Source: an optimization exercise on an open RTL-to-GDS flow (aim: small area). Production flows keep margins and buffers that such runs may drop.
Only simulation tests tie the RTL to the original design; equivalence was not proved.
Not every run is shown, and edits may drop behaviour that the tests do not exercise.
Power and IR drop assume default switching activity.

==> design/flow/run.sh <==
#!/bin/bash
# synth_recipe.tcl (not shown) runs the flow's synth.tcl, then flattens the netlist and writes it again
# the make line also repeats each setting of config.mk as NAME=value (left out here)
make -C /OpenROAD-flow-scripts/flow DESIGN_CONFIG=/design/flow/config.mk WORK_HOME=/design/flow/orfs CLKGATE_MAP_FILE= SYNTH_SCRIPT=/design/flow/synth_recipe.tcl finish
==> design/flow/design.v <==
module program_counter(i_clk, i_arst, i_next_addr, o_curr_addr); 
input i_clk;
input i_arst;
input [31:0] i_next_addr;
output reg [31:0] o_curr_addr;
always @(posedge i_clk, posedge i_arst) 
	if(i_arst) begin
		o_curr_addr <= 32'd0;
	end else begin
		o_curr_addr <= i_next_addr;
	end
endmodule
module sign_extender(i_input16, o_output32);
input wire [15:0] i_input16;
output reg [31:0] o_output32;
always @*	 
begin
	o_output32[15:0] = i_input16[15:0];
	o_output32[31:16] = {16{i_input16[15]}};
end 
endmodule
module main_decoder(i_opcode, o_memto_reg, o_mem_write, o_branch_beq, o_branch_bne, o_jump, o_alu_src, o_reg_dst, o_reg_write);
input [5:0] i_opcode;
output reg o_memto_reg;
output reg o_mem_write;
output reg o_branch_beq;
output reg o_branch_bne;
output reg o_jump;
output reg o_alu_src;
output reg o_reg_dst;
output reg o_reg_write;
always @(i_opcode) begin
	o_reg_write = 1'bx;
	o_reg_dst = 1'bx;
	o_alu_src = 1'bx;
	o_branch_beq = 1'bx;
	o_branch_bne = 1'bx;
	o_mem_write = 1'bx;
	o_memto_reg = 1'bx;
	o_jump = 1'bx;
	casez(i_opcode)
		6'b000000:	 
			begin
				o_reg_write = 1'b1;	
				o_reg_dst = 1'b1;
				o_alu_src = 1'b0;
				o_branch_beq = 1'b0;
				o_branch_bne = 1'b0;
				o_mem_write = 1'b0;
				o_memto_reg = 1'b0;
				o_jump = 1'b0;
			end
		6'b100011:				 
			begin
				o_reg_write = 1'b1;
				o_reg_dst = 1'b0;
				o_alu_src = 1'b1;
				o_branch_beq = 1'b0;
				o_branch_bne = 1'b0;
				o_mem_write = 1'b0;
				o_memto_reg = 1'b1;
				o_jump = 1'b0;
			end
		6'b101011:				 
			begin
				o_reg_write = 1'b0;
				o_reg_dst = 1'bx;
				o_alu_src = 1'b1;
				o_branch_beq = 1'b0;
				o_branch_bne = 1'b0;
				o_mem_write = 1'b1;
				o_memto_reg = 1'bx;
				o_jump = 1'b0;
			end
		6'b000100:				 
			begin
				o_reg_write = 1'b0;
				o_reg_dst = 1'bx;
				o_alu_src = 1'b0;
				o_branch_beq = 1'b1;
				o_branch_bne = 1'b0;
				o_mem_write = 1'b0;
				o_memto_reg = 1'bx;
				o_jump = 1'b0;
			end
		6'b000101:				 
			begin
				o_reg_write = 1'b0;
				o_reg_dst = 1'bx;
				o_alu_src = 1'b0;
				o_branch_beq = 1'b0;
				o_branch_bne = 1'b1;
				o_mem_write = 1'b0;
				o_memto_reg = 1'bx;
				o_jump = 1'b0;
			end
		6'b001000:				 
			begin
				o_reg_write = 1'b1;
				o_reg_dst = 1'b0;
				o_alu_src = 1'b1;
				o_branch_beq = 1'b0;
				o_branch_bne = 1'b0;
				o_mem_write = 1'b0;
				o_memto_reg = 1'b0;
				o_jump = 1'b0;
			end
		6'b001010:				 
			begin
				o_reg_write = 1'b1;	 
				o_reg_dst = 1'b0;	 
				o_alu_src = 1'b1;	 
				o_branch_beq = 1'b0;	 
				o_branch_bne = 1'b0;
				o_mem_write = 1'b0;	 
				o_memto_reg = 1'b0;	 
				o_jump = 1'b0;		 
			end
		6'b001100:				 
			begin
				o_reg_write = 1'b1;
				o_reg_dst = 1'b0;
				o_alu_src = 1'b1;
				o_branch_beq = 1'b0;
				o_branch_bne = 1'b0;
				o_mem_write = 1'b0;
				o_memto_reg = 1'b0;
				o_jump = 1'b0;
			end
		6'b001101:				 
			begin
				o_reg_write = 1'b1;
				o_reg_dst = 1'b0;
				o_alu_src = 1'b1;
				o_branch_beq = 1'b0;
				o_branch_bne = 1'b0;
				o_mem_write = 1'b0;
				o_memto_reg = 1'b0;
				o_jump = 1'b0;
			end
		6'b001110:				 
			begin
				o_reg_write = 1'b1;
				o_reg_dst = 1'b0;
				o_alu_src = 1'b1;
				o_branch_beq = 1'b0;
				o_branch_bne = 1'b0;
				o_mem_write = 1'b0;
				o_memto_reg = 1'b0;
				o_jump = 1'b0;
			end
		6'b000010:				 
			begin
				o_reg_write = 1'b0;
				o_reg_dst = 1'bx;
				o_alu_src = 1'bx;
				o_branch_beq = 1'bx;
				o_branch_bne = 1'bx;
				o_mem_write = 1'b0;
				o_memto_reg = 1'bx;
				o_jump = 1'b1;
			end
		default:	
			begin
				o_reg_write = 1'bx;
				o_reg_dst = 1'bx;
				o_alu_src = 1'bx;
				o_branch_beq = 1'bx;
				o_branch_bne = 1'bx;
				o_mem_write = 1'bx;
				o_memto_reg = 1'bx;
				o_jump = 1'bx;
			end
	endcase
end
endmodule
module alu_decoder(i_opcode, i_funct, o_shift, o_alu_control);
input [5:0] i_opcode;		 
input [5:0] i_funct;		 
output reg o_shift;
output reg [3:0] o_alu_control;	 
always @(*) begin 
	o_alu_control = 4'bxxxx;	 
	o_shift = 1'bx;
	casez(i_opcode)
		6'b000000:	 
			begin
				casez(i_funct)
					6'b100000:	
						begin	
							o_alu_control = 4'b0010;  
							o_shift = 1'b0;
						end 
					6'b100010:	
						begin	
							o_alu_control = 4'b0110;  
							o_shift = 1'b0;
						end
					6'b100100:	
						begin
							o_alu_control = 4'b0000;  
							o_shift = 1'b0;
						end
					6'b100101:	
						begin	
							o_alu_control = 4'b0001;  
							o_shift = 1'b0;
						end
					6'b101010:	
						begin	
							o_alu_control = 4'b0111;  
							o_shift = 1'b0;
						end
					6'b100110:	
						begin	
							o_alu_control = 4'b0011;  
							o_shift = 1'b0;
						end
					6'b100111:	
						begin	
							o_alu_control = 4'b0100;  
							o_shift = 1'b0;
						end
					6'b000000:									 
						begin
							o_alu_control = 4'b1000;  
							o_shift = 1'b1;
						end
					6'b000010:
						begin
							o_alu_control = 4'b1001;  
							o_shift = 1'b1;
						end
					6'b000011:	
						begin
							o_alu_control = 4'b1010;  
							o_shift = 1'b1;
						end
					6'b000101:	
						begin
							o_alu_control = 4'b1011;  
							o_shift = 1'b1;
						end
					6'b001001:	
						begin
							o_alu_control = 4'b1100;  
							o_shift = 1'b1;
						end
					default: 	
						begin
							o_alu_control = 4'bxxxx;  
							o_shift = 1'bx;
						end
				endcase	
			end
		6'b100011:	 
			begin
				o_alu_control = 4'b0010;	 
				o_shift = 1'b0;
			end
		6'b101011:	 
			begin
				o_alu_control = 4'b0010;	 
				o_shift = 1'b0;
			end
		6'b000100:	 
			begin
				o_alu_control = 4'b0110;	 
				o_shift = 1'b0;
			end
		6'b000101:	 
			begin
				o_alu_control = 4'b0110;	 
				o_shift = 1'b0;
			end
		6'b001000:	 
			begin
				o_alu_control = 4'b0010;	 
				o_shift = 1'b0;
			end
		6'b001010:	 
			begin
				o_alu_control = 4'b0111;	 
				o_shift = 1'b0;
			end
		6'b001100:	 
			begin
				o_alu_control = 4'b0000;	 
				o_shift = 1'b0;
			end
		6'b001101:	 
			begin
				o_alu_control = 4'b0001;	 
				o_shift = 1'b0;
			end
		6'b001110:	 
			begin
				o_alu_control = 4'b0011;	 
				o_shift = 1'b0;
			end
		6'b000010:	 
			begin
				o_alu_control = 4'bxxxx;	 
				o_shift = 1'b0;
			end
		default:	 
			begin
				o_alu_control = 4'bxxxx;	 
				o_shift = 1'bx;
			end
	endcase
end
endmodule
module barrel_shifter(i_data, i_mode, i_shift_count, o_data);
input [31:0] i_data;
input [2:0] i_mode;
input [4:0] i_shift_count;
output reg [31:0] o_data;
wire [63:0] l_shifted = {i_data, i_data} << i_shift_count;
wire [63:0] r_shifted = {i_data, i_data} >> i_shift_count;
always @(*) begin
	case (i_mode)
		3'b000:
			begin
				o_data = l_shifted[31:0];				 
			end
		3'b001:
			begin
				o_data = r_shifted[63:32];				 
			end
		3'b010:	
			begin							 
				o_data = l_shifted[63:32];
			end
		3'b011:	
			begin							 
				o_data = r_shifted[31:0];
			end
		3'b100:
			begin
				o_data = $signed(i_data) >>> i_shift_count;	 
			end
		default:
			begin
				o_data = {32{1'bx}};	 
			end
	endcase
end
endmodule
module ALU(i_data_A, i_data_B, i_alu_control, o_zero_flag, o_result);
input [31:0] i_data_A;					 
input [31:0] i_data_B;					 
output reg [31:0] o_result;				 
input [3:0] i_alu_control;				 
output wire o_zero_flag;				 
assign o_zero_flag = ~|o_result;
reg [31:0] i_shifter_data;
reg [2:0] i_shift_mode;
reg [4:0] i_shift_cnt;
wire [31:0] o_shifted_data; 
barrel_shifter bs_inst(.i_data(i_shifter_data),
			.i_mode(i_shift_mode),
			.i_shift_count(i_shift_cnt),
			.o_data(o_shifted_data));
always @(*) begin
	i_shifter_data = {32{1'bx}};
	i_shift_mode = {3{1'bx}};
	i_shift_cnt = {5{1'bx}};
	casex(i_alu_control)
		4'b0010:	 
			begin
				o_result = i_data_A + i_data_B;
			end
		4'b0110:	 
			begin
				o_result = i_data_A - i_data_B;
			end
		4'b0000:	 
			begin
				o_result = i_data_A & i_data_B;
			end
		4'b0001:	 
			begin
				o_result = i_data_A | i_data_B;
			end
		4'b0111:	 
			begin
				o_result = i_data_A < i_data_B ? 32'h00000001 : 32'h00000000;	
			end
		4'b0011:	 
			begin
				o_result = i_data_A ^ i_data_B;
			end
		4'b0100:	 
			begin
				o_result = ~(i_data_A | i_data_B);
			end
		4'b1000:	 
			begin
				i_shifter_data = i_data_B;
				i_shift_mode = 3'b000;
				i_shift_cnt = i_data_A[4:0];	 
				o_result = o_shifted_data;		
			end
		4'b1001:	 
			begin
				i_shifter_data = i_data_B;
				i_shift_mode = 3'b001;
				i_shift_cnt = i_data_A[4:0];	
				o_result = o_shifted_data;	
			end
		4'b1010:	 
			begin
				i_shifter_data = i_data_B;
				i_shift_mode = 3'b100;
				i_shift_cnt = i_data_A[4:0];	
				o_result = o_shifted_data;	
			end
		4'b1011:	 
			begin
				i_shifter_data = i_data_B;
				i_shift_mode = 3'b011;
				i_shift_cnt = i_data_A[4:0];
				o_result = o_shifted_data;	
			end
		4'b1100:	 
			begin
				i_shifter_data = i_data_B;
				i_shift_mode = 3'b010;
				i_shift_cnt = i_data_A[4:0];	
				o_result = o_shifted_data;	
			end
		default:
			begin
				o_result = {32{1'bx}};	 
			end
	endcase
end
endmodule
module register_file(i_clk, i_we, i_arst, i_addr_1, i_addr_2, i_addr_3, i_wdata, o_rdata_1, o_rdata_2);
input i_clk;				 
input i_we;				 
input i_arst;
integer i;
input [4:0] i_addr_1;			 
input [4:0] i_addr_2;			 
input [4:0] i_addr_3;			 
input [31:0] i_wdata;			 
output [31:0] o_rdata_1;		 
output [31:0] o_rdata_2;		 
reg [31:0] registers[31:0];		 
assign o_rdata_1 = (i_addr_1 == 0) ? 32'd0 : registers[i_addr_1];	 
assign o_rdata_2 = (i_addr_2 == 0) ? 32'd0 : registers[i_addr_2];	 
always @(posedge i_clk or posedge i_arst)			 
	if(i_arst) begin
		for(i = 0; i < 32; i = i + 1) 
			registers[i] <= 32'd0;
	end else if(i_we) begin
		registers[i_addr_3] <= (i_addr_3 == 0) ? 32'd0 : i_wdata;
	end else begin
		for(i = 0; i < 32; i = i + 1) 
			registers[i] <= registers[i];	 
	end
endmodule
module MIPS(i_clk, i_arst, o_pc_cur, o_pc_next, i_instr, o_mem_addr, o_mem_wdata, o_mem_we, i_mem_rdata);
input i_clk;	 
input i_arst;	 
output wire [31:0] o_pc_cur;
output wire [31:0] o_pc_next;
input [31:0] i_instr;			 
output wire [31:0] o_mem_addr;		 
output wire [31:0] o_mem_wdata;		 
output wire o_mem_we;			 
input [31:0] i_mem_rdata;		 
wire MemtoReg;
wire MemWrite;
wire Branch_beq;
wire Branch_bne;
wire [3:0] ALUControl;
wire ALUSrc;
wire RegDst;
wire RegWrite;
wire Shift;
wire Jump;
wire Zero;						 
wire PCSrc;						 
assign PCSrc = (Branch_beq & Zero) | (Branch_bne & !Zero);
reg [31:0] pc_next;					 
wire [31:0] pc_current;					 
wire [31:0] pc_plus4;					 
wire [31:0] pc_branch;					 
wire [31:0] pc_jump;					 
wire [31:0] ROM_A;					 
wire [31:0] Instr;					 
assign ROM_A = pc_current;				 
	assign o_pc_cur = pc_current;
	assign o_pc_next = pc_next;
assign Instr = i_instr;					 
wire [31:0] sign_imm;					 
wire [31:0] shifted_sign_imm;					 
assign shifted_sign_imm = {sign_imm[29:0], 2'b00};	 
assign pc_plus4 = pc_current + 32'd4;			 
assign pc_branch = pc_plus4 + shifted_sign_imm;		 
assign pc_jump = {pc_plus4[31:28], Instr[25:0], 2'b00};	 
always @(*) begin
	casex(Jump)
		1'b0:
			begin
				casex(PCSrc)
					1'b0:
						begin
							pc_next = pc_plus4;
						end
					1'b1:	
						begin
							pc_next = pc_branch;
						end
				endcase
			end
		1'b1:	
			begin
				pc_next = pc_jump;
			end
	endcase
end
program_counter pc_inst(.i_clk(i_clk),			 
			.i_arst(i_arst),
			.i_next_addr(pc_next),
			.o_curr_addr(pc_current));
sign_extender sign_ext_inst(.i_input16(Instr[15:0]),	 
				.o_output32(sign_imm));	
main_decoder main_control_inst(.i_opcode(Instr[31:26]),  
				.o_memto_reg(MemtoReg),
				.o_mem_write(MemWrite),
				.o_branch_beq(Branch_beq),
				.o_branch_bne(Branch_bne),
				.o_jump(Jump),
				.o_alu_src(ALUSrc),
				.o_reg_dst(RegDst),
				.o_reg_write(RegWrite));
alu_decoder alu_control_inst(.i_opcode(Instr[31:26]),	 
				.i_funct(Instr[5:0]),
				.o_shift(Shift),
				.o_alu_control(ALUControl));
wire [4:0] REGF_A1;	
wire [4:0] REGF_A2;
reg [4:0] REGF_A3;
wire [31:0] REGF_WD3;
wire [31:0] REGF_RD1;
wire [31:0] REGF_RD2;
reg [31:0] result;		 
assign REGF_A1 = Instr[25:21];	 
assign REGF_A2 = Instr[20:16];	 
assign REGF_WD3 = result;
always @(*) begin
	casex(RegDst)
		1'b0:
			begin
				REGF_A3 = Instr[20:16];	 
			end
		1'b1:
			begin
				REGF_A3 = Instr[15:11];	 
			end
	endcase
end
register_file reg_file_inst(.i_clk(i_clk),		 
				.i_we(RegWrite),
				.i_arst(i_arst),
				.i_addr_1(REGF_A1),
				.i_addr_2(REGF_A2),
				.i_addr_3(REGF_A3),
				.i_wdata(REGF_WD3),
				.o_rdata_1(REGF_RD1),
				.o_rdata_2(REGF_RD2));
reg [31:0] srcA;
reg [31:0] srcB;
wire [31:0] alu_result;
always @(*) begin
	casex(Shift)
		1'b0:
			begin
				srcA = REGF_RD1;
			end
		1'b1:	
			begin
				srcA = {{27{1'b0}}, Instr[10:6]};
			end
	endcase
end
always @(*) begin
	casex(ALUSrc)
		1'b0:
			begin
				srcB = REGF_RD2;
			end
		1'b1:	
			begin
				srcB = sign_imm;
			end
	endcase
end
ALU alu_inst(.i_data_A(srcA),				 
		.i_data_B(srcB),
		.i_alu_control(ALUControl),
		.o_zero_flag(Zero),
		.o_result(alu_result));
wire [31:0] RAM_A;
wire [31:0] RAM_WD;
wire [31:0] RAM_RD;
assign RAM_A = alu_result;
assign RAM_WD = REGF_RD2;
assign o_mem_addr = RAM_A;
assign o_mem_wdata = RAM_WD;
assign o_mem_we = MemWrite;
assign RAM_RD = i_mem_rdata;
always @(*) begin
	casex(MemtoReg)
		1'b0: 
			begin
				result = alu_result;
			end
		1'b1:
			begin
				result = RAM_RD;
			end
	endcase
end
endmodule
==> design/flow/config.mk <==
export PLATFORM = sky130hd
export DESIGN_NAME = MIPS
export DESIGN_NICKNAME = MIPS
export VERILOG_FILES = /design/flow/design.v
export SDC_FILE = /design/flow/constraint.sdc
export NUM_CORES = 4
export LEC_CHECK = 0
export CAP_MARGIN = 20
export CORE_MARGIN = 2
export CORE_UTILIZATION = 40
export SETUP_SLACK_MARGIN = 0.4
export SLEW_MARGIN = 20
==> design/flow/constraint.sdc <==
create_clock -name core_clock -period 14.0 [get_ports {i_clk}]
set_input_delay 2.8000 -clock core_clock [delete_from_list [all_inputs] [get_ports {i_clk}]]
set_output_delay 2.8000 -clock core_clock [all_outputs]
set_load 0.01 [all_outputs]
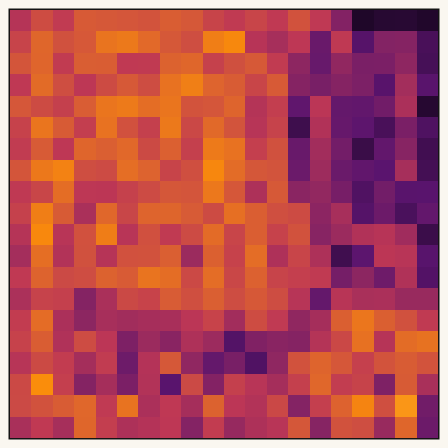
**Above:** run 1 (local utilization).
20 x 20 tiles, from black (low) to pale yellow (high), 0 to 100% covered.
mean over tiles	50%
tiles over 75% full	0.50%
fullest tile	77%
emptiest ninth of the die	top right
core area: 162,400 sq um
Starting Density: 0.4016
Final Util: 0.5244

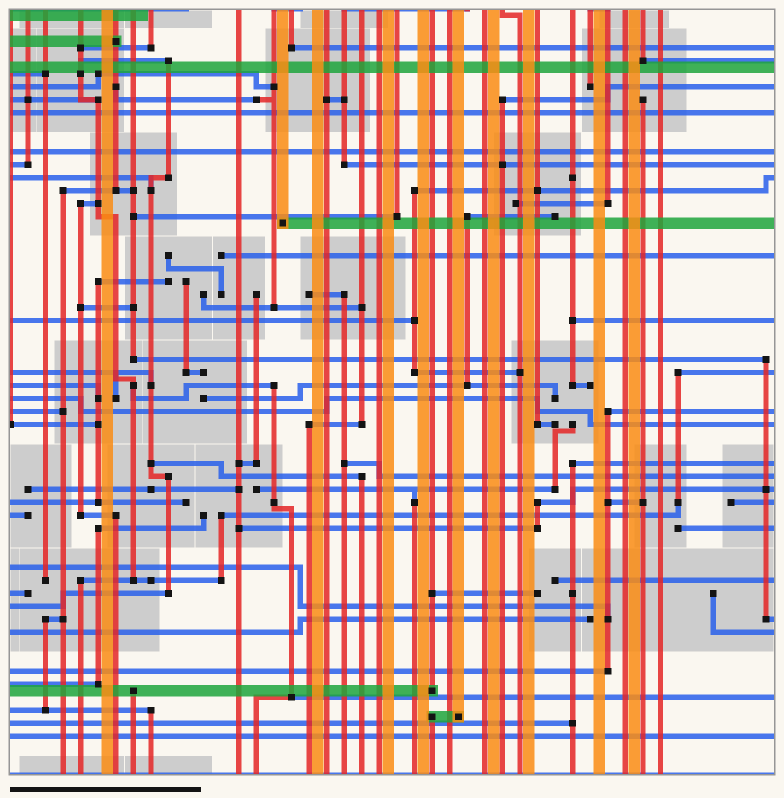
**Above:** run 1 (close-up of the layout).
The bar under the picture is 5 um long. Region (296, 296) to (316, 316) um. Cells in gray, sequential cells in the stronger gray; small squares are vias.
layer	color
M3	green
M4	orange
M2	red
M1	blue
most frequent	o22ai_1 (8), buf_4 (5), nand2_1 (2)
cells with their middle in the window	17
sequential cells in the window	0

==> flow_summary.json, run 1 <==
{
  "dp_cells": 10850,
  "multi_input_area_share": 0.4465,
  "grt_antenna_before_repair": 42,
  "worstHoldStart": "reg_file_inst.registers[15][29]",
  "status": "no timing/DRC/antenna violations",
  "ys_top_cells_by_area": "dfrtp_1 39%, o21ai_0 8.1%, nand2_1 7.2%",
  "hold_path_end": "reg_file_inst.registers[15][29]",
  "grt_overflow_total": 0,
  "synth-xor-area-share": 0.01007,
  "drive_above_1_share": 0.2441,
  "ctsResizeCount": 200,
  "clk_path_buf_depth": 3,
  "synthesis.area_sq_um": 65230,
  "whs_path_depth": 2,
  "required_ps": 11200,
  "whs_ps": 501.4,
  "synth_seq_area_share": 0.3928,
  "multi_input_area_sq_um": 38020,
  "ys_types": 112,
  "critPathMaxStageDelay_ps": 600,
  "cp_common_cell": "buf_4",
  "cts_max_level": 3,
  "ir_drop_mv": 0.1573,
  "totalWireLength_um": 445100,
  "die_w_um": 407.8,
  "hp-class": "reg2reg",
  "crit_fanout": 14,
  "drv_cap": 0
}
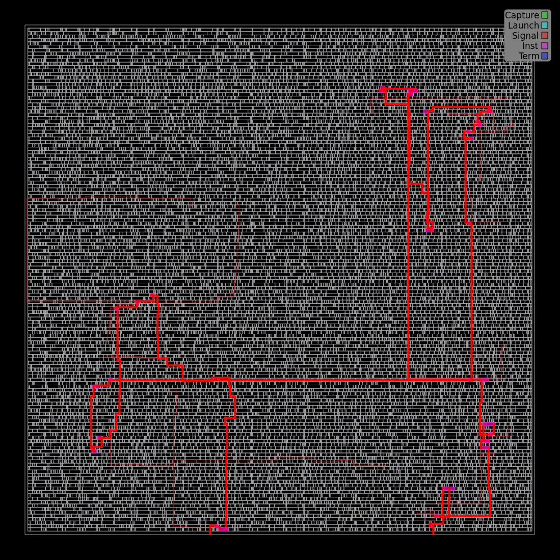
**Above:** run 1 (the worst timing path).
Tmin final: 13,810 ps
Final TNS setup: 0 ps

==> run 1: worst max-delay path by stage <==
| stage | startpoint | to | slack [ps] | depth (start not counted) |
|---|---|---|---|---|
| 2_1_floorplan | i_arst | pc_inst.o_curr_addr[0] | -2910 | 1 |
| 3_3_place_gp | i_instr[24] | o_pc_next[28] | -1110 | 35 |
| 3_5_place_dp | i_instr[24] | o_pc_next[27] | -1050 | 35 |
| 4_1_cts | i_instr[25] | o_pc_next[12] | 400 | 41 |
| 5_1_grt | i_instr[17] | o_pc_next[27] | 340 | 40 |
| 6_report | i_instr[19] | o_pc_next[27] | 190 | 33 |
==> run 1: per-layer routing <==
metal,global-route usage,up-vias,wire (um)
li1,-,30970,-
met3,0.2020,2272,60640
met4,0.4267,28,47080
met5,0,-,175
met2,0.7284,6870,178700
met1,0.6205,37540,158400
==> run 1: worst max-delay path: cells and delay by family <==
kind / cells / cell delay (ps)
simple gates: 8 / 2340
compound gates: 10 / 2760
mux: 1 / 210
buf+inv: 14 / 2840
==> run 1: report_power, final <==
part	switching (uW)	internal [uW]	leakage, uW
sequential	1200	3880	0.0130
clock	1410	1770	0.00187
combinational	4100	2900	0.0251
==> run 1: registers in the layout, indices dropped and copies added (netlist names) <==
signal,flops
reg_file_inst.registers,992
pc_inst.o_curr_addr,32
==> run 1: per-stage QoR <==
step / setup WS [ps] / setup TNS (ps)
2_1_floorplan: -2914 / -2983870
3_3_place_gp: -1112 / -31240
3_5_place_dp: -1051 / -28970
4_1_cts: 403.8 / 0
5_1_grt: 340.9 / 0
6_report: 194.5 / 0
==> run 1: Yosys cell counts, types with 21 or more instances <==
cell type / instances
a21oi_1: 240
o21ai_0: 1053
or4_1: 28
mux2_2: 138
nand2b_1: 46
o22ai_1: 91
nand3b_1: 25
a22o_1: 27
nand4_1: 111
or2_2: 46
nor2_1: 361
o211ai_1: 42
a211oi_1: 76
a32oi_1: 23
a222oi_1: 32
a2111oi_0: 137
clkbuf_1: 572
inv_1: 134
xnor2_1: 46
a22oi_1: 517
and3_1: 488
ha_1: 124
a31oi_1: 41
mux2i_1: 135
dfrtp_1: 1024
nand2_1: 1257
nor2b_1: 32
nor4_1: 33
nand3_1: 118
a221oi_1: 70
a21o_1: 29
buf_1: 38
buf_2: 81
xor2_1: 29
or3_1: 35
and4_1: 21
nor3_1: 103
**Run 1: routed clock nets over the placement**

The bar under the picture is 100 um long.
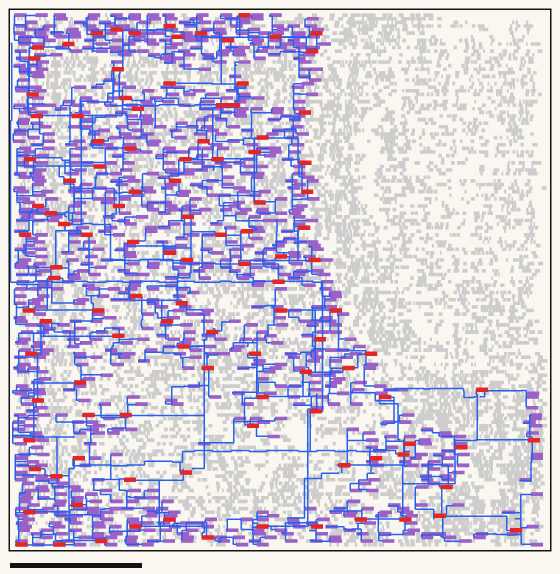

==> run 2: a larger rewrite; changed files in full <==
removed: design/flow/run.sh
==> design/flow/design.v <==
module program_counter(i_clk, i_arst, i_imm, i_target, i_jump, i_taken, o_pc, o_pc_next);
input i_clk;
input i_arst;
input [29:0] i_imm;		 
input [25:0] i_target;		 
input i_jump;
input i_taken;
output reg [29:0] o_pc;
output [31:0] o_pc_next;	 
wire [29:0] pc_plus4 = o_pc + 30'd1;
wire [29:0] pc_branch = o_pc + i_imm + 30'd1;
wire [29:0] pc_next = i_jump ? {pc_plus4[29:26], i_target} :
		      i_taken ? pc_branch : pc_plus4;
assign o_pc_next = {pc_next, 2'b00};
always @(posedge i_clk, posedge i_arst)
	if (i_arst)
		o_pc <= 30'd0;
	else
		o_pc <= pc_next;
endmodule
module sign_extender(i_input16, o_output32);
input [15:0] i_input16;
output [31:0] o_output32;
assign o_output32 = {{16{i_input16[15]}}, i_input16};
endmodule
module main_decoder(i_opcode, o_reg_write, o_reg_dst, o_alu_src, o_memto_reg, o_mem_write,
			o_branch, o_branch_ne, o_jump);
input [5:0] i_opcode;
output o_reg_write;	 
output o_reg_dst;	 
output o_alu_src;	 
output o_memto_reg;	 
output o_mem_write;	 
output o_branch;	 
output o_branch_ne;	 
output o_jump;		 
wire mem = i_opcode[5];
wire imm = i_opcode[3];
assign o_reg_write = mem ? ~imm : (imm | ~(i_opcode[2] | i_opcode[1]));
assign o_reg_dst = ~imm & ~mem;
assign o_alu_src = imm | mem;
assign o_memto_reg = mem;
assign o_mem_write = mem & imm;
assign o_branch = ~mem & ~imm & i_opcode[2];
assign o_branch_ne = i_opcode[0];
assign o_jump = ~mem & ~imm & i_opcode[1];
endmodule
module alu_decoder(i_opcode, i_funct, o_sub, o_slt, o_logic, o_logic_sel,
			o_shift, o_shift_left, o_shift_rot, o_shift_arith);
input [5:0] i_opcode;
input [5:0] i_funct;
output o_sub;			 
output o_slt;			 
output o_logic;			 
output [1:0] o_logic_sel;	 
output o_shift;			 
output o_shift_left;		 
output o_shift_rot;		 
output o_shift_arith;		 
wire imm = i_opcode[3];
wire [2:0] f = imm ? i_opcode[2:0] : i_funct[2:0];
assign o_sub = ~i_opcode[5] & f[1];
assign o_slt = imm ? i_opcode[1] : i_funct[3];
assign o_logic = f[2];
assign o_logic_sel = f[1:0];
assign o_shift = ~imm & ~i_funct[5];
assign o_shift_left = i_funct[3] | ~(i_funct[2] | i_funct[1]);
assign o_shift_rot = i_funct[3] | i_funct[2];
assign o_shift_arith = i_funct[0];
endmodule
module barrel_shifter(i_data, i_shift_count, i_left, i_rot, i_arith, o_data);
input [31:0] i_data;
input [4:0] i_shift_count;
input i_left;		 
input i_rot;		 
input i_arith;		 
output [31:0] o_data;
wire [4:0] n = i_left ? (5'd0 - i_shift_count) : i_shift_count;
wire [31:0] r0 = n[0] ? {i_data[0], i_data[31:1]} : i_data;
wire [31:0] r1 = n[1] ? {r0[1:0], r0[31:2]} : r0;
wire [31:0] r2 = n[2] ? {r1[3:0], r1[31:4]} : r1;
wire [31:0] r3 = n[3] ? {r2[7:0], r2[31:8]} : r2;
wire [31:0] rotated = n[4] ? {r3[15:0], r3[31:16]} : r3;
wire [31:0] low = ~(32'hffffffff << i_shift_count);
wire fill = i_arith & i_data[31];
genvar i;
generate
	for (i = 0; i < 32; i = i + 1) begin : g_bit
		wire wrapped = ~i_rot & (i_left ? low[i] : low[31 - i]);
		assign o_data[i] = wrapped ? fill : rotated[i];
	end
endgenerate
endmodule
module ALU(i_a, i_b, i_rt, i_shamt, i_sub, i_slt, i_logic, i_logic_sel, i_shift, i_shift_left,
		i_shift_rot, i_shift_arith, o_sum, o_equal, o_result);
input [31:0] i_a;
input [31:0] i_b;
input [31:0] i_rt;			 
input [4:0] i_shamt;
input i_sub;
input i_slt;
input i_logic;
input [1:0] i_logic_sel;
input i_shift;
input i_shift_left;
input i_shift_rot;
input i_shift_arith;
output [31:0] o_sum;
output o_equal;
output [31:0] o_result;
wire carry;
assign {carry, o_sum} = {1'b0, i_a} + {1'b0, i_b ^ {32{i_sub}}} + {32'd0, i_sub};
wire [31:0] x = i_a ^ i_b;
assign o_equal = i_a == i_rt;
reg [31:0] logic_res;
always @(*)
	case (i_logic_sel)
		2'b00: logic_res = i_a & i_b;
		2'b01: logic_res = i_a | i_b;
		2'b10: logic_res = x;
		default: logic_res = ~(i_a | i_b);
	endcase
wire [31:0] shifted;
barrel_shifter bs_inst(.i_data(i_rt), .i_shift_count(i_shamt), .i_left(i_shift_left),
			.i_rot(i_shift_rot), .i_arith(i_shift_arith), .o_data(shifted));
assign o_result = i_shift ? shifted :
		  i_logic ? logic_res :
		  i_slt ? {31'd0, ~carry} : o_sum;
endmodule
module register_file(i_clk, i_arst, i_we, i_addr_1, i_addr_2, i_addr_3, i_wdata, o_rdata_1, o_rdata_2);
input i_clk;
input i_arst;
input i_we;
input [4:0] i_addr_1;
input [4:0] i_addr_2;
input [4:0] i_addr_3;
input [31:0] i_wdata;
output [31:0] o_rdata_1;
output [31:0] o_rdata_2;
reg [31:0] registers [1:31];
reg [31:1] valid;
wire [31:1] we;
wire [31:1] sel_1, sel_2;
wire [32*31-1:0] data;
genvar i;
generate
	for (i = 1; i < 32; i = i + 1) begin : g_reg
		assign we[i] = i_we & (i_addr_3 == i);
		always @(posedge i_clk)
			if (we[i])
				registers[i] <= i_wdata;
		assign sel_1[i] = valid[i] & (i_addr_1 == i);
		assign sel_2[i] = valid[i] & (i_addr_2 == i);
		assign data[32*(i-1) +: 32] = registers[i];
	end
endgenerate
always @(posedge i_clk, posedge i_arst)
	if (i_arst)
		valid <= 31'd0;
	else
		valid <= valid | we;
read_port rp1_inst(.i_sel(sel_1), .i_data(data), .o_data(o_rdata_1));
read_port rp2_inst(.i_sel(sel_2), .i_data(data), .o_data(o_rdata_2));
endmodule
module read_port(i_sel, i_data, o_data);
input [31:1] i_sel;
input [32*31-1:0] i_data;
output reg [31:0] o_data;
integer j;
always @(*) begin
	o_data = 32'd0;
	for (j = 1; j < 32; j = j + 1)
		o_data = o_data | ({32{i_sel[j]}} & i_data[32*(j-1) +: 32]);
end
endmodule
module MIPS(i_clk, i_arst, o_pc_cur, o_pc_next, i_instr, o_mem_addr, o_mem_wdata, o_mem_we, i_mem_rdata);
input i_clk;
input i_arst;
output wire [31:0] o_pc_cur;
output wire [31:0] o_pc_next;
input [31:0] i_instr;
output wire [31:0] o_mem_addr;
output wire [31:0] o_mem_wdata;
output wire o_mem_we;
input [31:0] i_mem_rdata;
wire [5:0] op = i_instr[31:26];
wire reg_write, reg_dst, alu_src, mem_to_reg, mem_write, branch, branch_ne, jump;
wire sub, slt, logic_op, shift;
wire [1:0] logic_sel;
wire shift_left, shift_rot, shift_arith;
main_decoder dec_inst(.i_opcode(op),
			.o_reg_write(reg_write), .o_reg_dst(reg_dst), .o_alu_src(alu_src),
			.o_memto_reg(mem_to_reg), .o_mem_write(mem_write),
			.o_branch(branch), .o_branch_ne(branch_ne), .o_jump(jump));
alu_decoder alu_dec_inst(.i_opcode(op), .i_funct(i_instr[5:0]),
			.o_sub(sub), .o_slt(slt), .o_logic(logic_op), .o_logic_sel(logic_sel),
			.o_shift(shift), .o_shift_left(shift_left), .o_shift_rot(shift_rot),
			.o_shift_arith(shift_arith));
wire [31:0] rs_data, rt_data, wdata;
wire [4:0] waddr = reg_dst ? i_instr[15:11] : i_instr[20:16];
register_file rf_inst(.i_clk(i_clk), .i_arst(i_arst), .i_we(reg_write),
			.i_addr_1(i_instr[25:21]), .i_addr_2(i_instr[20:16]), .i_addr_3(waddr),
			.i_wdata(wdata), .o_rdata_1(rs_data), .o_rdata_2(rt_data));
wire [31:0] sign_imm;
sign_extender sx_inst(.i_input16(i_instr[15:0]), .o_output32(sign_imm));
wire [31:0] src_b = alu_src ? sign_imm : rt_data;
wire [31:0] sum, alu_result;
wire equal;
ALU alu_inst(.i_a(rs_data), .i_b(src_b), .i_rt(rt_data), .i_shamt(i_instr[10:6]),
		.i_sub(sub), .i_slt(slt), .i_logic(logic_op), .i_logic_sel(logic_sel),
		.i_shift(shift), .i_shift_left(shift_left), .i_shift_rot(shift_rot),
		.i_shift_arith(shift_arith),
		.o_sum(sum), .o_equal(equal), .o_result(alu_result));
assign wdata = mem_to_reg ? i_mem_rdata : alu_result;
assign o_mem_addr = sum;
assign o_mem_wdata = rt_data;
assign o_mem_we = mem_write;
wire [29:0] pc;
wire taken = branch & (equal ^ branch_ne);
program_counter pc_inst(.i_clk(i_clk), .i_arst(i_arst), .i_imm(sign_imm[29:0]),
			.i_target(i_instr[25:0]), .i_jump(jump), .i_taken(taken), .o_pc(pc),
			.o_pc_next(o_pc_next));
assign o_pc_cur = {pc, 2'b00};
endmodule
==> design/flow/flow/run.sh <==
#!/bin/bash
# Own layout flow: the standard ORFS flow, with
#  - port buffers of the smallest buffer cell;
#  - clock tree without dummy loads.
# Each tool's output goes to the ORFS logs under orfs/logs; make's own output to flow_make.log.
set -euo pipefail
WORK=$(cd "$(dirname "$0")/.." && pwd)
cd "$WORK"

sed "s|log_cmd abc {\*}\$abc_args|log_cmd abc -script $WORK/flow/abc_area.script {*}[lrange \$abc_args 2 end]|" \
	"$FLOW_HOME/scripts/synth.tcl" > "$WORK/flow_synth_core.tcl"
grep -q "flow/abc_area.script" "$WORK/flow_synth_core.tcl"
sed "s|source \$::env(SCRIPTS_DIR)/synth.tcl|source $WORK/flow_synth_core.tcl|" \
	"$WORK/synth_recipe.tcl" > "$WORK/flow_synth.tcl"
grep -q "flow_synth_core.tcl" "$WORK/flow_synth.tcl"

export BUFFER_PORTS_ARGS="-buffer_cell sky130_fd_sc_hd__buf_1"
export CTS_ARGS="-sink_clustering_enable -repair_clock_nets -dont_use_dummy_load -buf_list {sky130_fd_sc_hd__clkbuf_4 sky130_fd_sc_hd__clkbuf_8}"

bash "$WORK/standard.sh" SYNTH_SCRIPT="$WORK/flow_synth.tcl" finish > "$WORK/flow_make.log" 2>&1
test -s "$WORK/out/final.def"
==> design/flow/flow/abc_area.script <==
strash
&get -n
&st
&syn2
&dch
&nf -a
&st
&dch
&nf -a
&put
topo
stime -c
buffer -c
upsize -c
dnsize -c
==> design/flow/standard.sh <==
#!/bin/bash
# synth_recipe.tcl (not shown) runs the flow's synth.tcl, then flattens the netlist and writes it again
# the make line also repeats each setting of config.mk as NAME=value (left out here)
make -C /OpenROAD-flow-scripts/flow DESIGN_CONFIG=/design/flow/config.mk WORK_HOME=/design/flow/orfs CLKGATE_MAP_FILE= SYNTH_SCRIPT=/design/flow/synth_recipe.tcl "${@:-finish}"
==> design/flow/config.mk <==
export PLATFORM = sky130hd
export DESIGN_NAME = MIPS
export DESIGN_NICKNAME = MIPS
export VERILOG_FILES = /design/flow/design.v
export SDC_FILE = /design/flow/constraint.sdc
export NUM_CORES = 4
export LEC_CHECK = 0
export CAP_MARGIN = 20
export CORE_MARGIN = 2
export CORE_UTILIZATION = 55
export GPL_TIMING_DRIVEN = 0
export SETUP_SLACK_MARGIN = 0.4
export SLEW_MARGIN = 20
export SYNTH_HIERARCHICAL = 1
export SYNTH_MINIMUM_KEEP_SIZE = 200
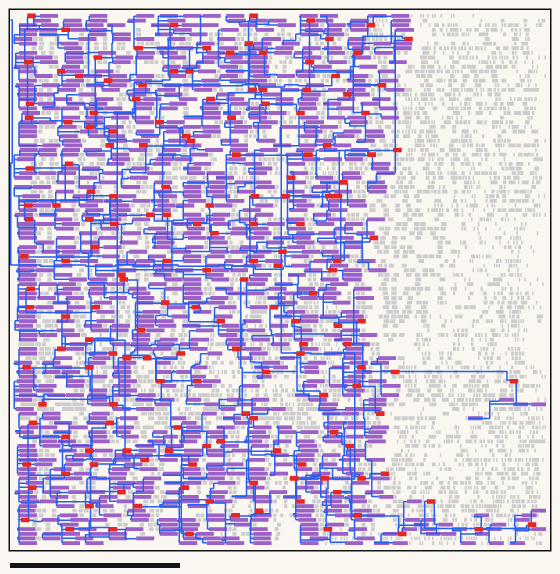
**Above:** run 2 (routed clock nets over the placement).
The bar under the picture is 100 um long.
[clock-net drivers] red | count: 169
[clock wires] blue | length: 12,600 um
[flip-flops] purple | count: 1,053
routed clock nets	170
clock skew: 67.06 ps
clock power share: 0.266
worst-skew pair later-pin latency: 840 ps

==> flow_summary.json, run 2 <==
{
  "drive_above_1_share": 0.1029,
  "synth_most_common_cell": "edfxtp_1",
  "synthesis.area_sq_um": 54100,
  "reg.largest.list": "rf_inst.registers x992, rf_inst.valid x31, pc_inst.o_pc x30",
  "status": "no timing/DRC/antenna violations",
  "fin_setup_tns_ps": 0,
  "cp_common_cell": "buf_1",
  "cp_top_family": "simple AND/OR/NAND/NOR gates",
  "period_needed_ps": 12970,
  "path_buf_inv": 6,
  "ys_top_cells_by_area": "edfxtp_1 55%, a22oi_1 7.4%, a221oi_1 3.3%",
  "cts_max_level": 4,
  "totalWireLength_um": 201000,
  "drv_cap": 0,
  "synth_seq_area_share": 0.5788,
  "required_ps": 11200,
  "top_register": "rf_inst.registers",
  "critPathMaxStageDelay_ps": 780,
  "ys_types": 90,
  "crit_fanout": 10,
  "ctsResizeCount": 0,
  "grt_antenna_before_repair": 10,
  "clk_path_buf_depth": 3,
  "grt_overflow_total": 0,
  "ir_drop_mv": 0.09482
}
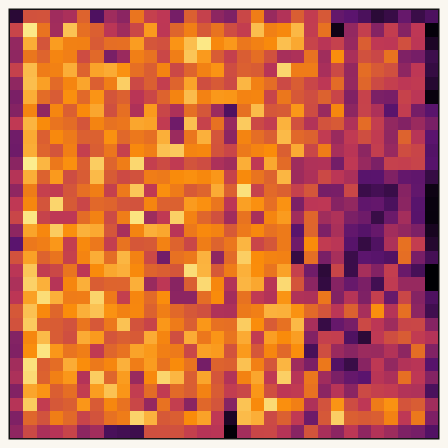
**Above:** run 2 (local utilization).
32 x 32 tiles, from black (low) to pale yellow (high), 0 to 100% covered.
nearly empty tiles	0.40%
mean over tiles	58%
emptiest ninth of the die	right middle
core area: 97,990 sq um
Final Util: 0.6099

## run 2: cell count changes after synthesis, moves of 391 or more
cell and delta:
nand2_1 -1088, edfxtp_1 +992, dfrtp_1 -963, o21ai_0 -935, and3_1 -415, clkbuf_1 -391
## run 2: cell families after synthesis
family / Yosys count / synth area share
muxes: 197 / 0.03802
xor gates and xnor gates: 111 / 0.01811
and+or+nand+nor: 766 / 0.07618
buffers and inverters: 439 / 0.03950
other: 2 / 0.0001388
DFF: 1053 / 0.5788
AOI/OAI and AO/OA: 1552 / 0.2178
adders and majority gates: 135 / 0.03150
## run 2: cell type report
| cell class | count | area (sq um) | share of cell area |
|---|---|---|---|
| Sequential cell | 1053 | 31320 | 0.5240 |
| Inverter | 133 | 499.2 | 0.008354 |
| Multi-Input combinational cell | 2765 | 20890 | 0.3496 |
| Antenna cell | 6 | 15.01 | 0.0002512 |
| Buffer | 306 | 1638 | 0.02741 |
| Tap cell | 1287 | 1610 | 0.02695 |
| Clock buffer | 169 | 2326 | 0.03892 |
| Timing Repair Buffer | 221 | 1466 | 0.02454 |
## run 2: per-stage QoR
stage | power [uW] | util | std cells | setup WS [ps] | hold slack, ps
3_3_place_gp | 5881 | 0.5758 | 5731 | 1287 | 463.7
4_1_cts | 8020 | 0.6097 | 5934 | 1326 | 484.0
2_1_floorplan | 5047 | - | 4257 | 4258 | 448.4
6_report | 8072 | 0.6099 | 5940 | 1029 | 482.2
3_5_place_dp | 5905 | 0.5860 | 5765 | 1337 | 465.7
5_1_grt | 8340 | 0.6098 | 5937 | 904.8 | 502.7
## run 2: report_power, final
group          internal, uW  switching, uW
Combinational           627           1540
Sequential             3670           96.6
Clock                  1060           1080
Total                  5350           2720
## run 2: worst paths after layout
check,start,endpoint,cells past startpoint
worst min register to register,rf_inst.valid[1],rf_inst.valid[1],1
min in group asynchronous,i_arst,pc_inst.o_pc[27],2
worst max register to register,rf_inst.valid[27],rf_inst.registers[5][30],20
max in group asynchronous,i_arst,rf_inst.valid[17],2
worst max-delay path,i_instr[17],o_pc_next[26],19
worst min-delay path,rf_inst.valid[1],rf_inst.valid[1],1
## run 2: layer usage
layer,up-vias,global-route usage,part of all wire
met1,21200,0.5033,0.37
met2,3011,0.5964,0.45
met3,580,0.09617,0.11
li1,18220,-,-
met5,-,0,0.000065
met4,2,0.2218,0.062
**Run 2: close-up of the layout**

The bar under the picture is 5 um long. Region (228, 228) to (248, 248) um. Cells in gray, sequential cells in the stronger gray; small squares are vias.
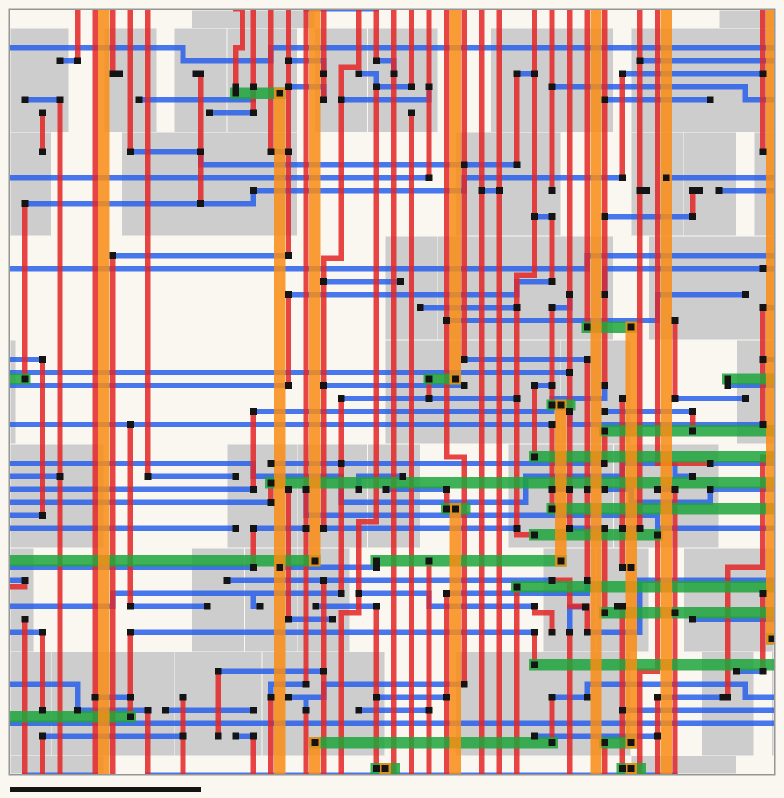

==> inputs of run 3 (changes only) <==
==> design/flow/flow/run.sh (replaced) <==
#!/bin/bash
# Own layout flow: the standard ORFS flow (standard.sh), with these changes:
#  - port buffers of the smallest buffer cell (buf_1);
#  - clock tree of clkbuf_4/clkbuf_8 without dummy loads.
# Each tool writes its full output to its own log under orfs/logs/; make's output goes to
# flow_make.log in the work folder.
set -euo pipefail
WORK=$(cd "$(dirname "$0")/.." && pwd)
cd "$WORK"

CORE="$WORK/flow_synth_core.tcl"
awk -v gates="$WORK/flow/read_port_gates.v" -v abcs="$WORK/flow/abc_area.script" '
	/^read_checkpoint .*1_1_yosys_canonicalize.rtlil/ {
		print; print "delete read_port"; print "read_verilog -overwrite " gates; n1++; next }
	/^  log_cmd abc \{\*\}\$abc_args$/ {
		print "  log_cmd abc -script " abcs " {*}[lrange $abc_args 2 end]"; n2++; next }
	{ print }
	END { if (n1 != 1 || n2 != 1) exit 1 }' "$FLOW_HOME/scripts/synth.tcl" > "$CORE"
sed "s|source \$::env(SCRIPTS_DIR)/synth.tcl|source $CORE|" "$WORK/synth_recipe.tcl" > "$WORK/flow_synth.tcl"
grep -q "flow_synth_core.tcl" "$WORK/flow_synth.tcl"

export BUFFER_PORTS_ARGS="-buffer_cell sky130_fd_sc_hd__buf_1"
export CTS_ARGS="-sink_clustering_enable -repair_clock_nets -dont_use_dummy_load -buf_list {sky130_fd_sc_hd__clkbuf_4 sky130_fd_sc_hd__clkbuf_8}"

bash "$WORK/standard.sh" SYNTH_SCRIPT="$WORK/flow_synth.tcl" ${FLOW_TARGET:-finish} > "$WORK/flow_make.log" 2>&1
[[ -n "${FLOW_TARGET:-}" ]] || test -s "$WORK/out/final.def"
==> design/flow/flow/abc_area.script (replaced) <==
strash
&get -n
&st
&syn2
&dch
&nf -a
&st
&dch
&nf -a
&put
topo
==> design/flow/flow/read_port_gates.v (new file) <==
// read_port mapped onto sky130_fd_sc_hd cells (read by the flow's synthesis in place of the
// RTL read_port of register.v). Per bit: ten a222oi_1 and one nand2_1 give eleven active-low
// terms, two nand4_1 and a nand3_1 merge them, and an or3_1 gives the bit.
module read_port(i_sel, i_data, o_data);
input [31:1] i_sel;
input [32*31-1:0] i_data;
output [31:0] o_data;
genvar b, g;
generate
	for (b = 0; b < 32; b = b + 1) begin : g_bit
		wire [10:0] n;
		wire [2:0] m;
		for (g = 0; g < 10; g = g + 1) begin : g_grp
			sky130_fd_sc_hd__a222oi_1 u_a (
				.A1(i_sel[3*g+1]), .A2(i_data[32*(3*g)+b]),
				.B1(i_sel[3*g+2]), .B2(i_data[32*(3*g+1)+b]),
				.C1(i_sel[3*g+3]), .C2(i_data[32*(3*g+2)+b]), .Y(n[g]));
		end
		sky130_fd_sc_hd__nand2_1 u_n (.A(i_sel[31]), .B(i_data[32*30+b]), .Y(n[10]));
		sky130_fd_sc_hd__nand4_1 u_m0 (.A(n[0]), .B(n[1]), .C(n[2]), .D(n[3]), .Y(m[0]));
		sky130_fd_sc_hd__nand4_1 u_m1 (.A(n[4]), .B(n[5]), .C(n[6]), .D(n[7]), .Y(m[1]));
		sky130_fd_sc_hd__nand3_1 u_m2 (.A(n[8]), .B(n[9]), .C(n[10]), .Y(m[2]));
		sky130_fd_sc_hd__or3_1 u_o (.A(m[0]), .B(m[1]), .C(m[2]), .X(o_data[b]));
	end
endgenerate
endmodule
--- a/design/flow/config.mk
+++ b/design/flow/config.mk
@@ -8,8 +8,6 @@
 export CAP_MARGIN = 20
 export CORE_MARGIN = 2
-export CORE_UTILIZATION = 55
+export CORE_UTILIZATION = 60
 export GPL_TIMING_DRIVEN = 0
 export SETUP_SLACK_MARGIN = 0.4
 export SLEW_MARGIN = 20
-export SYNTH_HIERARCHICAL = 1
-export SYNTH_MINIMUM_KEEP_SIZE = 200
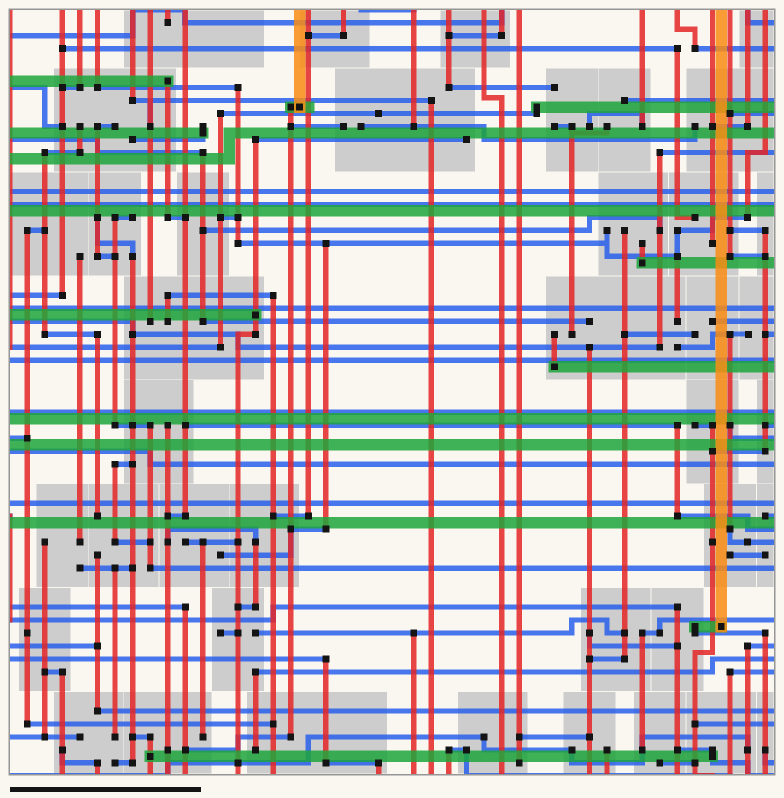
**Above:** run 3 (close-up of the layout).
The bar under the picture is 5 um long. Region (210, 210) to (230, 230) um. Cells in gray, sequential cells in the stronger gray; small squares are vias.
layer	color
M3	green
M2	red
M4	orange
M1	blue
most frequent	nand2_1 (8), mux2i_1 (6), a21oi_1 (6)
cells with their middle in the window	34
sequential cells in the window	0

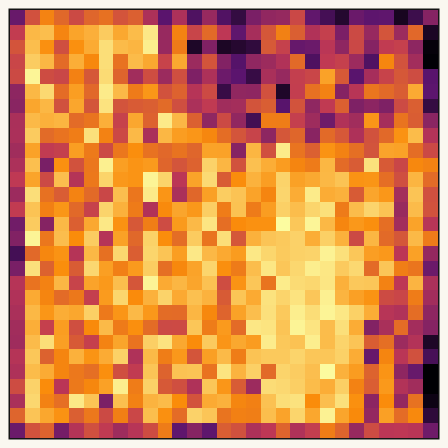
**Above:** run 3 (local utilization).
29 x 29 tiles, from black (low) to pale yellow (high), 0 to 100% covered.
tiles over 75% full	44%
mean over tiles	67%
fullest tile	99%
nearly empty tiles	0.50%
Starting Density: 0.6026
core area: 83,290 sq um
Final Util: 0.7084

==> flow_summary.json, run 3 <==
{
  "status": "no timing/DRC/antenna violations",
  "worstHoldStart": "rf_inst.valid[27]",
  "clk_latency_ps": 850,
  "totalWireLength_um": 208900,
  "ys_top_cells_by_area": "edfxtp_1 59%, a222oi_1 13%, ha_1 3.3%",
  "p_int_uw": 5271,
  "grt_overflow_total": 0,
  "fin_setup_tns_ps": 0,
  "p_comb_frac": 0.257,
  "synth_seq_area_share": 0.6239,
  "p_seq_frac": 0.475,
  "reg.largest.list": "rf_inst.registers x992, rf_inst.valid x31, pc_inst.o_pc x30",
  "hold_path_end": "rf_inst.valid[27]",
  "final_cells": 5353,
  "p_seq_uw": 3730,
  "ys_types": 56,
  "fin_skew_ps": 95.67,
  "powerComb_uw": 2020,
  "synthesis.area_sq_um": 50190,
  "p_total_uw": 7835,
  "sw_frac_of_total": 0.3273,
  "drv_cap": 0,
  "pg_clk_uw": 2090,
  "pre_cts_ws_ps": 1552,
  "required_ps": 11200,
  "timing.rr.start": "rf_inst.valid[13]",
  "drive_above_1_share": 0.1140,
  "whs_ps": 505.7
}
run 3: cell count changes after synthesis, moves of 67 or more:
cell,delta
a22oi_1,-533
clkinv_1,+90
clkbuf_1,-181
nand2_1,+135
a221oi_1,-174
nand3_1,+77
inv_1,-133
a222oi_1,+576
a22o_1,-181
mux2i_1,-76
a21oi_1,+67
run 3: cells by family after synthesis:
logic type                 Yosys count  share of synthesized area
muxes                               65                    0.01321
DFF                               1053                     0.6239
and+or+nand+nor                    984                    0.09630
other                                1                 0.00007471
xor gates and xnor gates           127                    0.02216
buffers and inverters               94                   0.007329
adders and majority gates          133                    0.03345
AOI/OAI and AO/OA                 1279                     0.2036
run 3: worst max path at each step:
stage	startpoint	to
after floorplan	i_instr[29]	o_mem_addr[26]
after global routing	i_instr[16]	o_mem_addr[26]
after detailed placement	i_instr[16]	o_mem_addr[26]
after CTS	i_instr[16]	o_mem_addr[26]
final	i_instr[16]	o_mem_addr[26]
after global placement	i_instr[29]	rf_inst.registers[4][26]
run 3: metal layers:
layer,up-vias,part of all wire,global-route usage
met4,10,0.090,0.3400
met5,-,0.00038,0.005105
met2,4856,0.41,0.6788
met3,1127,0.18,0.2014
li1,17450,-,-
met1,21020,0.32,0.5844
run 3: cell type report:
| class | count | area (sq um) |
|---|---|---|
| diodes | 9 | 22.52 |
| plain buffers | 4 | 30.03 |
| clock buffers | 162 | 2230 |
| fillers | 5539 | 24280 |
| inverters | 90 | 339.1 |
| multi-input cells | 2592 | 19290 |
| flip-flops and latches | 1053 | 31320 |
| well taps | 1080 | 1351 |
| repair buffers | 363 | 4431 |
run 3: stage by stage:
stage | utilization | instance area [sq um]
floorplan | - | 50200
global placement | 0.6275 | 52270
detailed placement | 0.6810 | 56720
CTS | 0.7077 | 58950
global route | 0.7082 | 58990
finish | 0.7084 | 59010
run 3: critical path, stage by stage:
cell	delay (ps)
buf_1	390
nor2b_1	500
nor2b_1	430
and3_2	670
a222oi_1	170
nand4_1	440
or3_1	510
mux2i_1	270
xnor2_1	300
clkinv_1	130
fa_1	480
nor2b_1	130
nor3_1	70
o31a_1	310
o21ai_0	330
a31oi_1	290
o31a_1	420
o31a_1	360
o31a_1	370
o31a_1	340
xnor2_1	270
buf_1	200
**Run 3: routed clock nets over the placement**

The bar under the picture is 100 um long.
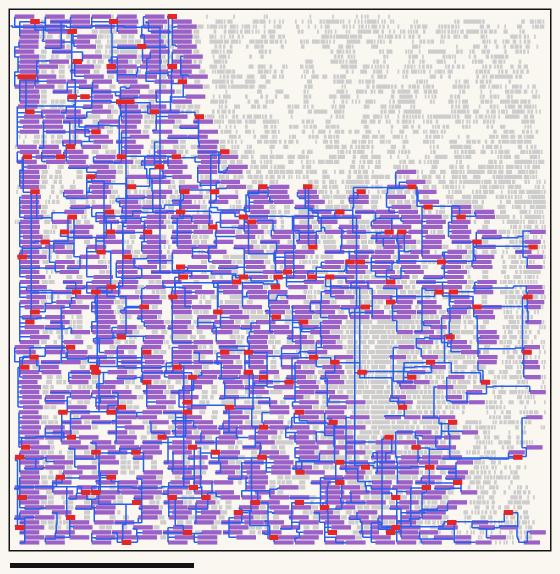

==> inputs of run 4 (changes only) <==
--- a/design/flow/design.v
+++ b/design/flow/design.v
@@ -60,5 +60,5 @@
 wire imm = i_opcode[3];
 wire [2:0] f = imm ? i_opcode[2:0] : i_funct[2:0];
-assign o_sub = ~i_opcode[5] & f[1];
+assign o_sub = ~i_opcode[5] & f[1] & ~f[2];	 
 assign o_slt = imm ? i_opcode[1] : i_funct[3];
 assign o_logic = f[2];
@@ -92,9 +92,11 @@
 endgenerate
 endmodule
-module ALU(i_a, i_b, i_rt, i_shamt, i_sub, i_slt, i_logic, i_logic_sel, i_shift, i_shift_left,
+module ALU(i_a, i_b, i_rt, i_rdata, i_load, i_shamt, i_sub, i_slt, i_logic, i_logic_sel, i_shift, i_shift_left,
 		i_shift_rot, i_shift_arith, o_sum, o_equal, o_result);
 input [31:0] i_a;
 input [31:0] i_b;
 input [31:0] i_rt;			 
+input [31:0] i_rdata;			 
+input i_load;				 
 input [4:0] i_shamt;
 input i_sub;
@@ -111,20 +113,21 @@
 wire carry;
 assign {carry, o_sum} = {1'b0, i_a} + {1'b0, i_b ^ {32{i_sub}}} + {32'd0, i_sub};
-wire [31:0] x = i_a ^ i_b;
 assign o_equal = i_a == i_rt;
-reg [31:0] logic_res;
-always @(*)
-	case (i_logic_sel)
-		2'b00: logic_res = i_a & i_b;
-		2'b01: logic_res = i_a | i_b;
-		2'b10: logic_res = x;
-		default: logic_res = ~(i_a | i_b);
-	endcase
+wire [31:0] p = i_a ^ i_b;
+wire [31:0] g = i_a & i_b;
 wire [31:0] shifted;
 barrel_shifter bs_inst(.i_data(i_rt), .i_shift_count(i_shamt), .i_left(i_shift_left),
 			.i_rot(i_shift_rot), .i_arith(i_shift_arith), .o_data(shifted));
-assign o_result = i_shift ? shifted :
-		  i_logic ? logic_res :
-		  i_slt ? {31'd0, ~carry} : o_sum;
+wire alu = ~i_load & ~i_shift;
+wire s_sh = ~i_load & i_shift;
+wire s_lg = alu & i_logic;
+wire s_sum = alu & ~i_logic & ~i_slt;
+wire s_slt = alu & ~i_logic & i_slt;
+wire t_g = s_lg & ~i_logic_sel[1];			 
+wire t_p = s_lg & (i_logic_sel[1] ^ i_logic_sel[0]);	 
+wire t_0 = s_lg & i_logic_sel[1] & i_logic_sel[0];	 
+assign o_result = ({32{i_load}} & i_rdata) | ({32{s_sh}} & shifted) |
+		  ({32{s_sum}} & o_sum) | {31'd0, s_slt & ~carry} |
+		  ({32{t_g}} & g) | ({32{t_p}} & p) | ({32{t_0}} & ~(p | g));
 endmodule
 module register_file(i_clk, i_arst, i_we, i_addr_1, i_addr_2, i_addr_3, i_wdata, o_rdata_1, o_rdata_2);
@@ -205,12 +208,11 @@
 sign_extender sx_inst(.i_input16(i_instr[15:0]), .o_output32(sign_imm));
 wire [31:0] src_b = alu_src ? sign_imm : rt_data;
-wire [31:0] sum, alu_result;
+wire [31:0] sum;
 wire equal;
-ALU alu_inst(.i_a(rs_data), .i_b(src_b), .i_rt(rt_data), .i_shamt(i_instr[10:6]),
+ALU alu_inst(.i_a(rs_data), .i_b(src_b), .i_rt(rt_data), .i_rdata(i_mem_rdata), .i_load(mem_to_reg), .i_shamt(i_instr[10:6]),
 		.i_sub(sub), .i_slt(slt), .i_logic(logic_op), .i_logic_sel(logic_sel),
 		.i_shift(shift), .i_shift_left(shift_left), .i_shift_rot(shift_rot),
 		.i_shift_arith(shift_arith),
-		.o_sum(sum), .o_equal(equal), .o_result(alu_result));
-assign wdata = mem_to_reg ? i_mem_rdata : alu_result;
+		.o_sum(sum), .o_equal(equal), .o_result(wdata));
 assign o_mem_addr = sum;
 assign o_mem_wdata = rt_data;
--- a/design/flow/flow/run.sh
+++ b/design/flow/flow/run.sh
@@ -2,5 +2,6 @@
 # Own layout flow: the standard ORFS flow (standard.sh), with these changes:
 #  - port buffers of the smallest buffer cell (buf_1);
-#  - clock tree of clkbuf_4/clkbuf_8 without dummy loads.
+#  - the repair of slew and capacitance after placement uses small cells (flow/resize_pre.tcl);
+#  - clock tree of clkbuf_4 in clusters of up to 10 sinks, without dummy loads.
 # Each tool writes its full output to its own log under orfs/logs/; make's output goes to
 # flow_make.log in the work folder.
@@ -20,7 +21,9 @@
 grep -q "flow_synth_core.tcl" "$WORK/flow_synth.tcl"
 
+export PRE_RESIZE_TCL="$WORK/flow/resize_pre.tcl"
 export BUFFER_PORTS_ARGS="-buffer_cell sky130_fd_sc_hd__buf_1"
-export CTS_ARGS="-sink_clustering_enable -repair_clock_nets -dont_use_dummy_load -buf_list {sky130_fd_sc_hd__clkbuf_4 sky130_fd_sc_hd__clkbuf_8}"
+export CTS_ARGS="-sink_clustering_enable -repair_clock_nets -dont_use_dummy_load -buf_list {sky130_fd_sc_hd__clkbuf_4} -sink_clustering_size 10 -sink_clustering_max_diameter 50"
 
-bash "$WORK/standard.sh" SYNTH_SCRIPT="$WORK/flow_synth.tcl" ${FLOW_TARGET:-finish} > "$WORK/flow_make.log" 2>&1
+bash "$WORK/standard.sh" SYNTH_SCRIPT="$WORK/flow_synth.tcl" SYNTH_OPERATIONS_ARGS=-noshare ADDER_MAP_FILE= \
+	${FLOW_TARGET:-finish} > "$WORK/flow_make.log" 2>&1
 [[ -n "${FLOW_TARGET:-}" ]] || test -s "$WORK/out/final.def"
==> design/flow/flow/abc_area.script (replaced) <==
strash
&get -n
&st
&syn2
&dch -f
&nf -a -R 1000
&st
&syn2
&dch -f
&nf -a -R 1000
&st
&dch -f
&nf -a -R 1000
&put
topo
==> design/flow/flow/resize_pre.tcl (new file) <==
# Sourced by ORFS's resize step (PRE_RESIZE_TCL) before repair_design: fix slew and
# capacitance with small buffers and gates rather than the big buffers the repair
# otherwise picks. Later steps (timing repair after CTS and global route) may still
# use every cell.
set_dont_use {sky130_fd_sc_hd__buf_6 sky130_fd_sc_hd__buf_8 sky130_fd_sc_hd__buf_12
	sky130_fd_sc_hd__buf_16 sky130_fd_sc_hd__clkbuf_* sky130_fd_sc_hd__dlygate*
	sky130_fd_sc_hd__clkdly* sky130_fd_sc_hd__dlymetal* sky130_fd_sc_hd__bufbuf*
	sky130_fd_sc_hd__bufinv* sky130_fd_sc_hd__*_4 sky130_fd_sc_hd__*_8}
--- a/design/flow/config.mk
+++ b/design/flow/config.mk
@@ -8,6 +8,6 @@
 export CAP_MARGIN = 20
 export CORE_MARGIN = 2
-export CORE_UTILIZATION = 60
+export CORE_UTILIZATION = 50
 export GPL_TIMING_DRIVEN = 0
-export SETUP_SLACK_MARGIN = 0.4
+export SETUP_SLACK_MARGIN = 0.3
 export SLEW_MARGIN = 20
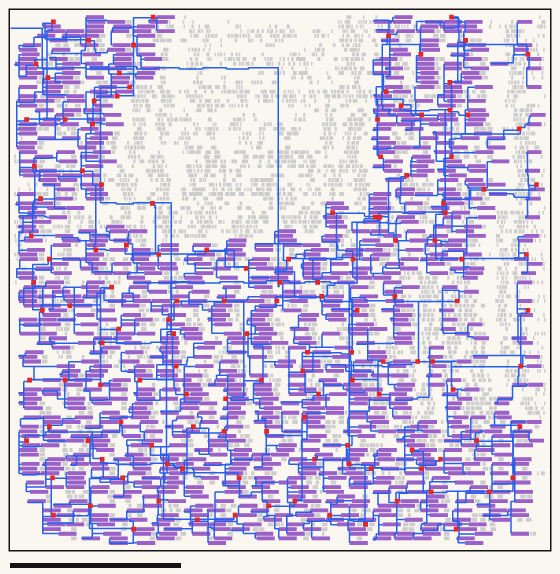
**Above:** run 4 (routed clock nets over the placement).
The bar under the picture is 100 um long.
[clock wires] blue | length: 11,900 um
[clock-net drivers] red | count: 131
[flip-flops] purple | count: 1,053
flops lie	all over the die
routed clock nets	132
clock skew: 176.9 ps
clock power share: 0.200
worst-skew pair later-pin latency: 1090 ps
Clock net power: 1410 uW

==> flow_summary.json, run 4 <==
{
  "status": "no timing/DRC/antenna violations",
  "r2r_end": "rf_inst.registers[4][0]",
  "critPathMaxStageDelay_ps": 760,
  "top_register": "rf_inst.registers",
  "ys_types": 58,
  "required_ps": 11200,
  "core-area_sq_um": 96420,
  "dr_wl_met2_um": 88950,
  "dp_cells": 5194,
  "p_comb_frac": 0.251,
  "synthesis.area_sq_um": 48560,
  "cts_max_level": 4,
  "drv_cap": 0,
  "top_usage_layer": "met2",
  "largest_reg_flops": 992,
  "r2r_cells": 27,
  "endpoint": "o_mem_addr[31]",
  "area.sequential_sq_um": 31320,
  "power.net_switching_uw": 2382,
  "reg.largest.list": "rf_inst.registers x992, rf_inst.valid x31, pc_inst.o_pc x30",
  "use_met1": 0.5046,
  "clk_path_buf_depth": 3,
  "fillCellCount": 8033,
  "ys_top_cells_by_area": "edfxtp_1 61%, a222oi_1 13%, dfrtp_1 3.1%",
  "timing.rr.start": "rf_inst.valid[8]",
  "ys_top_cells_by_count": "992 x edfxtp_1, 643 x a222oi_1, 277 x nand2_1",
  "p_seq_uw": 3860,
  "grt_antenna_before_repair": 8,
  "startpoint": "i_instr[20]",
  "path_buf_inv": 5,
  "cp_top_family": "compound AO/OA/AOI/OAI gates",
  "drive_above_1_share": 0.1197,
  "final_cells": 5332,
  "grtUsageMet2": 0.6000,
  "use_met3": 0.1242
}
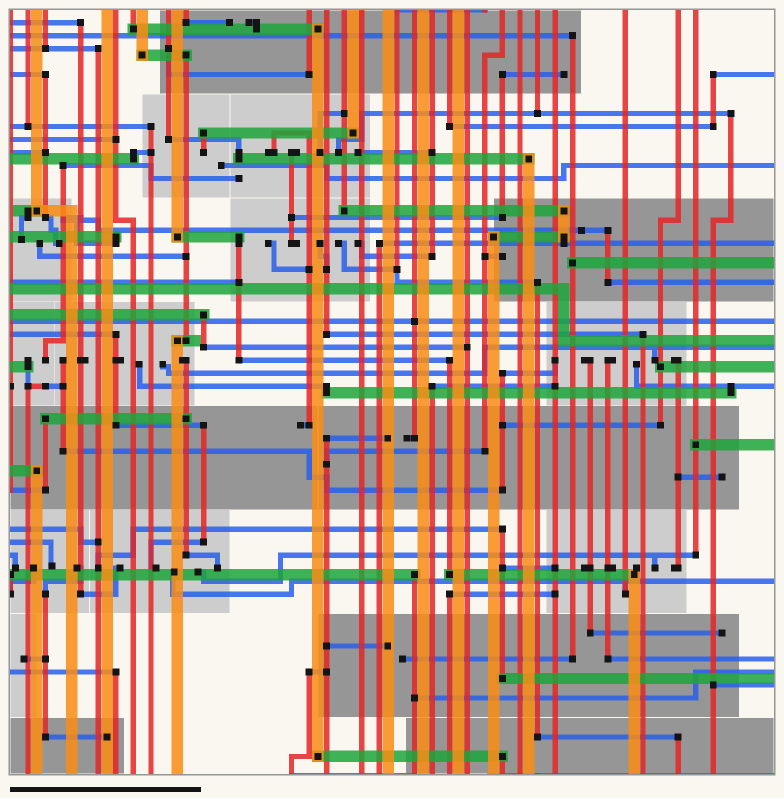
**Above:** run 4 (close-up of the layout).
The bar under the picture is 5 um long. Region (227, 227) to (247, 247) um. Cells in gray, sequential cells in the stronger gray; small squares are vias.
layer	color
M3	green
M1	blue
M4	orange
M2	red
cells with their middle in the window	15
netlist names of flops here include	rf_inst.registers (6)
most frequent	a222oi_1 (7), edfxtp_1 (6)
sequential cells in the window	6

[run 4: changes by cell type after synthesis, moves of 16 or more]
cell / change
nand3_1: +28
nand2b_1: +24
o31ai_1: -19
nand4_1: -16
ha_1: -131
clkinv_1: -58
a21oi_1: -81
mux2i_1: +41
nand2_1: -27
[run 4: area by class of cell]
| class | instances | area share |
|---|---|---|
| plain buffers | 4 | 0.0005634 |
| multi-input cells | 2446 | 0.3278 |
| diodes | 4 | 0.0001878 |
| well taps | 1276 | 0.02995 |
| inverters | 32 | 0.002277 |
| repair buffers | 386 | 0.03329 |
| clock buffers | 131 | 0.01845 |
| flip-flops and latches | 1053 | 0.5875 |
[run 4: kinds of logic after synthesis]
kind of cell    count (synthesis)  synth area share
compound gates               1167            0.1977
xor+xnor                      119           0.02146
fa+ha+maj                       3         0.0006185
buf+inv                        36          0.003092
flops                        1053            0.6449
mux                           109           0.02350
other cells                     1        0.00007723
simple gates                 1044            0.1086
[run 4: how the worst min path moves through the flow]
stage                                 start                 to  slack [ps]  cells past startpoint
final                      pc_inst.o_pc[29]   pc_inst.o_pc[29]         490                      1
after floorplan           rf_inst.valid[10]  rf_inst.valid[10]         450                      1
after global routing      rf_inst.valid[12]  rf_inst.valid[12]         510                      1
after detailed placement  rf_inst.valid[30]  rf_inst.valid[30]         470                      1
after global placement    rf_inst.valid[12]  rf_inst.valid[12]         460                      1
after CTS                  pc_inst.o_pc[29]   pc_inst.o_pc[29]         490                      1
[run 4: worst register-to-register path, cell delays in order (launching register included)]
cell,delay (ps)
dfrtp_1,410
and3_2,380
clkbuf_4,410
a222oi_1,400
nand4_1,380
or3_1,760
mux2i_1,380
a22oi_1,100
o21ai_0,170
nand2_1,120
clkinv_1,90
a221oi_1,80
a211oi_1,340
a31oi_2,180
a21o_1,290
o21ai_4,300
a21oi_2,210
a21oi_1,270
a31oi_2,250
nor4_1,420
a211oi_2,80
buf_4,180
nor3_2,290
a41oi_1,290
or3_1,440
nand2_1,130
nand4_1,510
buf_2,460
[run 4: per-stage QoR]
stage               TNS [ps]    util  total power (uW)  setup slack [ps]  area [sq um]
CTS                        0  0.5512              6990             301.8         53150
finish                     0  0.5528              7048             496.5         53300
global placement    -2556200  0.5276              5577             -6271         50870
detailed placement     -8507  0.5403              5627             -1362         52100
global route               0  0.5528              7287             234.4         53300
floorplan                  0       -              4886             672.5         48570
**Run 4: the worst timing path**

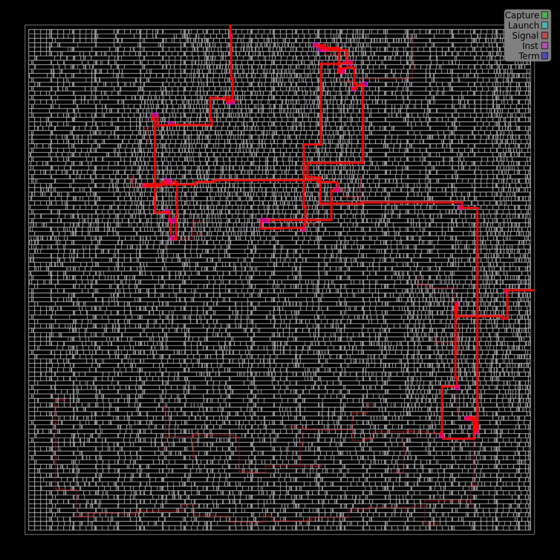

==> inputs of run 5 (changes only) <==
--- a/design/flow/design.v
+++ b/design/flow/design.v
@@ -8,6 +8,13 @@
 output reg [29:0] o_pc;
 output [31:0] o_pc_next;	 
-wire [29:0] pc_plus4 = o_pc + 30'd1;
-wire [29:0] pc_branch = o_pc + i_imm + 30'd1;
+wire [16:0] lo_plus4 = {1'b0, o_pc[15:0]} + 17'd1;
+wire [16:0] lo_branch = {1'b0, o_pc[15:0]} + {1'b0, i_imm[15:0]} + 17'd1;
+wire [13:0] hi = o_pc[29:16];
+wire [13:0] hi_inc = hi + 14'd1;
+wire [13:0] hi_dec = hi - 14'd1;
+wire [13:0] hi_plus4 = lo_plus4[16] ? hi_inc : hi;
+wire [13:0] hi_branch = (lo_branch[16] == i_imm[15]) ? hi : lo_branch[16] ? hi_inc : hi_dec;
+wire [29:0] pc_plus4 = {hi_plus4, lo_plus4[15:0]};
+wire [29:0] pc_branch = {hi_branch, lo_branch[15:0]};
 wire [29:0] pc_next = i_jump ? {pc_plus4[29:26], i_target} :
 		      i_taken ? pc_branch : pc_plus4;
@@ -113,7 +120,7 @@
 wire carry;
 assign {carry, o_sum} = {1'b0, i_a} + {1'b0, i_b ^ {32{i_sub}}} + {32'd0, i_sub};
-assign o_equal = i_a == i_rt;
 wire [31:0] p = i_a ^ i_b;
 wire [31:0] g = i_a & i_b;
+assign o_equal = ~|p;
 wire [31:0] shifted;
 barrel_shifter bs_inst(.i_data(i_rt), .i_shift_count(i_shamt), .i_left(i_shift_left),
--- a/design/flow/flow/run.sh
+++ b/design/flow/flow/run.sh
@@ -3,5 +3,5 @@
 #  - port buffers of the smallest buffer cell (buf_1);
 #  - the repair of slew and capacitance after placement uses small cells (flow/resize_pre.tcl);
-#  - clock tree of clkbuf_4 in clusters of up to 10 sinks, without dummy loads.
+#  - clock tree of clkbuf_4 in clusters of up to 8 sinks, without dummy loads.
 # Each tool writes its full output to its own log under orfs/logs/; make's output goes to
 # flow_make.log in the work folder.
@@ -23,5 +23,5 @@
 export PRE_RESIZE_TCL="$WORK/flow/resize_pre.tcl"
 export BUFFER_PORTS_ARGS="-buffer_cell sky130_fd_sc_hd__buf_1"
-export CTS_ARGS="-sink_clustering_enable -repair_clock_nets -dont_use_dummy_load -buf_list {sky130_fd_sc_hd__clkbuf_4} -sink_clustering_size 10 -sink_clustering_max_diameter 50"
+export CTS_ARGS="-sink_clustering_enable -repair_clock_nets -dont_use_dummy_load -buf_list {sky130_fd_sc_hd__clkbuf_4} -sink_clustering_size 8 -sink_clustering_max_diameter 40"
 
 bash "$WORK/standard.sh" SYNTH_SCRIPT="$WORK/flow_synth.tcl" SYNTH_OPERATIONS_ARGS=-noshare ADDER_MAP_FILE= \
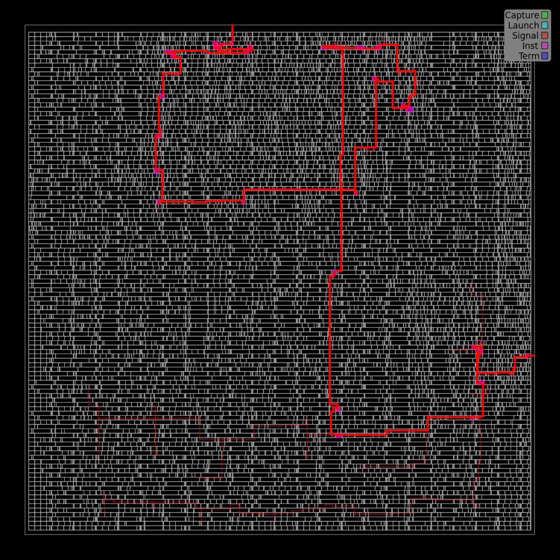
**Above:** run 5 (the worst timing path).
Final Util: 0.5593
Tmin final: 13,760 ps
Non-Filler Instances: 5,274
final setup margin: 235.3 ps

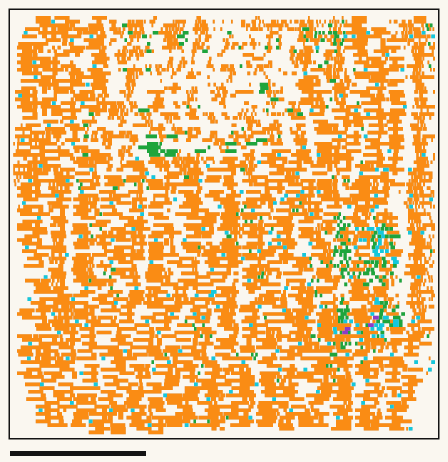
**Above:** run 5 (cell sizes after repair).
The bar under the picture is 100 um long.
size	color	cells	share	most used
x1 and smaller	orange	3,468	87%	edfxtp_1
x3 and x4	cyan	220	5.5%	clkbuf_4
x2	green	311	7.8%	buf_2
x6 and larger	purple	4	0.10%	buf_6
Area growth, synth to finish: 10.52%
Final Cell Area: 53,290 sq um
non-clock buffer count: 397

==> flow_summary.json, run 5 <==
{
  "status": "no timing/DRC/antenna violations",
  "use_met1": 0.5117,
  "synth_most_common_cell": "edfxtp_1",
  "ys_top_cells_by_count": "992 x edfxtp_1, 640 x a222oi_1, 266 x nand2_1",
  "reg.largest.list": "rf_inst.registers x992, rf_inst.valid x31, pc_inst.o_pc x30",
  "crit_fanout": 18,
  "synth_seq_area_share": 0.6494,
  "r2r_end": "rf_inst.registers[22][31]",
  "p_int_uw": 4770,
  "synth_fa_ha_area_frac": 0.0008303,
  "p_seq_frac": 0.541,
  "required_ps": 11200,
  "die_w_um": 314.5,
  "critPathMaxStageDelay_ps": 660,
  "sw_frac_of_total": 0.3308,
  "powerComb_uw": 1710,
  "core-area_sq_um": 95290,
  "yosys.area_share.simple": 0.1104,
  "crit_cells": 29,
  "p_comb_frac": 0.240,
  "clk_latency_ps": 1170,
  "power.net_switching_uw": 2358,
  "drive_above_1_share": 0.1336,
  "r2r_cells": 27,
  "initial_core_util": 0.5060,
  "grt_overflow_total": 0,
  "synth_compound_area_frac": 0.1876,
  "pg_clk_uw": 1560,
  "largestPowerGroup": "sequential cells",
  "fillCellCount": 7834,
  "worst_path_max_delay_cell": "buf_2",
  "p_total_uw": 7128,
  "route.met3.wl_um": 32170,
  "synth-xor-area-share": 0.02143,
  "synthesis.area_sq_um": 48220,
  "clkPwrFrac": 0.219,
  "path_buf_inv": 3,
  "p_seq_uw": 3860,
  "timing.rr.start": "rf_inst.valid[8]",
  "dr_wl_met2_um": 89210,
  "ys_types": 59,
  "whs_ps": 496.3
}
## run 5: cell types whose count changed in the layout (fill, tap and decap cells not counted), moves of 9 or more
cell      previous run  this run
clkbuf_4           136       167
o21ai_0            142       117
a21oi_1            173       150
buf_4               18        39
a211oi_1            24         6
buf_2              181       169
clkinv_1            31        19
mux4_2               3        15
nor2_1             120       131
mux2i_1             96        86
nand2_1            272       263
xor2_1              35        26
## run 5: timing repair
item / 4_1_cts / 5_1_grt
buffers inserted: 1 / 5
pin swaps: 1 / 0
hold endpoints to repair: 0 / 0
endpoints found under the setup margin: 11 / 12
cloned: 0 / 0
gates resized for setup: 51 / 11
## run 5: per-stage QoR
| stage | setup TNS [ps] | cell area, sq um | utilization | std cells | setup WS (ps) |
|---|---|---|---|---|---|
| CTS | 0 | 53150 | 0.5578 | 5263 | 340.9 |
| global route | -12.04 | 53290 | 0.5592 | 5271 | -12.04 |
| floorplan | 0 | 48230 | - | 3445 | 577.6 |
| detailed placement | -1256 | 51760 | 0.5432 | 5097 | -689.3 |
| finish | 0 | 53290 | 0.5593 | 5274 | 235.3 |
| global placement | -2101570 | 50520 | 0.5302 | 4899 | -5301 |
## run 5: logic make-up (layout without fill, tap and decap cells)
family | after synthesis | count (layout)
buffers and inverters | 24 | 582
other | 1 | 10
flip-flops | 1053 | 1053
multiplexers | 115 | 115
AND/OR/NAND/NOR | 1050 | 1050
XOR/XNOR | 118 | 118
AO/OA/AOI/OAI | 1077 | 1077
adder cells (fa/ha/maj) | 4 | 4
## run 5: area by class of cell
type,count,area (sq um),area share
Inverter,20,76.32,0.001432
Timing Repair Buffer,393,1856,0.03482
Tap cell,1265,1583,0.02970
Antenna cell,6,15.01,0.0002817
Clock buffer,165,1239,0.02324
Sequential cell,1053,31320,0.5876
Buffer,4,30.03,0.0005634
Multi-Input combinational cell,2368,17180,0.3224
## run 5: how the worst min path moves through the flow
stage                      start           endpoint  slack, ps  depth (start not counted)
6_report        pc_inst.o_pc[29]   pc_inst.o_pc[29]        500                          1
5_1_grt        rf_inst.valid[21]  rf_inst.valid[21]        510                          1
4_1_cts        rf_inst.valid[21]  rf_inst.valid[21]        490                          1
3_5_place_dp   rf_inst.valid[21]  rf_inst.valid[21]        470                          1
3_3_place_gp   rf_inst.valid[12]  rf_inst.valid[12]        460                          1
2_1_floorplan  rf_inst.valid[10]  rf_inst.valid[10]        450                          1
**Run 5: local utilization**

31 x 31 tiles, from black (low) to pale yellow (high), 0 to 100% covered.
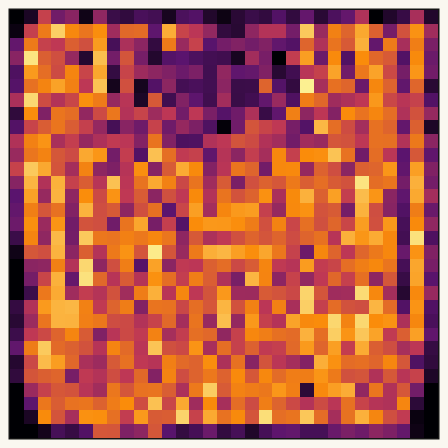

==> inputs of run 6 (changes only) <==
==> design/flow/flow/abc_area.script (replaced) <==
strash
&get -n
&st
&dc2
&syn2
&dch -f
&nf -a -R 1000
&st
&dc2
&dch -f
&nf -a -R 1000
&st
&dch -f
&nf -a -R 1000
&put
topo
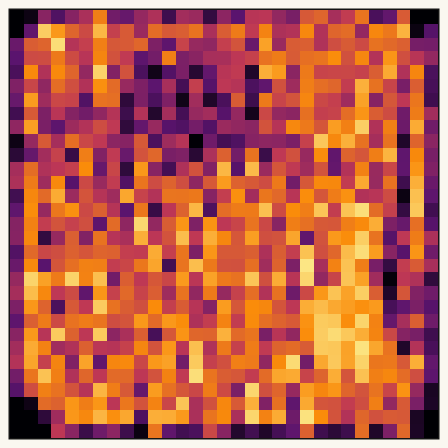
**Above:** run 6 (local utilization).
31 x 31 tiles, from black (low) to pale yellow (high), 0 to 100% covered.
mean over tiles	54%
tiles over 75% full	17%
nearly empty tiles	1.5%
emptiest ninth of the die	top middle
fullest tile	95%
Starting Density: 0.5033
core area: 94,870 sq um
Final Util: 0.5692

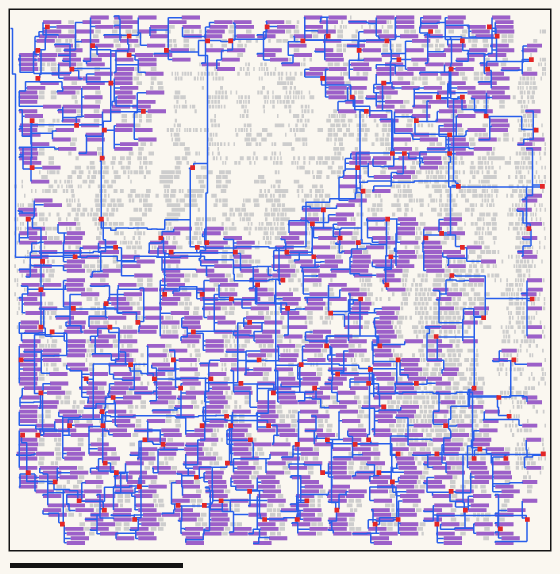
**Above:** run 6 (routed clock nets over the placement).
The bar under the picture is 100 um long.
[clock-net drivers] red | count: 170
[clock wires] blue | length: 12,500 um
[flip-flops] purple | count: 1,053
routed clock nets	171
flops lie	all over the die
clock skew: 110.0 ps
clock power share: 0.222

==> flow_summary.json, run 6 <==
{
  "use_met3": 0.1463,
  "synthesis.area_sq_um": 47750,
  "clk_latency_ps": 1180,
  "worst_path_max_delay_cell": "buf_2",
  "period_needed_ps": 13670,
  "critPathMaxStageDelay_ps": 720,
  "drv_cap": 0,
  "timing.rr.start": "rf_inst.valid[10]",
  "final_cells": 5235,
  "clk_path_buf_depth": 3,
  "drive_above_1_share": 0.1605,
  "ys_ff_latch": 1053,
  "r2r_end": "rf_inst.registers[19][31]",
  "dr.pass1.iters": 14,
  "endpoint": "o_mem_addr[31]",
  "fin_area_sq_um": 54000,
  "cts_max_level": 4,
  "p_total_uw": 7160,
  "ys_top_cells_by_count": "992 x edfxtp_1, 640 x a222oi_1, 295 x nand2_1",
  "startpoint": "i_instr[25]",
  "synth_seq_area_share": 0.6558,
  "status": "no timing/DRC/antenna violations",
  "reg.largest.list": "rf_inst.registers x992, rf_inst.valid x31, pc_inst.o_pc x30",
  "dp_cells": 4998,
  "place_area_sq_um": 51290,
  "totalWireLength_um": 207500,
  "largest_reg_flops": 992,
  "fillCellCount": 7753,
  "area_growth_pct": 13.09,
  "hp-class": "reg2reg",
  "cp_common_cell": "o21ai_2",
  "num_io_pins": 195,
  "ys_types": 52,
  "ctsResizeCount": 227,
  "top_register": "rf_inst.registers",
  "grtUsageMet2": 0.5923,
  "top_usage_layer": "met2",
  "setup_viol": 0,
  "post_cts_buffers": 41,
  "grt_antenna_before_repair": 9,
  "die_w_um": 313.0,
  "crit_fanout": 21,
  "required_ps": 11200,
  "synth_most_common_cell": "edfxtp_1"
}
-- run 6: kinds of logic (layout without fill, tap and decap cells) --
| family | count (synthesis) | after routing | synth area share |
|---|---|---|---|
| other | 1 | 17 | 0.00007853 |
| flip-flops | 1053 | 1053 | 0.6558 |
| AND/OR/NAND/NOR | 1001 | 1001 | 0.1061 |
| XOR/XNOR | 143 | 143 | 0.02623 |
| AO/OA/AOI/OAI | 999 | 999 | 0.1804 |
| multiplexers | 116 | 116 | 0.02717 |
| adder cells (fa/ha/maj) | 10 | 10 | 0.002096 |
| buffers and inverters | 23 | 631 | 0.002122 |
-- run 6: power by group --
part	internal (uW)	switching, uW
clock	553	1030
sequential	3770	93.1
combinational	483	1230
total	4800	2360
-- run 6: area by class of cell --
class,count,area (sq um),area share
Inverter,19,72.57,0.001344
Sequential cell,1053,31320,0.5799
Timing Repair Buffer,438,2531,0.04687
Buffer,4,30.03,0.0005561
Tap cell,1265,1583,0.02931
Clock buffer,170,1276,0.02363
Multi-Input combinational cell,2273,17160,0.3178
Antenna cell,13,32.53,0.0006024
-- run 6: critical path, delay by kind of cell --
family	cells	cell delay, ps
buf+inv	4	1260
compound gates	12	1900
xor+xnor	2	470
fa+ha+maj	4	1330
simple gates	17	3070
-- run 6: per-layer routing --
layer / share of wire / wire [um]
met1: 0.34 / 70060
met3: 0.17 / 34620
met4: 0.073 / 15050
met2: 0.42 / 87580
met5: 0.00077 / 159
-- run 6: worst min path at each step --
| stage | from | to | slack [ps] | cells after the start |
|---|---|---|---|---|
| after global routing | rf_inst.valid[24] | rf_inst.valid[24] | 520 | 1 |
| after floorplan | rf_inst.valid[10] | rf_inst.valid[10] | 450 | 1 |
| after detailed placement | rf_inst.valid[6] | rf_inst.valid[6] | 480 | 1 |
| after CTS | rf_inst.valid[31] | rf_inst.valid[31] | 500 | 1 |
| final | rf_inst.valid[31] | rf_inst.valid[31] | 510 | 1 |
| after global placement | rf_inst.valid[24] | rf_inst.valid[24] | 470 | 1 |
-- run 6: stage by stage --
step	setup TNS, ps	worst slack, ps	hold slack, ps
6_report	0	327.5	509.7
5_1_grt	0	164.7	524.9
4_1_cts	0	303.0	500.7
3_5_place_dp	-111810	-3032	477.1
3_3_place_gp	-1063200	-5280	465.5
2_1_floorplan	0	762.2	449.3
**Run 6: placed standard cells**

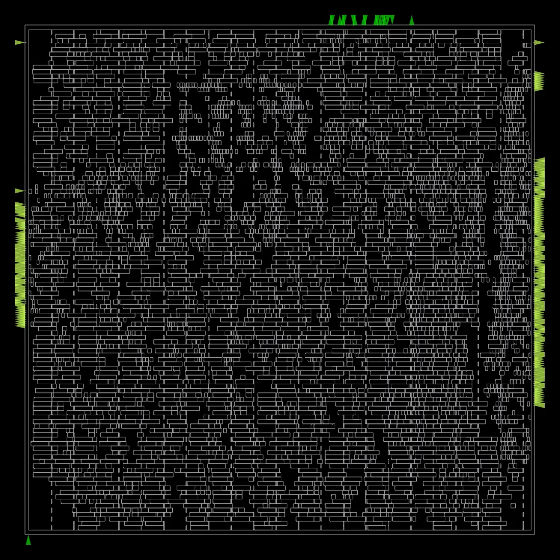

==> inputs of run 7 (changes only) <==
==> design/flow/flow/abc_area.script (replaced) <==
strash
&get -n
&st
&syn2
&dch -f
&nf -a -R 1000
&st
&syn2
&dch -f
&nf -a -R 1000
&st
&dch -f
&nf -a -R 1000
&put
topo
--- a/design/flow/config.mk
+++ b/design/flow/config.mk
@@ -10,4 +10,4 @@
 export CORE_UTILIZATION = 50
 export GPL_TIMING_DRIVEN = 0
-export SETUP_SLACK_MARGIN = 0.3
+export SETUP_SLACK_MARGIN = 0.6
 export SLEW_MARGIN = 20
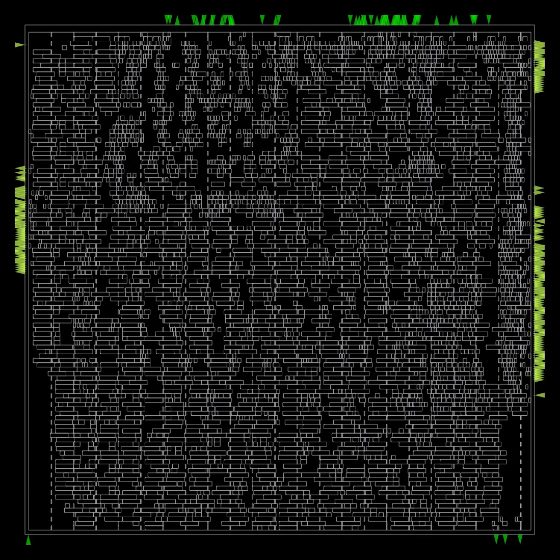
**Above:** run 7 (placed standard cells).
register share of the cell area: 0.5854
# rows: 113

==> flow_summary.json, run 7 <==
{
  "ys_types": 59,
  "wl_met1_um": 67980,
  "powerComb_uw": 1730,
  "place_area_sq_um": 51720,
  "grt_antenna_before_repair": 10,
  "p_seq_frac": 0.540,
  "synth_seq_area_share": 0.6494,
  "dr_wl_met2_um": 88090,
  "route.met3.wl_um": 31870,
  "worst_path_max_delay_cell": "and3_2",
  "dr.pass1.iters": 14,
  "r2r_end": "rf_inst.registers[21][29]",
  "fillCellCount": 7873,
  "arrival_ps": 10450,
  "largest_reg_flops": 992,
  "critPathMaxStageDelay_ps": 550,
  "clkPwrFrac": 0.218,
  "status": "no timing/DRC/antenna violations",
  "ir_drop_mv": 0.08796,
  "yosysWarningCount": 4,
  "timing.rr.start": "rf_inst.valid[4]",
  "whs_path_depth": 1,
  "cts_max_level": 4,
  "vias": 41290,
  "die_w_um": 314.5,
  "p_seq_uw": 3860,
  "clk_path_buf_depth": 3,
  "fin_area_sq_um": 53490,
  "num_io_pins": 195,
  "synthesis.area_sq_um": 48220,
  "totalWireLength_um": 202100,
  "setup_viol": 0,
  "power.net_switching_uw": 2365,
  "drive_above_1_share": 0.1391,
  "largestPowerGroup": "sequential cells",
  "sw_frac_of_total": 0.3310,
  "initial_core_util": 0.5060,
  "top_register": "rf_inst.registers",
  "required_ps": 11200,
  "use_met1": 0.5018,
  "top_layer": "met5",
  "core-area_sq_um": 95290,
  "drv_cap": 0,
  "hp-class": "reg2reg",
  "crit_fanout": 21,
  "ys_top_cells_by_area": "edfxtp_1 62%, a222oi_1 13%, dfrtp_1 3.2%",
  "pg_clk_uw": 1560,
  "grtUsageMet2": 0.5969,
  "p_comb_frac": 0.243,
  "top_usage_layer": "met2",
  "r2r_cells": 26,
  "hold_path_end": "rf_inst.valid[20]",
  "p_int_uw": 4779,
  "grt_max_degree": 42,
  "ys_top_cells_by_count": "992 x edfxtp_1, 640 x a222oi_1, 266 x nand2_1"
}
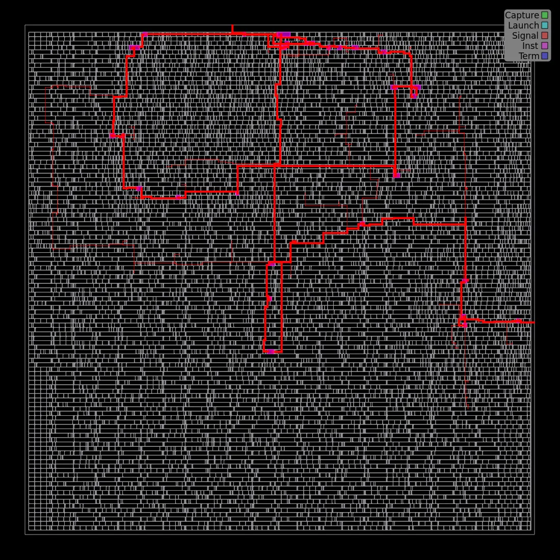
**Above:** run 7 (the worst timing path).
Tmin final: 13,250 ps
Final Util: 0.5613
final setup margin: 752.5 ps
Non-Filler Instances: 5,278

## run 7: changes by cell type in the layout (fill, tap and decap cells not counted), sizes merged, moves of 19 or more
cell,delta
a21oi,+26
nor2b,+22
o21ai,+20
nand2,-29
nor2,+40
o22ai,+19
buf,-50
xor2,-23
## run 7: what timing repair did
item	CTS	global route
endpoints found under the setup margin	23	34
resized for setup	41	66
buffers inserted	1	15
pin swaps	2	13
## run 7: kinds of logic (layout without fill, tap and decap cells)
family                   count (synthesis)  after routing  share of synthesized area
AO/OA/AOI/OAI                         1077           1077                     0.1876
XOR/XNOR                               118            118                    0.02143
adder cells (fa/ha/maj)                  4              4                  0.0008304
buffers and inverters                   24            582                   0.002180
flip-flops                            1053           1053                     0.6494
multiplexers                           115            115                    0.02813
other                                    1             14                 0.00007777
AND/OR/NAND/NOR                       1050           1050                     0.1104
## run 7: metrics by stage
stage          std cells  power (uW)  hold WS, ps    util
2_1_floorplan       3445        4856        449.3       -
3_3_place_gp        4899        5511        463.0  0.5302
3_5_place_dp        5088        5566        476.3  0.5427
4_1_cts             5252        7068        490.1  0.5569
5_1_grt             5275        7377        507.7  0.5612
6_report            5278        7144        489.8  0.5613
## run 7: how the worst max path moves through the flow
| stage | depth (start not counted) | start | end |
|---|---|---|---|
| 6_report | 31 | i_instr[18] | o_mem_addr[31] |
| 3_3_place_gp | 23 | i_instr[31] | o_mem_addr[31] |
| 4_1_cts | 29 | i_instr[23] | o_mem_addr[31] |
| 5_1_grt | 30 | i_instr[18] | o_mem_addr[31] |
| 3_5_place_dp | 30 | i_instr[16] | o_mem_addr[31] |
| 2_1_floorplan | 23 | i_instr[31] | o_mem_addr[31] |
## run 7: worst max-delay path, delay by kind of cell
kind	cells	cell delay, ps
AND/OR/NAND/NOR	14	3910
AO/OA/AOI/OAI	10	1980
buffers and inverters	4	1120
multiplexers	2	330
XOR/XNOR	1	250
## run 7: cell type report
cell class / count / area, sq um / area share
flip-flops and latches: 1053 / 31320 / 0.5854
multi-input cells: 2368 / 17300 / 0.3233
repair buffers: 395 / 1942 / 0.03630
well taps: 1265 / 1583 / 0.02959
clock buffers: 163 / 1224 / 0.02288
inverters: 20 / 76.32 / 0.001427
plain buffers: 4 / 30.03 / 0.0005614
diodes: 10 / 25.02 / 0.0004678
**Run 7: local utilization**

31 x 31 tiles, from black (low) to pale yellow (high), 0 to 100% covered.
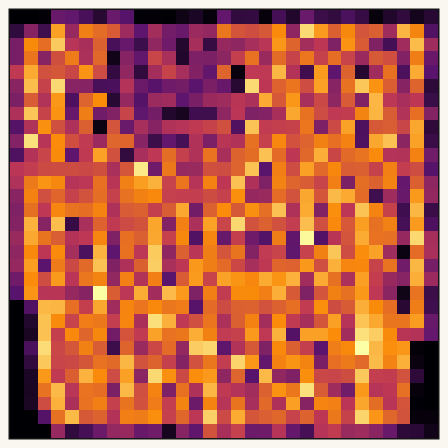

==> inputs of run 8 (changes only) <==
--- a/design/flow/flow/run.sh
+++ b/design/flow/flow/run.sh
@@ -3,5 +3,5 @@
 #  - port buffers of the smallest buffer cell (buf_1);
 #  - the repair of slew and capacitance after placement uses small cells (flow/resize_pre.tcl);
-#  - clock tree of clkbuf_4 in clusters of up to 8 sinks, without dummy loads.
+#  - clock tree of clkbuf_4 in clusters of up to 9 sinks, without dummy loads.
 # Each tool writes its full output to its own log under orfs/logs/; make's output goes to
 # flow_make.log in the work folder.
@@ -23,5 +23,5 @@
 export PRE_RESIZE_TCL="$WORK/flow/resize_pre.tcl"
 export BUFFER_PORTS_ARGS="-buffer_cell sky130_fd_sc_hd__buf_1"
-export CTS_ARGS="-sink_clustering_enable -repair_clock_nets -dont_use_dummy_load -buf_list {sky130_fd_sc_hd__clkbuf_4} -sink_clustering_size 8 -sink_clustering_max_diameter 40"
+export CTS_ARGS="-sink_clustering_enable -repair_clock_nets -dont_use_dummy_load -buf_list {sky130_fd_sc_hd__clkbuf_4} -sink_clustering_size 9 -sink_clustering_max_diameter 40"
 
 bash "$WORK/standard.sh" SYNTH_SCRIPT="$WORK/flow_synth.tcl" SYNTH_OPERATIONS_ARGS=-noshare ADDER_MAP_FILE= \
--- a/design/flow/config.mk
+++ b/design/flow/config.mk
@@ -6,8 +6,8 @@
 export NUM_CORES = 4
 export LEC_CHECK = 0
-export CAP_MARGIN = 20
+export CAP_MARGIN = 10
 export CORE_MARGIN = 2
 export CORE_UTILIZATION = 50
 export GPL_TIMING_DRIVEN = 0
 export SETUP_SLACK_MARGIN = 0.6
-export SLEW_MARGIN = 20
+export SLEW_MARGIN = 10
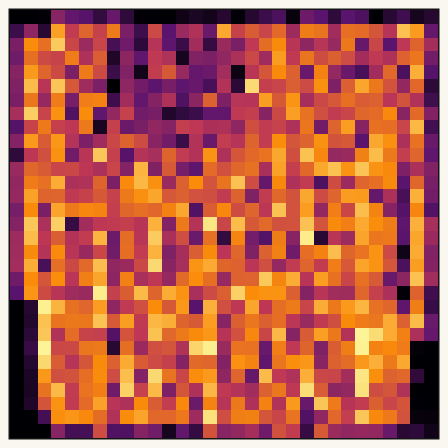
**Above:** run 8 (local utilization).
31 x 31 tiles, from black (low) to pale yellow (high), 0 to 100% covered.
fullest tile	98%
nearly empty tiles	3.5%
mean over tiles	52%
tiles over 75% full	17%
Final Util: 0.5595
core area: 95,290 sq um
Starting Density: 0.5060

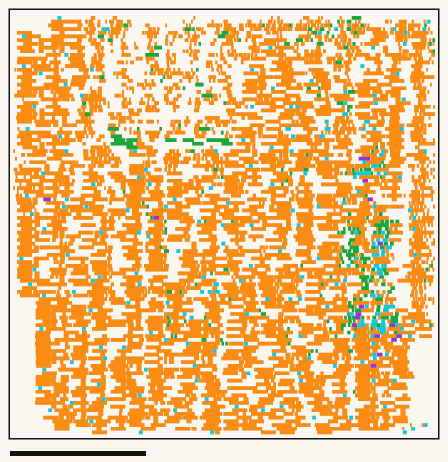
**Above:** run 8 (cell sizes after repair).
The bar under the picture is 100 um long.
size	color	cells	share	most used
x3 and x4	cyan	223	5.6%	clkbuf_4
x2	green	275	6.9%	buf_2
x1 and smaller	orange	3,463	87%	edfxtp_1
x6 and larger	purple	17	0.43%	buf_6
non-clock buffer count: 382
final setup margin: 645.8 ps
Area growth, synth to finish: 10.58%
Final Cell Area: 53,320 sq um

==> flow_summary.json, run 8 <==
{
  "setup_viol": 0,
  "final_cells": 5257,
  "totalWireLength_um": 202000,
  "clk_path_buf_depth": 3,
  "ys_top_cells_by_area": "edfxtp_1 62%, a222oi_1 13%, dfrtp_1 3.2%",
  "synth_most_common_cell": "edfxtp_1",
  "arrival_ps": 10550,
  "p_total_uw": 7101,
  "startpoint": "i_instr[18]",
  "top_register": "rf_inst.registers",
  "status": "no timing/DRC/antenna violations",
  "grt_overflow_total": 0,
  "clkPwrFrac": 0.213,
  "power.net_switching_uw": 2350,
  "drv_cap": 0,
  "synth_seq_area_share": 0.6494,
  "vias": 41330,
  "whs_ps": 489.5,
  "reg.largest.list": "rf_inst.registers x992, rf_inst.valid x31, pc_inst.o_pc x30",
  "dr.pass1.iters": 13,
  "drive_above_1_share": 0.1295,
  "ys_types": 59,
  "cp_top_family": "simple AND/OR/NAND/NOR gates",
  "ir_drop_mv": 0.09200,
  "timing.rr.start": "rf_inst.valid[8]",
  "grt_antenna_before_repair": 9,
  "dp_cells": 5074,
  "rows": 113,
  "pre_cts_ws_ps": -608.4,
  "sw_frac_of_total": 0.3310,
  "path_buf_inv": 4,
  "cts_max_level": 4,
  "required_ps": 11200,
  "worstHoldStart": "rf_inst.valid[12]"
}
[run 8: changes by cell type in the layout (fill, tap and decap cells not counted), moves of 3 or more]
cell / previous run / this run
or3_1: 65 / 69
buf_6: 13 / 16
nand3_2: 12 / 7
a221o_2: 7 / 0
or3_4: 11 / 7
a221o_1: 2 / 9
buf_2: 156 / 139
nand3_1: 120 / 125
diode_2: 10 / 14
clkbuf_4: 173 / 161
[run 8: timing repair]
item | 4_1_cts | 5_1_grt
pin swaps | 4 | 8
endpoints found under the setup margin | 24 | 12
setup buffers | 4 | 8
resized for setup | 62 | 47
[run 8: power by group through the flow]
| stage | registers, uW | clock network [uW] | logic, uW |
|---|---|---|---|
| 5_1_grt | 3870 | 1650 | 1820 |
| 2_1_floorplan | 3910 | 0 | 949 |
| 3_5_place_dp | 3930 | 0 | 1640 |
| 6_report | 3860 | 1510 | 1730 |
| 3_3_place_gp | 3920 | 0 | 1590 |
| 4_1_cts | 3860 | 1520 | 1650 |
[run 8: per-layer routing]
| layer | track usage | part of all wire |
|---|---|---|
| met3 | 0.1442 | 0.16 |
| met2 | 0.5970 | 0.44 |
| met5 | 0.003385 | 0.00036 |
| met4 | 0.2370 | 0.070 |
| met1 | 0.4966 | 0.33 |
[run 8: cell type report]
cell class              count  area (sq um)  share of cell area
multi-input cells        2368         17250              0.3234
diodes                     14         35.03           0.0006570
repair buffers            378          1872             0.03511
plain buffers               4         30.03           0.0005632
inverters                  20         76.32            0.001431
clock buffers             155          1164             0.02182
well taps                1265          1583             0.02968
flip-flops and latches   1053         31320              0.5873
[run 8: path summary, 6_finish.rpt]
| check | endpoint | slack (ps) | cells after the start |
|---|---|---|---|
| setup / recovery | o_mem_addr[31] | 650 | 31 |
| hold / removal | rf_inst.valid[12] | 490 | 1 |
| setup reg to reg | rf_inst.registers[20][31] | 5340 | 27 |
| hold reg to reg | rf_inst.valid[12] | 490 | 1 |
| max in group asynchronous | pc_inst.o_pc[1] | 11010 | 3 |
| min in group asynchronous | rf_inst.valid[6] | 1680 | 2 |
[run 8: cells by family (layout without fill, tap and decap cells)]
group	Yosys count	in the layout	synth area share
compound gates	1077	1077	0.1876
xor+xnor	118	118	0.02143
fa+ha+maj	4	4	0.0008304
buf+inv	24	557	0.002180
flops	1053	1053	0.6494
mux	115	115	0.02813
other cells	1	18	0.00007777
simple gates	1050	1050	0.1104
**Run 8: routed clock nets over the placement**

The bar under the picture is 100 um long.
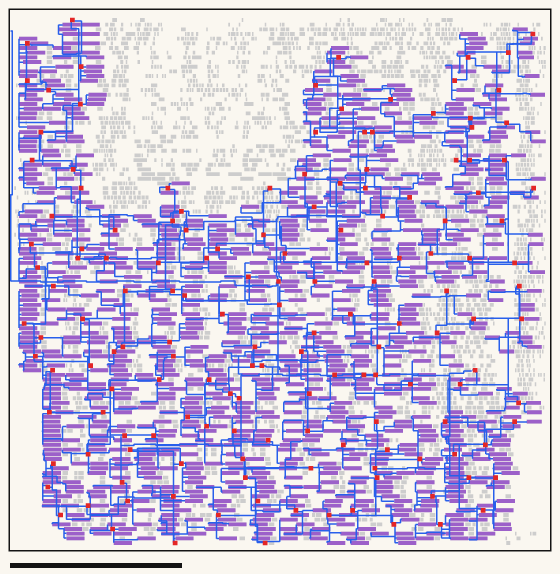

==> inputs of run 9 (changes only) <==
--- a/design/flow/config.mk
+++ b/design/flow/config.mk
@@ -10,4 +10,4 @@
 export CORE_UTILIZATION = 50
 export GPL_TIMING_DRIVEN = 0
-export SETUP_SLACK_MARGIN = 0.6
+export SETUP_SLACK_MARGIN = 0.45
 export SLEW_MARGIN = 10
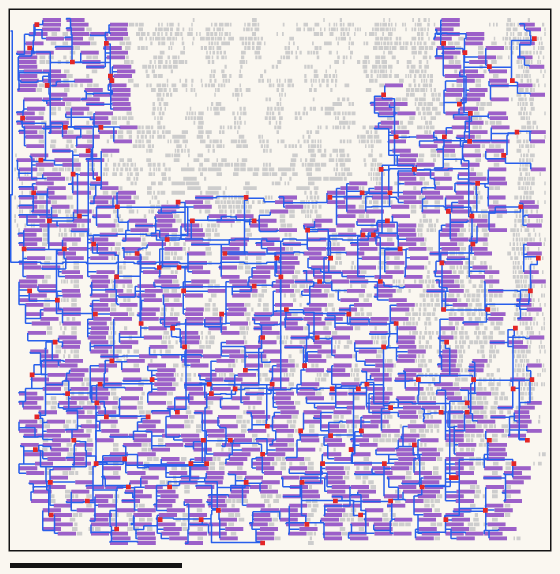
**Above:** run 9 (routed clock nets over the placement).
The bar under the picture is 100 um long.
[clock-net drivers] red | count: 155
[clock wires] blue | length: 12,100 um
[flip-flops] purple | count: 1,053
flops lie	all over the die
routed clock nets	156
Clock net power: 1510 uW
clock power share: 0.213

==> flow_summary.json, run 9 <==
{
  "clk_path_buf_depth": 3,
  "grtUsageMet2": 0.5989,
  "post_cts_buffers": 1,
  "ir_drop_mv": 0.08295,
  "core-area_sq_um": 95290,
  "setup_viol": 0,
  "initial_core_util": 0.5060,
  "ys_ff_latch": 1053,
  "ys_top_cells_by_count": "992 x edfxtp_1, 640 x a222oi_1, 266 x nand2_1",
  "crit_fanout": 23,
  "synth_seq_area_share": 0.6494,
  "yosysWarningCount": 4,
  "p_seq_frac": 0.545,
  "hp-class": "reg2reg",
  "power.net_switching_uw": 2341,
  "required_ps": 11200,
  "p_comb_frac": 0.242,
  "drv_cap": 0,
  "whs_ps": 491.2,
  "fin_skew_ps": 134.0,
  "ctsResizeCount": 51,
  "arrival_ps": 10620,
  "die_w_um": 314.5,
  "reg.largest.list": "rf_inst.registers x992, rf_inst.valid x31, pc_inst.o_pc x30",
  "cts_max_level": 4,
  "grt_overflow_total": 0,
  "drive_above_1_share": 0.1267,
  "ys_top_cells_by_area": "edfxtp_1 62%, a222oi_1 13%, dfrtp_1 3.2%",
  "status": "no timing/DRC/antenna violations",
  "grt_antenna_before_repair": 7,
  "vias": 41500,
  "largest_reg_flops": 992,
  "top_register": "rf_inst.registers",
  "p_int_uw": 4745,
  "dr.pass1.iters": 11,
  "top_usage_layer": "met2"
}
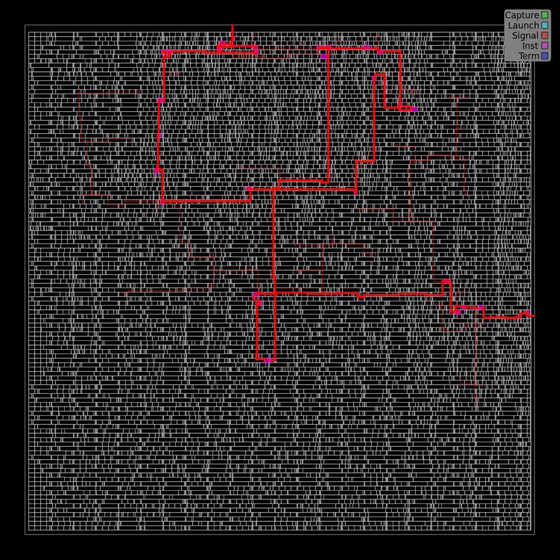
**Above:** run 9 (the worst timing path).
Final Util: 0.5590
final setup margin: 577.1 ps
Non-Filler Instances: 5,256
Tmin final: 13,420 ps

==> run 9: cell counts after synthesis <==
No cell type changed its count.
==> run 9: cell type report <==
type,count,area (sq um)
Sequential cell,1053,31320
Multi-Input combinational cell,2368,17180
Tap cell,1265,1583
Buffer,4,30.03
Timing Repair Buffer,379,1887
Inverter,20,76.32
Clock buffer,155,1164
Fill cell,7926,42030
Antenna cell,12,30.03
==> run 9: routing by layer <==
layer,up-vias,wire [um]
li1,16510,-
met1,20180,69510
met2,4046,88960
met3,765,31700
met4,8,15370
met5,-,92
==> run 9: per-stage QoR <==
stage,util,power (uW),std cells,worst slack (ps),instance area [sq um]
detailed placement,0.5421,5569,5077,-707.9,51660
finish,0.5590,7086,5256,577.1,53270
CTS,0.5559,7031,5233,500.9,52970
global route,0.5589,7318,5251,457.8,53260
floorplan,-,4856,3445,577.6,48230
global placement,0.5302,5513,4899,-5301,50520
==> run 9: worst max-delay path: cells and delay by family <==
kind	cells	cell delay [ps]
and+or+nand+nor	14	4060
AOI/OAI and AO/OA	10	2190
buffers and inverters	3	1000
muxes	2	370
xor gates and xnor gates	1	190
==> run 9: power by group through the flow <==
| stage | sequential (uW) | combinational, uW | clock (uW) |
|---|---|---|---|
| floorplan | 3910 | 949 | 0 |
| global placement | 3930 | 1590 | 0 |
| detailed placement | 3930 | 1640 | 0 |
| CTS | 3860 | 1650 | 1520 |
| global route | 3870 | 1800 | 1640 |
| finish | 3860 | 1720 | 1510 |
==> run 9: kinds of logic (layout without fill, tap and decap cells) <==
family	count (synthesis)	after routing	share of synthesized area
AND/OR/NAND/NOR	1050	1050	0.1104
other	1	16	0.00007777
multiplexers	115	115	0.02813
XOR/XNOR	118	118	0.02143
AO/OA/AOI/OAI	1077	1077	0.1876
adder cells (fa/ha/maj)	4	4	0.0008304
flip-flops	1053	1053	0.6494
buffers and inverters	24	558	0.002180
==> run 9: path summary, 6_finish.rpt <==
| kind | startpoint | to | depth (start not counted) |
|---|---|---|---|
| worst max-delay path | i_instr[18] | o_mem_addr[31] | 30 |
| worst min-delay path | pc_inst.o_pc[29] | pc_inst.o_pc[29] | 1 |
| worst max register to register | rf_inst.valid[8] | rf_inst.registers[19][31] | 27 |
| worst min register to register | pc_inst.o_pc[29] | pc_inst.o_pc[29] | 1 |
| max in group asynchronous | i_arst | pc_inst.o_pc[9] | 3 |
| min in group asynchronous | i_arst | rf_inst.valid[21] | 2 |
**Run 9: cell sizes after repair**

The bar under the picture is 100 um long.
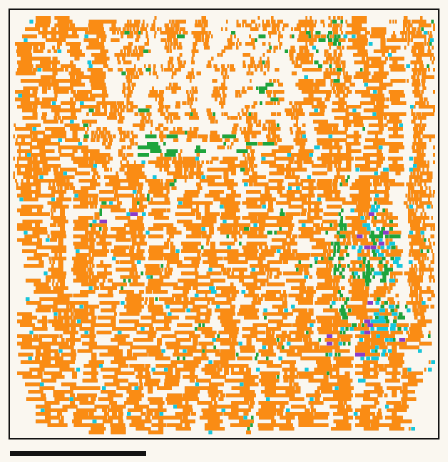

==> inputs of run 10 (changes only) <==
--- a/design/flow/config.mk
+++ b/design/flow/config.mk
@@ -6,8 +6,8 @@
 export NUM_CORES = 4
 export LEC_CHECK = 0
-export CAP_MARGIN = 10
+export CAP_MARGIN = 0
 export CORE_MARGIN = 2
 export CORE_UTILIZATION = 50
 export GPL_TIMING_DRIVEN = 0
 export SETUP_SLACK_MARGIN = 0.45
-export SLEW_MARGIN = 10
+export SLEW_MARGIN = 0
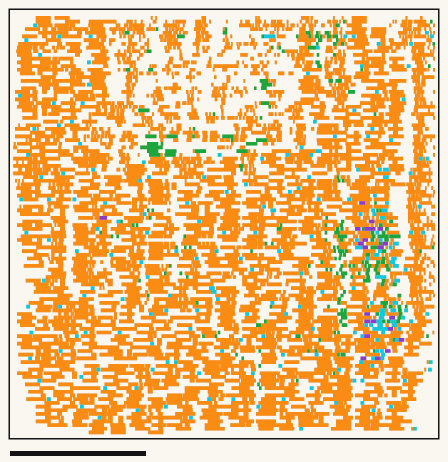
**Above:** run 10 (cell sizes after repair).
The bar under the picture is 100 um long.
size	color	cells	share	most used
x6 and larger	purple	22	0.56%	buf_6
x2	green	241	6.1%	buf_2
x1 and smaller	orange	3,471	88%	edfxtp_1
x3 and x4	cyan	215	5.4%	clkbuf_4
final setup margin: 517.9 ps
Final Cell Area: 53,140 sq um
Area growth, synth to finish: 10.21%
non-clock buffer count: 355

==> flow_summary.json, run 10 <==
{
  "cp_top_family": "simple AND/OR/NAND/NOR gates",
  "synthesis.area_sq_um": 48220,
  "power.net_switching_uw": 2343,
  "clk_latency_ps": 1140,
  "dr.pass1.iters": 14,
  "p_comb_frac": 0.243,
  "cp_common_cell": "a21oi_1",
  "arrival_ps": 10680,
  "fin_skew_ps": 155.2,
  "status": "no timing/DRC/antenna violations",
  "hp-class": "reg2reg",
  "top_register": "rf_inst.registers",
  "worstHoldStart": "rf_inst.valid[29]",
  "critPathMaxStageDelay_ps": 620,
  "crit_fanout": 17,
  "r2r_end": "rf_inst.registers[22][31]",
  "whs_path_depth": 1,
  "largest_reg_flops": 992,
  "clkPwrFrac": 0.212,
  "clk_path_buf_depth": 3,
  "reg.largest.list": "rf_inst.registers x992, rf_inst.valid x31, pc_inst.o_pc x30",
  "p_int_uw": 4740,
  "drv_cap": 0,
  "pre_cts_ws_ps": -724.6,
  "ys_top_cells_by_area": "edfxtp_1 62%, a222oi_1 13%, dfrtp_1 3.2%",
  "cts_max_level": 4,
  "yosysWarningCount": 4,
  "die_w_um": 314.5,
  "totalWireLength_um": 204000,
  "timing.rr.start": "rf_inst.valid[8]",
  "worst_path_max_delay_cell": "or3_4"
}
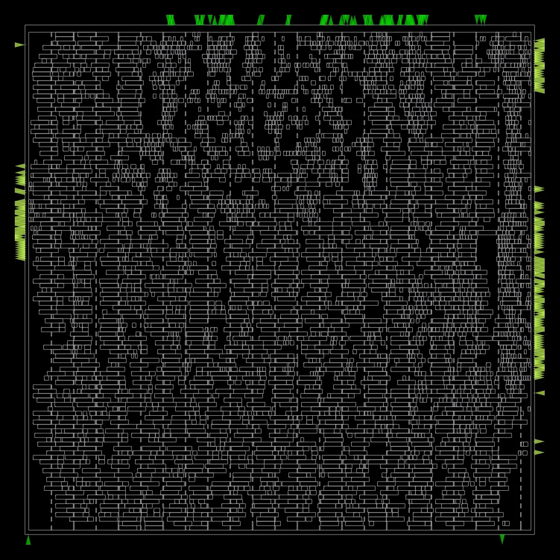
**Above:** run 10 (placed standard cells).
FF+latch count: 1,053
register share of the cell area: 0.5893
Final Util: 0.5577
Non-Filler Instances: 5,224
FILL cells: 7,893

## run 10: what timing repair did
item                       CTS  global route
hold buffers                 0             0
pin swaps                    0             6
setup buffers                0             9
setup endpoints to repair   14            21
hold endpoints to repair     0             0
cloned                       0             0
gates resized for setup     49            69
## run 10: worst max-delay path by stage
stage,slack [ps],start,end
CTS,460,i_instr[16],o_mem_addr[31]
finish,520,i_instr[16],o_mem_addr[31]
floorplan,580,i_instr[31],o_mem_addr[31]
global route,340,i_instr[16],o_mem_addr[31]
global placement,-5300,i_instr[31],o_mem_addr[31]
detailed placement,-720,i_instr[16],o_mem_addr[31]
## run 10: final cells by class
class	instances	area, sq um	share of cell area
flip-flops and latches	1053	31320	0.5893
multi-input cells	2368	17220	0.3241
repair buffers	351	1744	0.03282
well taps	1265	1583	0.02978
clock buffers	153	1149	0.02161
inverters	20	76.32	0.001436
plain buffers	4	30.03	0.0005651
diodes	10	25.02	0.0004709
## run 10: metrics by stage
| stage | hold WS, ps | TNS (ps) | utilization | instance area (sq um) | cells |
|---|---|---|---|---|---|
| finish | 486.6 | 0 | 0.5577 | 53140 | 5224 |
| global route | 518.5 | 0 | 0.5576 | 53140 | 5222 |
| CTS | 488.8 | 0 | 0.5541 | 52800 | 5204 |
| detailed placement | 474.3 | -1432 | 0.5406 | 51510 | 5051 |
| global placement | 464.5 | -2101570 | 0.5302 | 50520 | 4899 |
| floorplan | 449.3 | 0 | - | 48230 | 3445 |
## run 10: routing by layer
layer / share of wire / GRT usage
met2: 0.43 / 0.5931
met1: 0.34 / 0.5099
met3: 0.15 / 0.1224
met5: 0.00011 / 0.001934
met4: 0.079 / 0.2736
## run 10: power groups by stage
stage	Sequential, uW	Combinational (uW)	Clock (uW)
after floorplan	3910	949	0
after global placement	3930	1590	0
after detailed placement	3930	1640	0
after CTS	3860	1650	1510
after global routing	3880	1800	1640
final	3860	1720	1500
## run 10: cell families after synthesis
kind of cell / after synthesis / share of synthesized area
AND/OR/NAND/NOR: 1050 / 0.1104
flip-flops: 1053 / 0.6494
AO/OA/AOI/OAI: 1077 / 0.1876
multiplexers: 115 / 0.02813
XOR/XNOR: 118 / 0.02143
adder cells (fa/ha/maj): 4 / 0.0008304
other: 1 / 0.00007777
buffers and inverters: 24 / 0.002180
**Run 10: the worst timing path**

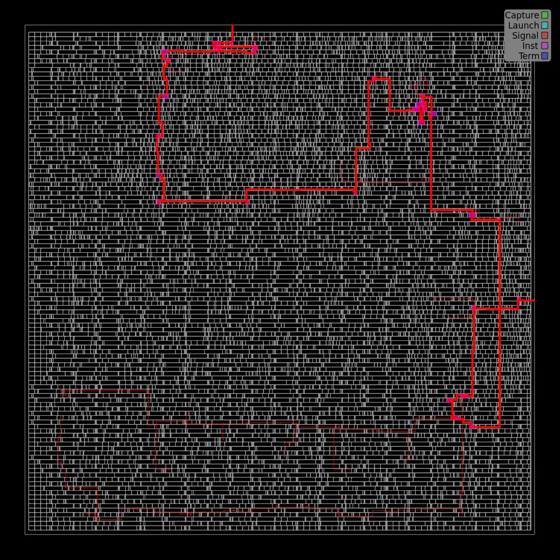

==> inputs of run 11 (changes only) <==
--- a/design/flow/config.mk
+++ b/design/flow/config.mk
@@ -6,8 +6,8 @@
 export NUM_CORES = 4
 export LEC_CHECK = 0
-export CAP_MARGIN = 0
+export CAP_MARGIN = 10
 export CORE_MARGIN = 2
-export CORE_UTILIZATION = 50
+export CORE_UTILIZATION = 45
 export GPL_TIMING_DRIVEN = 0
 export SETUP_SLACK_MARGIN = 0.45
-export SLEW_MARGIN = 0
+export SLEW_MARGIN = 10
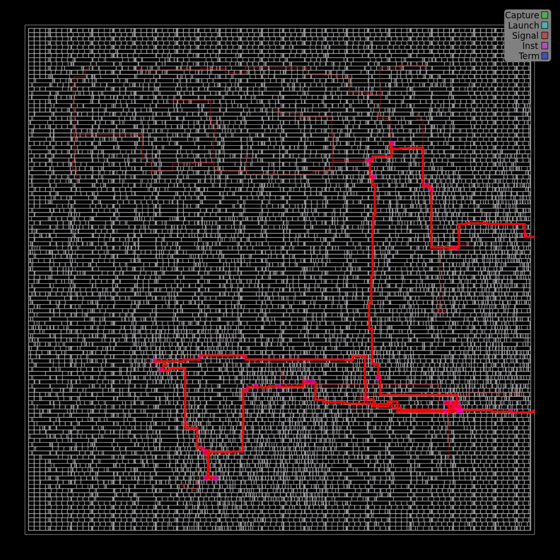
**Above:** run 11 (the worst timing path).
Tmin final: 13,760 ps
Non-Filler Instances: 5,393
final setup margin: 237.7 ps
Final Util: 0.5011

==> flow_summary.json, run 11 <==
{
  "worst_path_max_delay_cell": "or3_1",
  "r2r_cells": 26,
  "fin_setup_tns_ps": 0,
  "status": "no timing/DRC/antenna violations",
  "r2r_end": "rf_inst.registers[25][31]",
  "clkPwrFrac": 0.216,
  "grt_antenna_before_repair": 10,
  "core-area_sq_um": 106600,
  "cp_common_cell": "or3_1",
  "dr.pass1.iters": 15,
  "synth_compound_area_frac": 0.1876,
  "p_seq_frac": 0.541,
  "dp_cells": 5214,
  "ys_ff_latch": 1053,
  "p_comb_frac": 0.243,
  "top_register": "rf_inst.registers",
  "whs_ps": 489.6,
  "power.net_switching_uw": 2358,
  "fin_skew_ps": 133.0,
  "ys_top_cells_by_count": "992 x edfxtp_1, 640 x a222oi_1, 266 x nand2_1",
  "p_int_uw": 4766,
  "synthesis.area_sq_um": 48220,
  "required_ps": 11200,
  "cts_max_level": 4,
  "grt_max_degree": 38,
  "synth_seq_area_share": 0.6494,
  "vias": 40960,
  "p_total_uw": 7125,
  "totalWireLength_um": 199800,
  "pre_cts_ws_ps": -1002,
  "drv_cap": 0,
  "cp_top_family": "simple AND/OR/NAND/NOR gates",
  "clk_latency_ps": 1160,
  "yosysWarningCount": 4,
  "whs_path_depth": 1,
  "synth_top_family_by_area": "compound AO/OA/AOI/OAI gates",
  "rows": 120,
  "crit_fanout": 20,
  "setup_viol": 0,
  "largest_reg_flops": 992,
  "synth_most_common_cell": "edfxtp_1",
  "yosys.area_share.simple": 0.1104,
  "synth_fa_ha_area_frac": 0.0008303,
  "critPathMaxStageDelay_ps": 630,
  "path_buf_inv": 3,
  "worstHoldStart": "pc_inst.o_pc[29]",
  "fin_area_sq_um": 53420
}
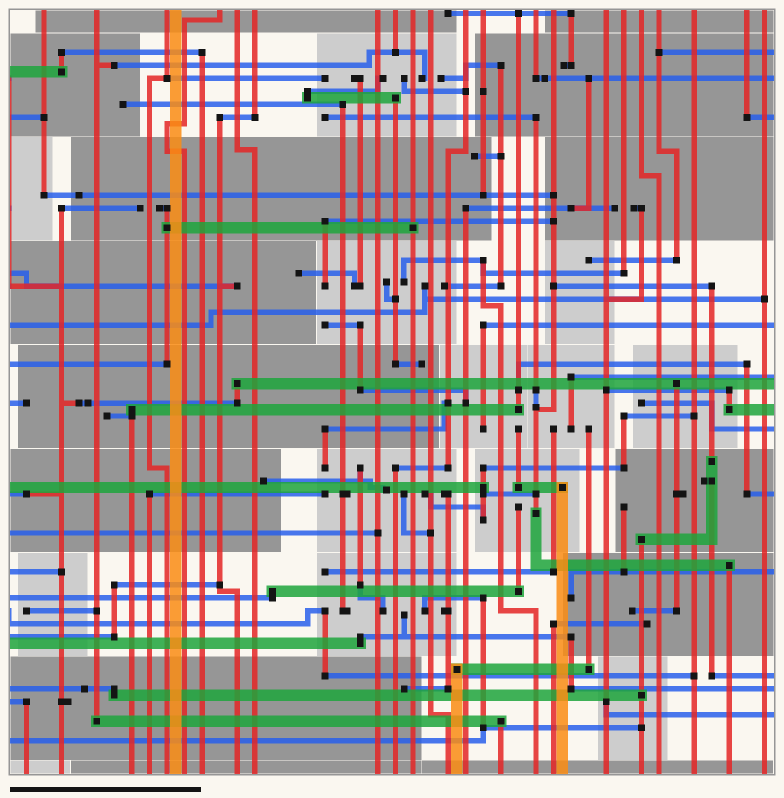
**Above:** run 11 (close-up of the layout).
The bar under the picture is 5 um long. Region (239, 239) to (259, 259) um. Cells in gray, sequential cells in the stronger gray; small squares are vias.
layer	color
M1	blue
M3	green
M2	red
M4	orange
cells with their middle in the window	19
most frequent	edfxtp_1 (8), a222oi_1 (4), buf_2 (3)
netlist names of flops here include	rf_inst.registers (8)
sequential cells in the window	8

-- run 11: area by class of cell --
| type | instances | area (sq um) |
|---|---|---|
| sequential | 1053 | 31320 |
| timing repair buffer | 374 | 1817 |
| inverter | 20 | 76.32 |
| fill | 9211 | 53190 |
| multi-input combinational | 2368 | 17190 |
| clock buffer | 160 | 1201 |
| tap | 1403 | 1755 |
| buffer | 4 | 30.03 |
| antenna | 11 | 27.53 |
-- run 11: power by group through the flow --
| stage | Sequential, uW | Clock [uW] | Combinational (uW) |
|---|---|---|---|
| floorplan | 3910 | 0 | 949 |
| global placement | 3930 | 0 | 1620 |
| detailed placement | 3930 | 0 | 1650 |
| CTS | 3860 | 1560 | 1660 |
| global route | 3870 | 1680 | 1830 |
| finish | 3860 | 1540 | 1730 |
-- run 11: worst max path at each step --
| stage | start | to | slack [ps] | depth (start not counted) |
|---|---|---|---|---|
| 2_1_floorplan | i_instr[31] | o_mem_addr[31] | 580 | 23 |
| 3_3_place_gp | i_instr[31] | o_mem_addr[31] | -5400 | 25 |
| 3_5_place_dp | i_instr[16] | o_mem_addr[31] | -1000 | 30 |
| 4_1_cts | i_instr[19] | o_mem_addr[31] | 460 | 29 |
| 5_1_grt | i_instr[18] | o_mem_addr[31] | 90 | 30 |
| 6_report | i_instr[19] | o_mem_addr[31] | 240 | 29 |
-- run 11: repair_timing --
item,4_1_cts,5_1_grt
pin swaps,1,1
setup endpoints to repair,11,14
buffers inserted,1,3
resized for setup,65,11
gates cloned,0,0
-- run 11: cells by family (layout without fill, tap and decap cells) --
logic type | count (synthesis) | after routing
XOR/XNOR | 118 | 118
other | 1 | 15
adder cells (fa/ha/maj) | 4 | 4
AO/OA/AOI/OAI | 1077 | 1077
multiplexers | 115 | 115
AND/OR/NAND/NOR | 1050 | 1050
flip-flops | 1053 | 1053
buffers and inverters | 24 | 558
-- run 11: metal layers --
layer  up-vias  wire (um)  share of wire  global-route usage
met5         -         38        0.00019                   0
met4         6      13840          0.069              0.2092
met3       668      32130           0.16              0.1050
met2      3846      83620           0.42              0.5054
met1     19920      70200           0.35              0.4708
li1      16520          -              -                   -

==> notes/layouts.md <==
Pictures saved along the way, in no particular order.

Placed standard cells.
picture 1
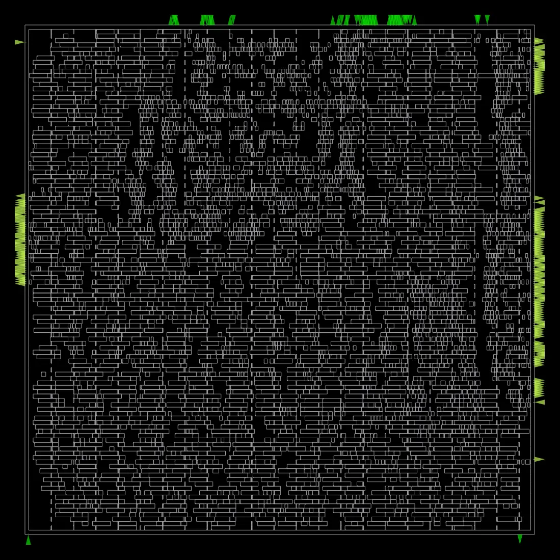
picture 2
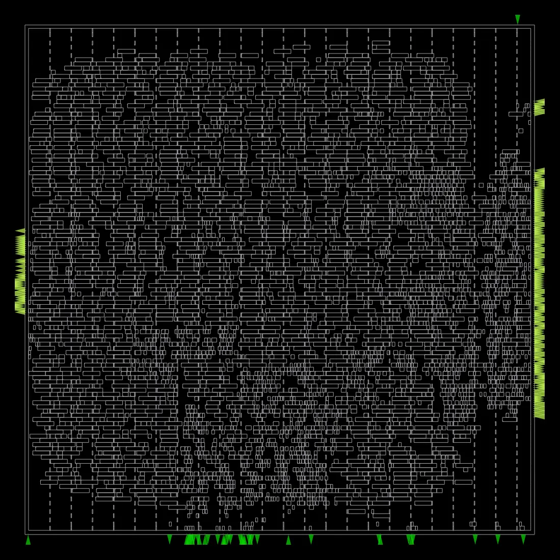
picture 3
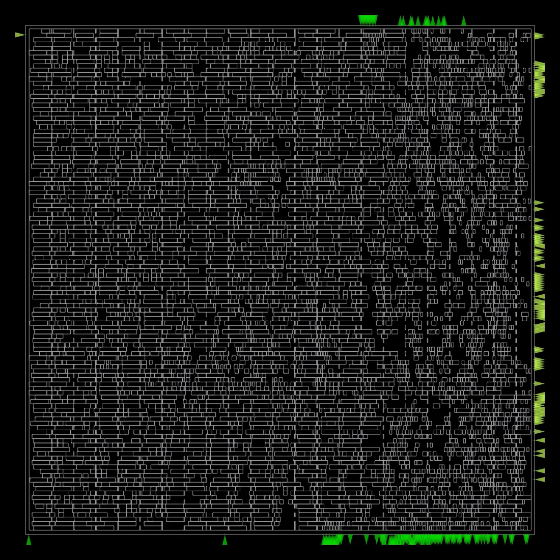
picture 4
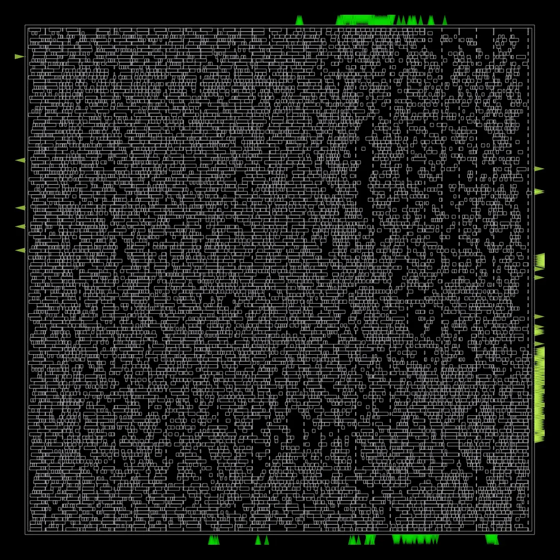
run 11: picture 2
run 1: picture 4
run 2: picture 3
run 4: picture 1
- most cells: picture 4


==> notes/layouts.md <==
Pictures saved along the way, in no particular order.

Cell sizes after repair.
The bar under the picture is 100 um long.
image #1
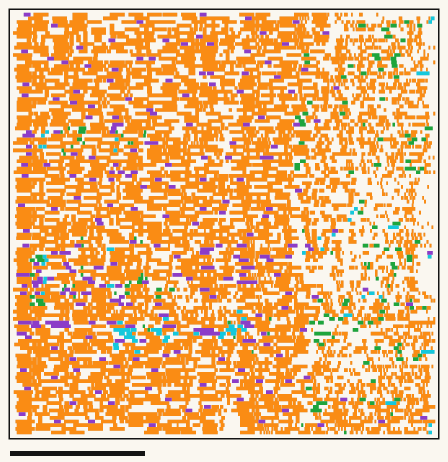
image #2
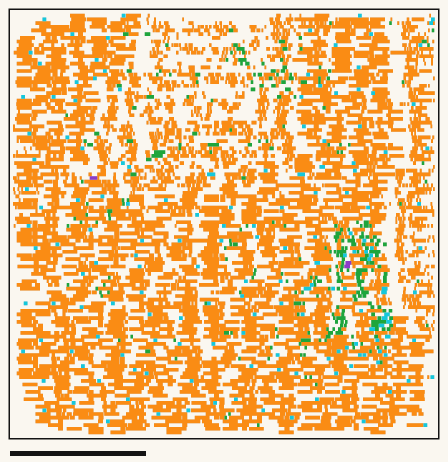
image #3
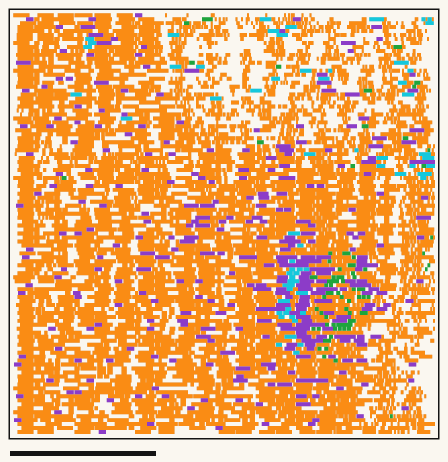
- run 4 = image #2
- run 2 = image #1
- run 3 = image #3

[re-timing with driven ports]
Ports are ideal in the flow. The routed layouts listed here were re-timed in OpenROAD.
Step 1 sets driving cells, clkbuf_16 on the clock port and buf_2 on the other inputs (assumed; they add their load-dependent delay and slew).
Step 2 times the ports against the registers' clock, not the clock port: input delays grow and output delays shrink by t, the midpoint of the rising clock arrivals with the driver on.
Three values: no drivers, after step 1, after step 2; two values: the first two.
run	t, ns	setup WS [ns]	hold slack, ns	cell pins on the clock port's net
run 1	0.900	0.195 / 0.166 / 0.166	0.501 / 0.501 / 0.501	1
run 2	0.877	1.029 / 0.997 / 0.997	0.482 / 0.482 / 0.482	1
run 3	0.873	1.019 / 0.993 / 0.993	0.506 / 0.506 / 0.506	1
run 4	1.082	0.497 / 0.457 / 0.457	0.487 / 0.487 / 0.487	1
run 5	1.159	0.235 / 0.212 / 0.212	0.496 / 0.496 / 0.496	1
run 6	1.195	0.328 / 0.296 / 0.296	0.510 / 0.510 / 0.510	1
run 7	1.198	0.752 / 0.722 / 0.722	0.490 / 0.490 / 0.490	1
run 8	1.154	0.646 / 0.619 / 0.619	0.490 / 0.490 / 0.490	1
run 9	1.147	0.577 / 0.552 / 0.552	0.491 / 0.491 / 0.491	1
run 10	1.132	0.518 / 0.489 / 0.489	0.487 / 0.487 / 0.487	1
run 11	1.165	0.238 / 0.211 / 0.211	0.490 / 0.490 / 0.490	1
After both steps setup and hold are still met in every run listed. The setup slack of run 4, which loses most, moves by -0.040 ns with the drivers and by -0.040 ns with both steps.
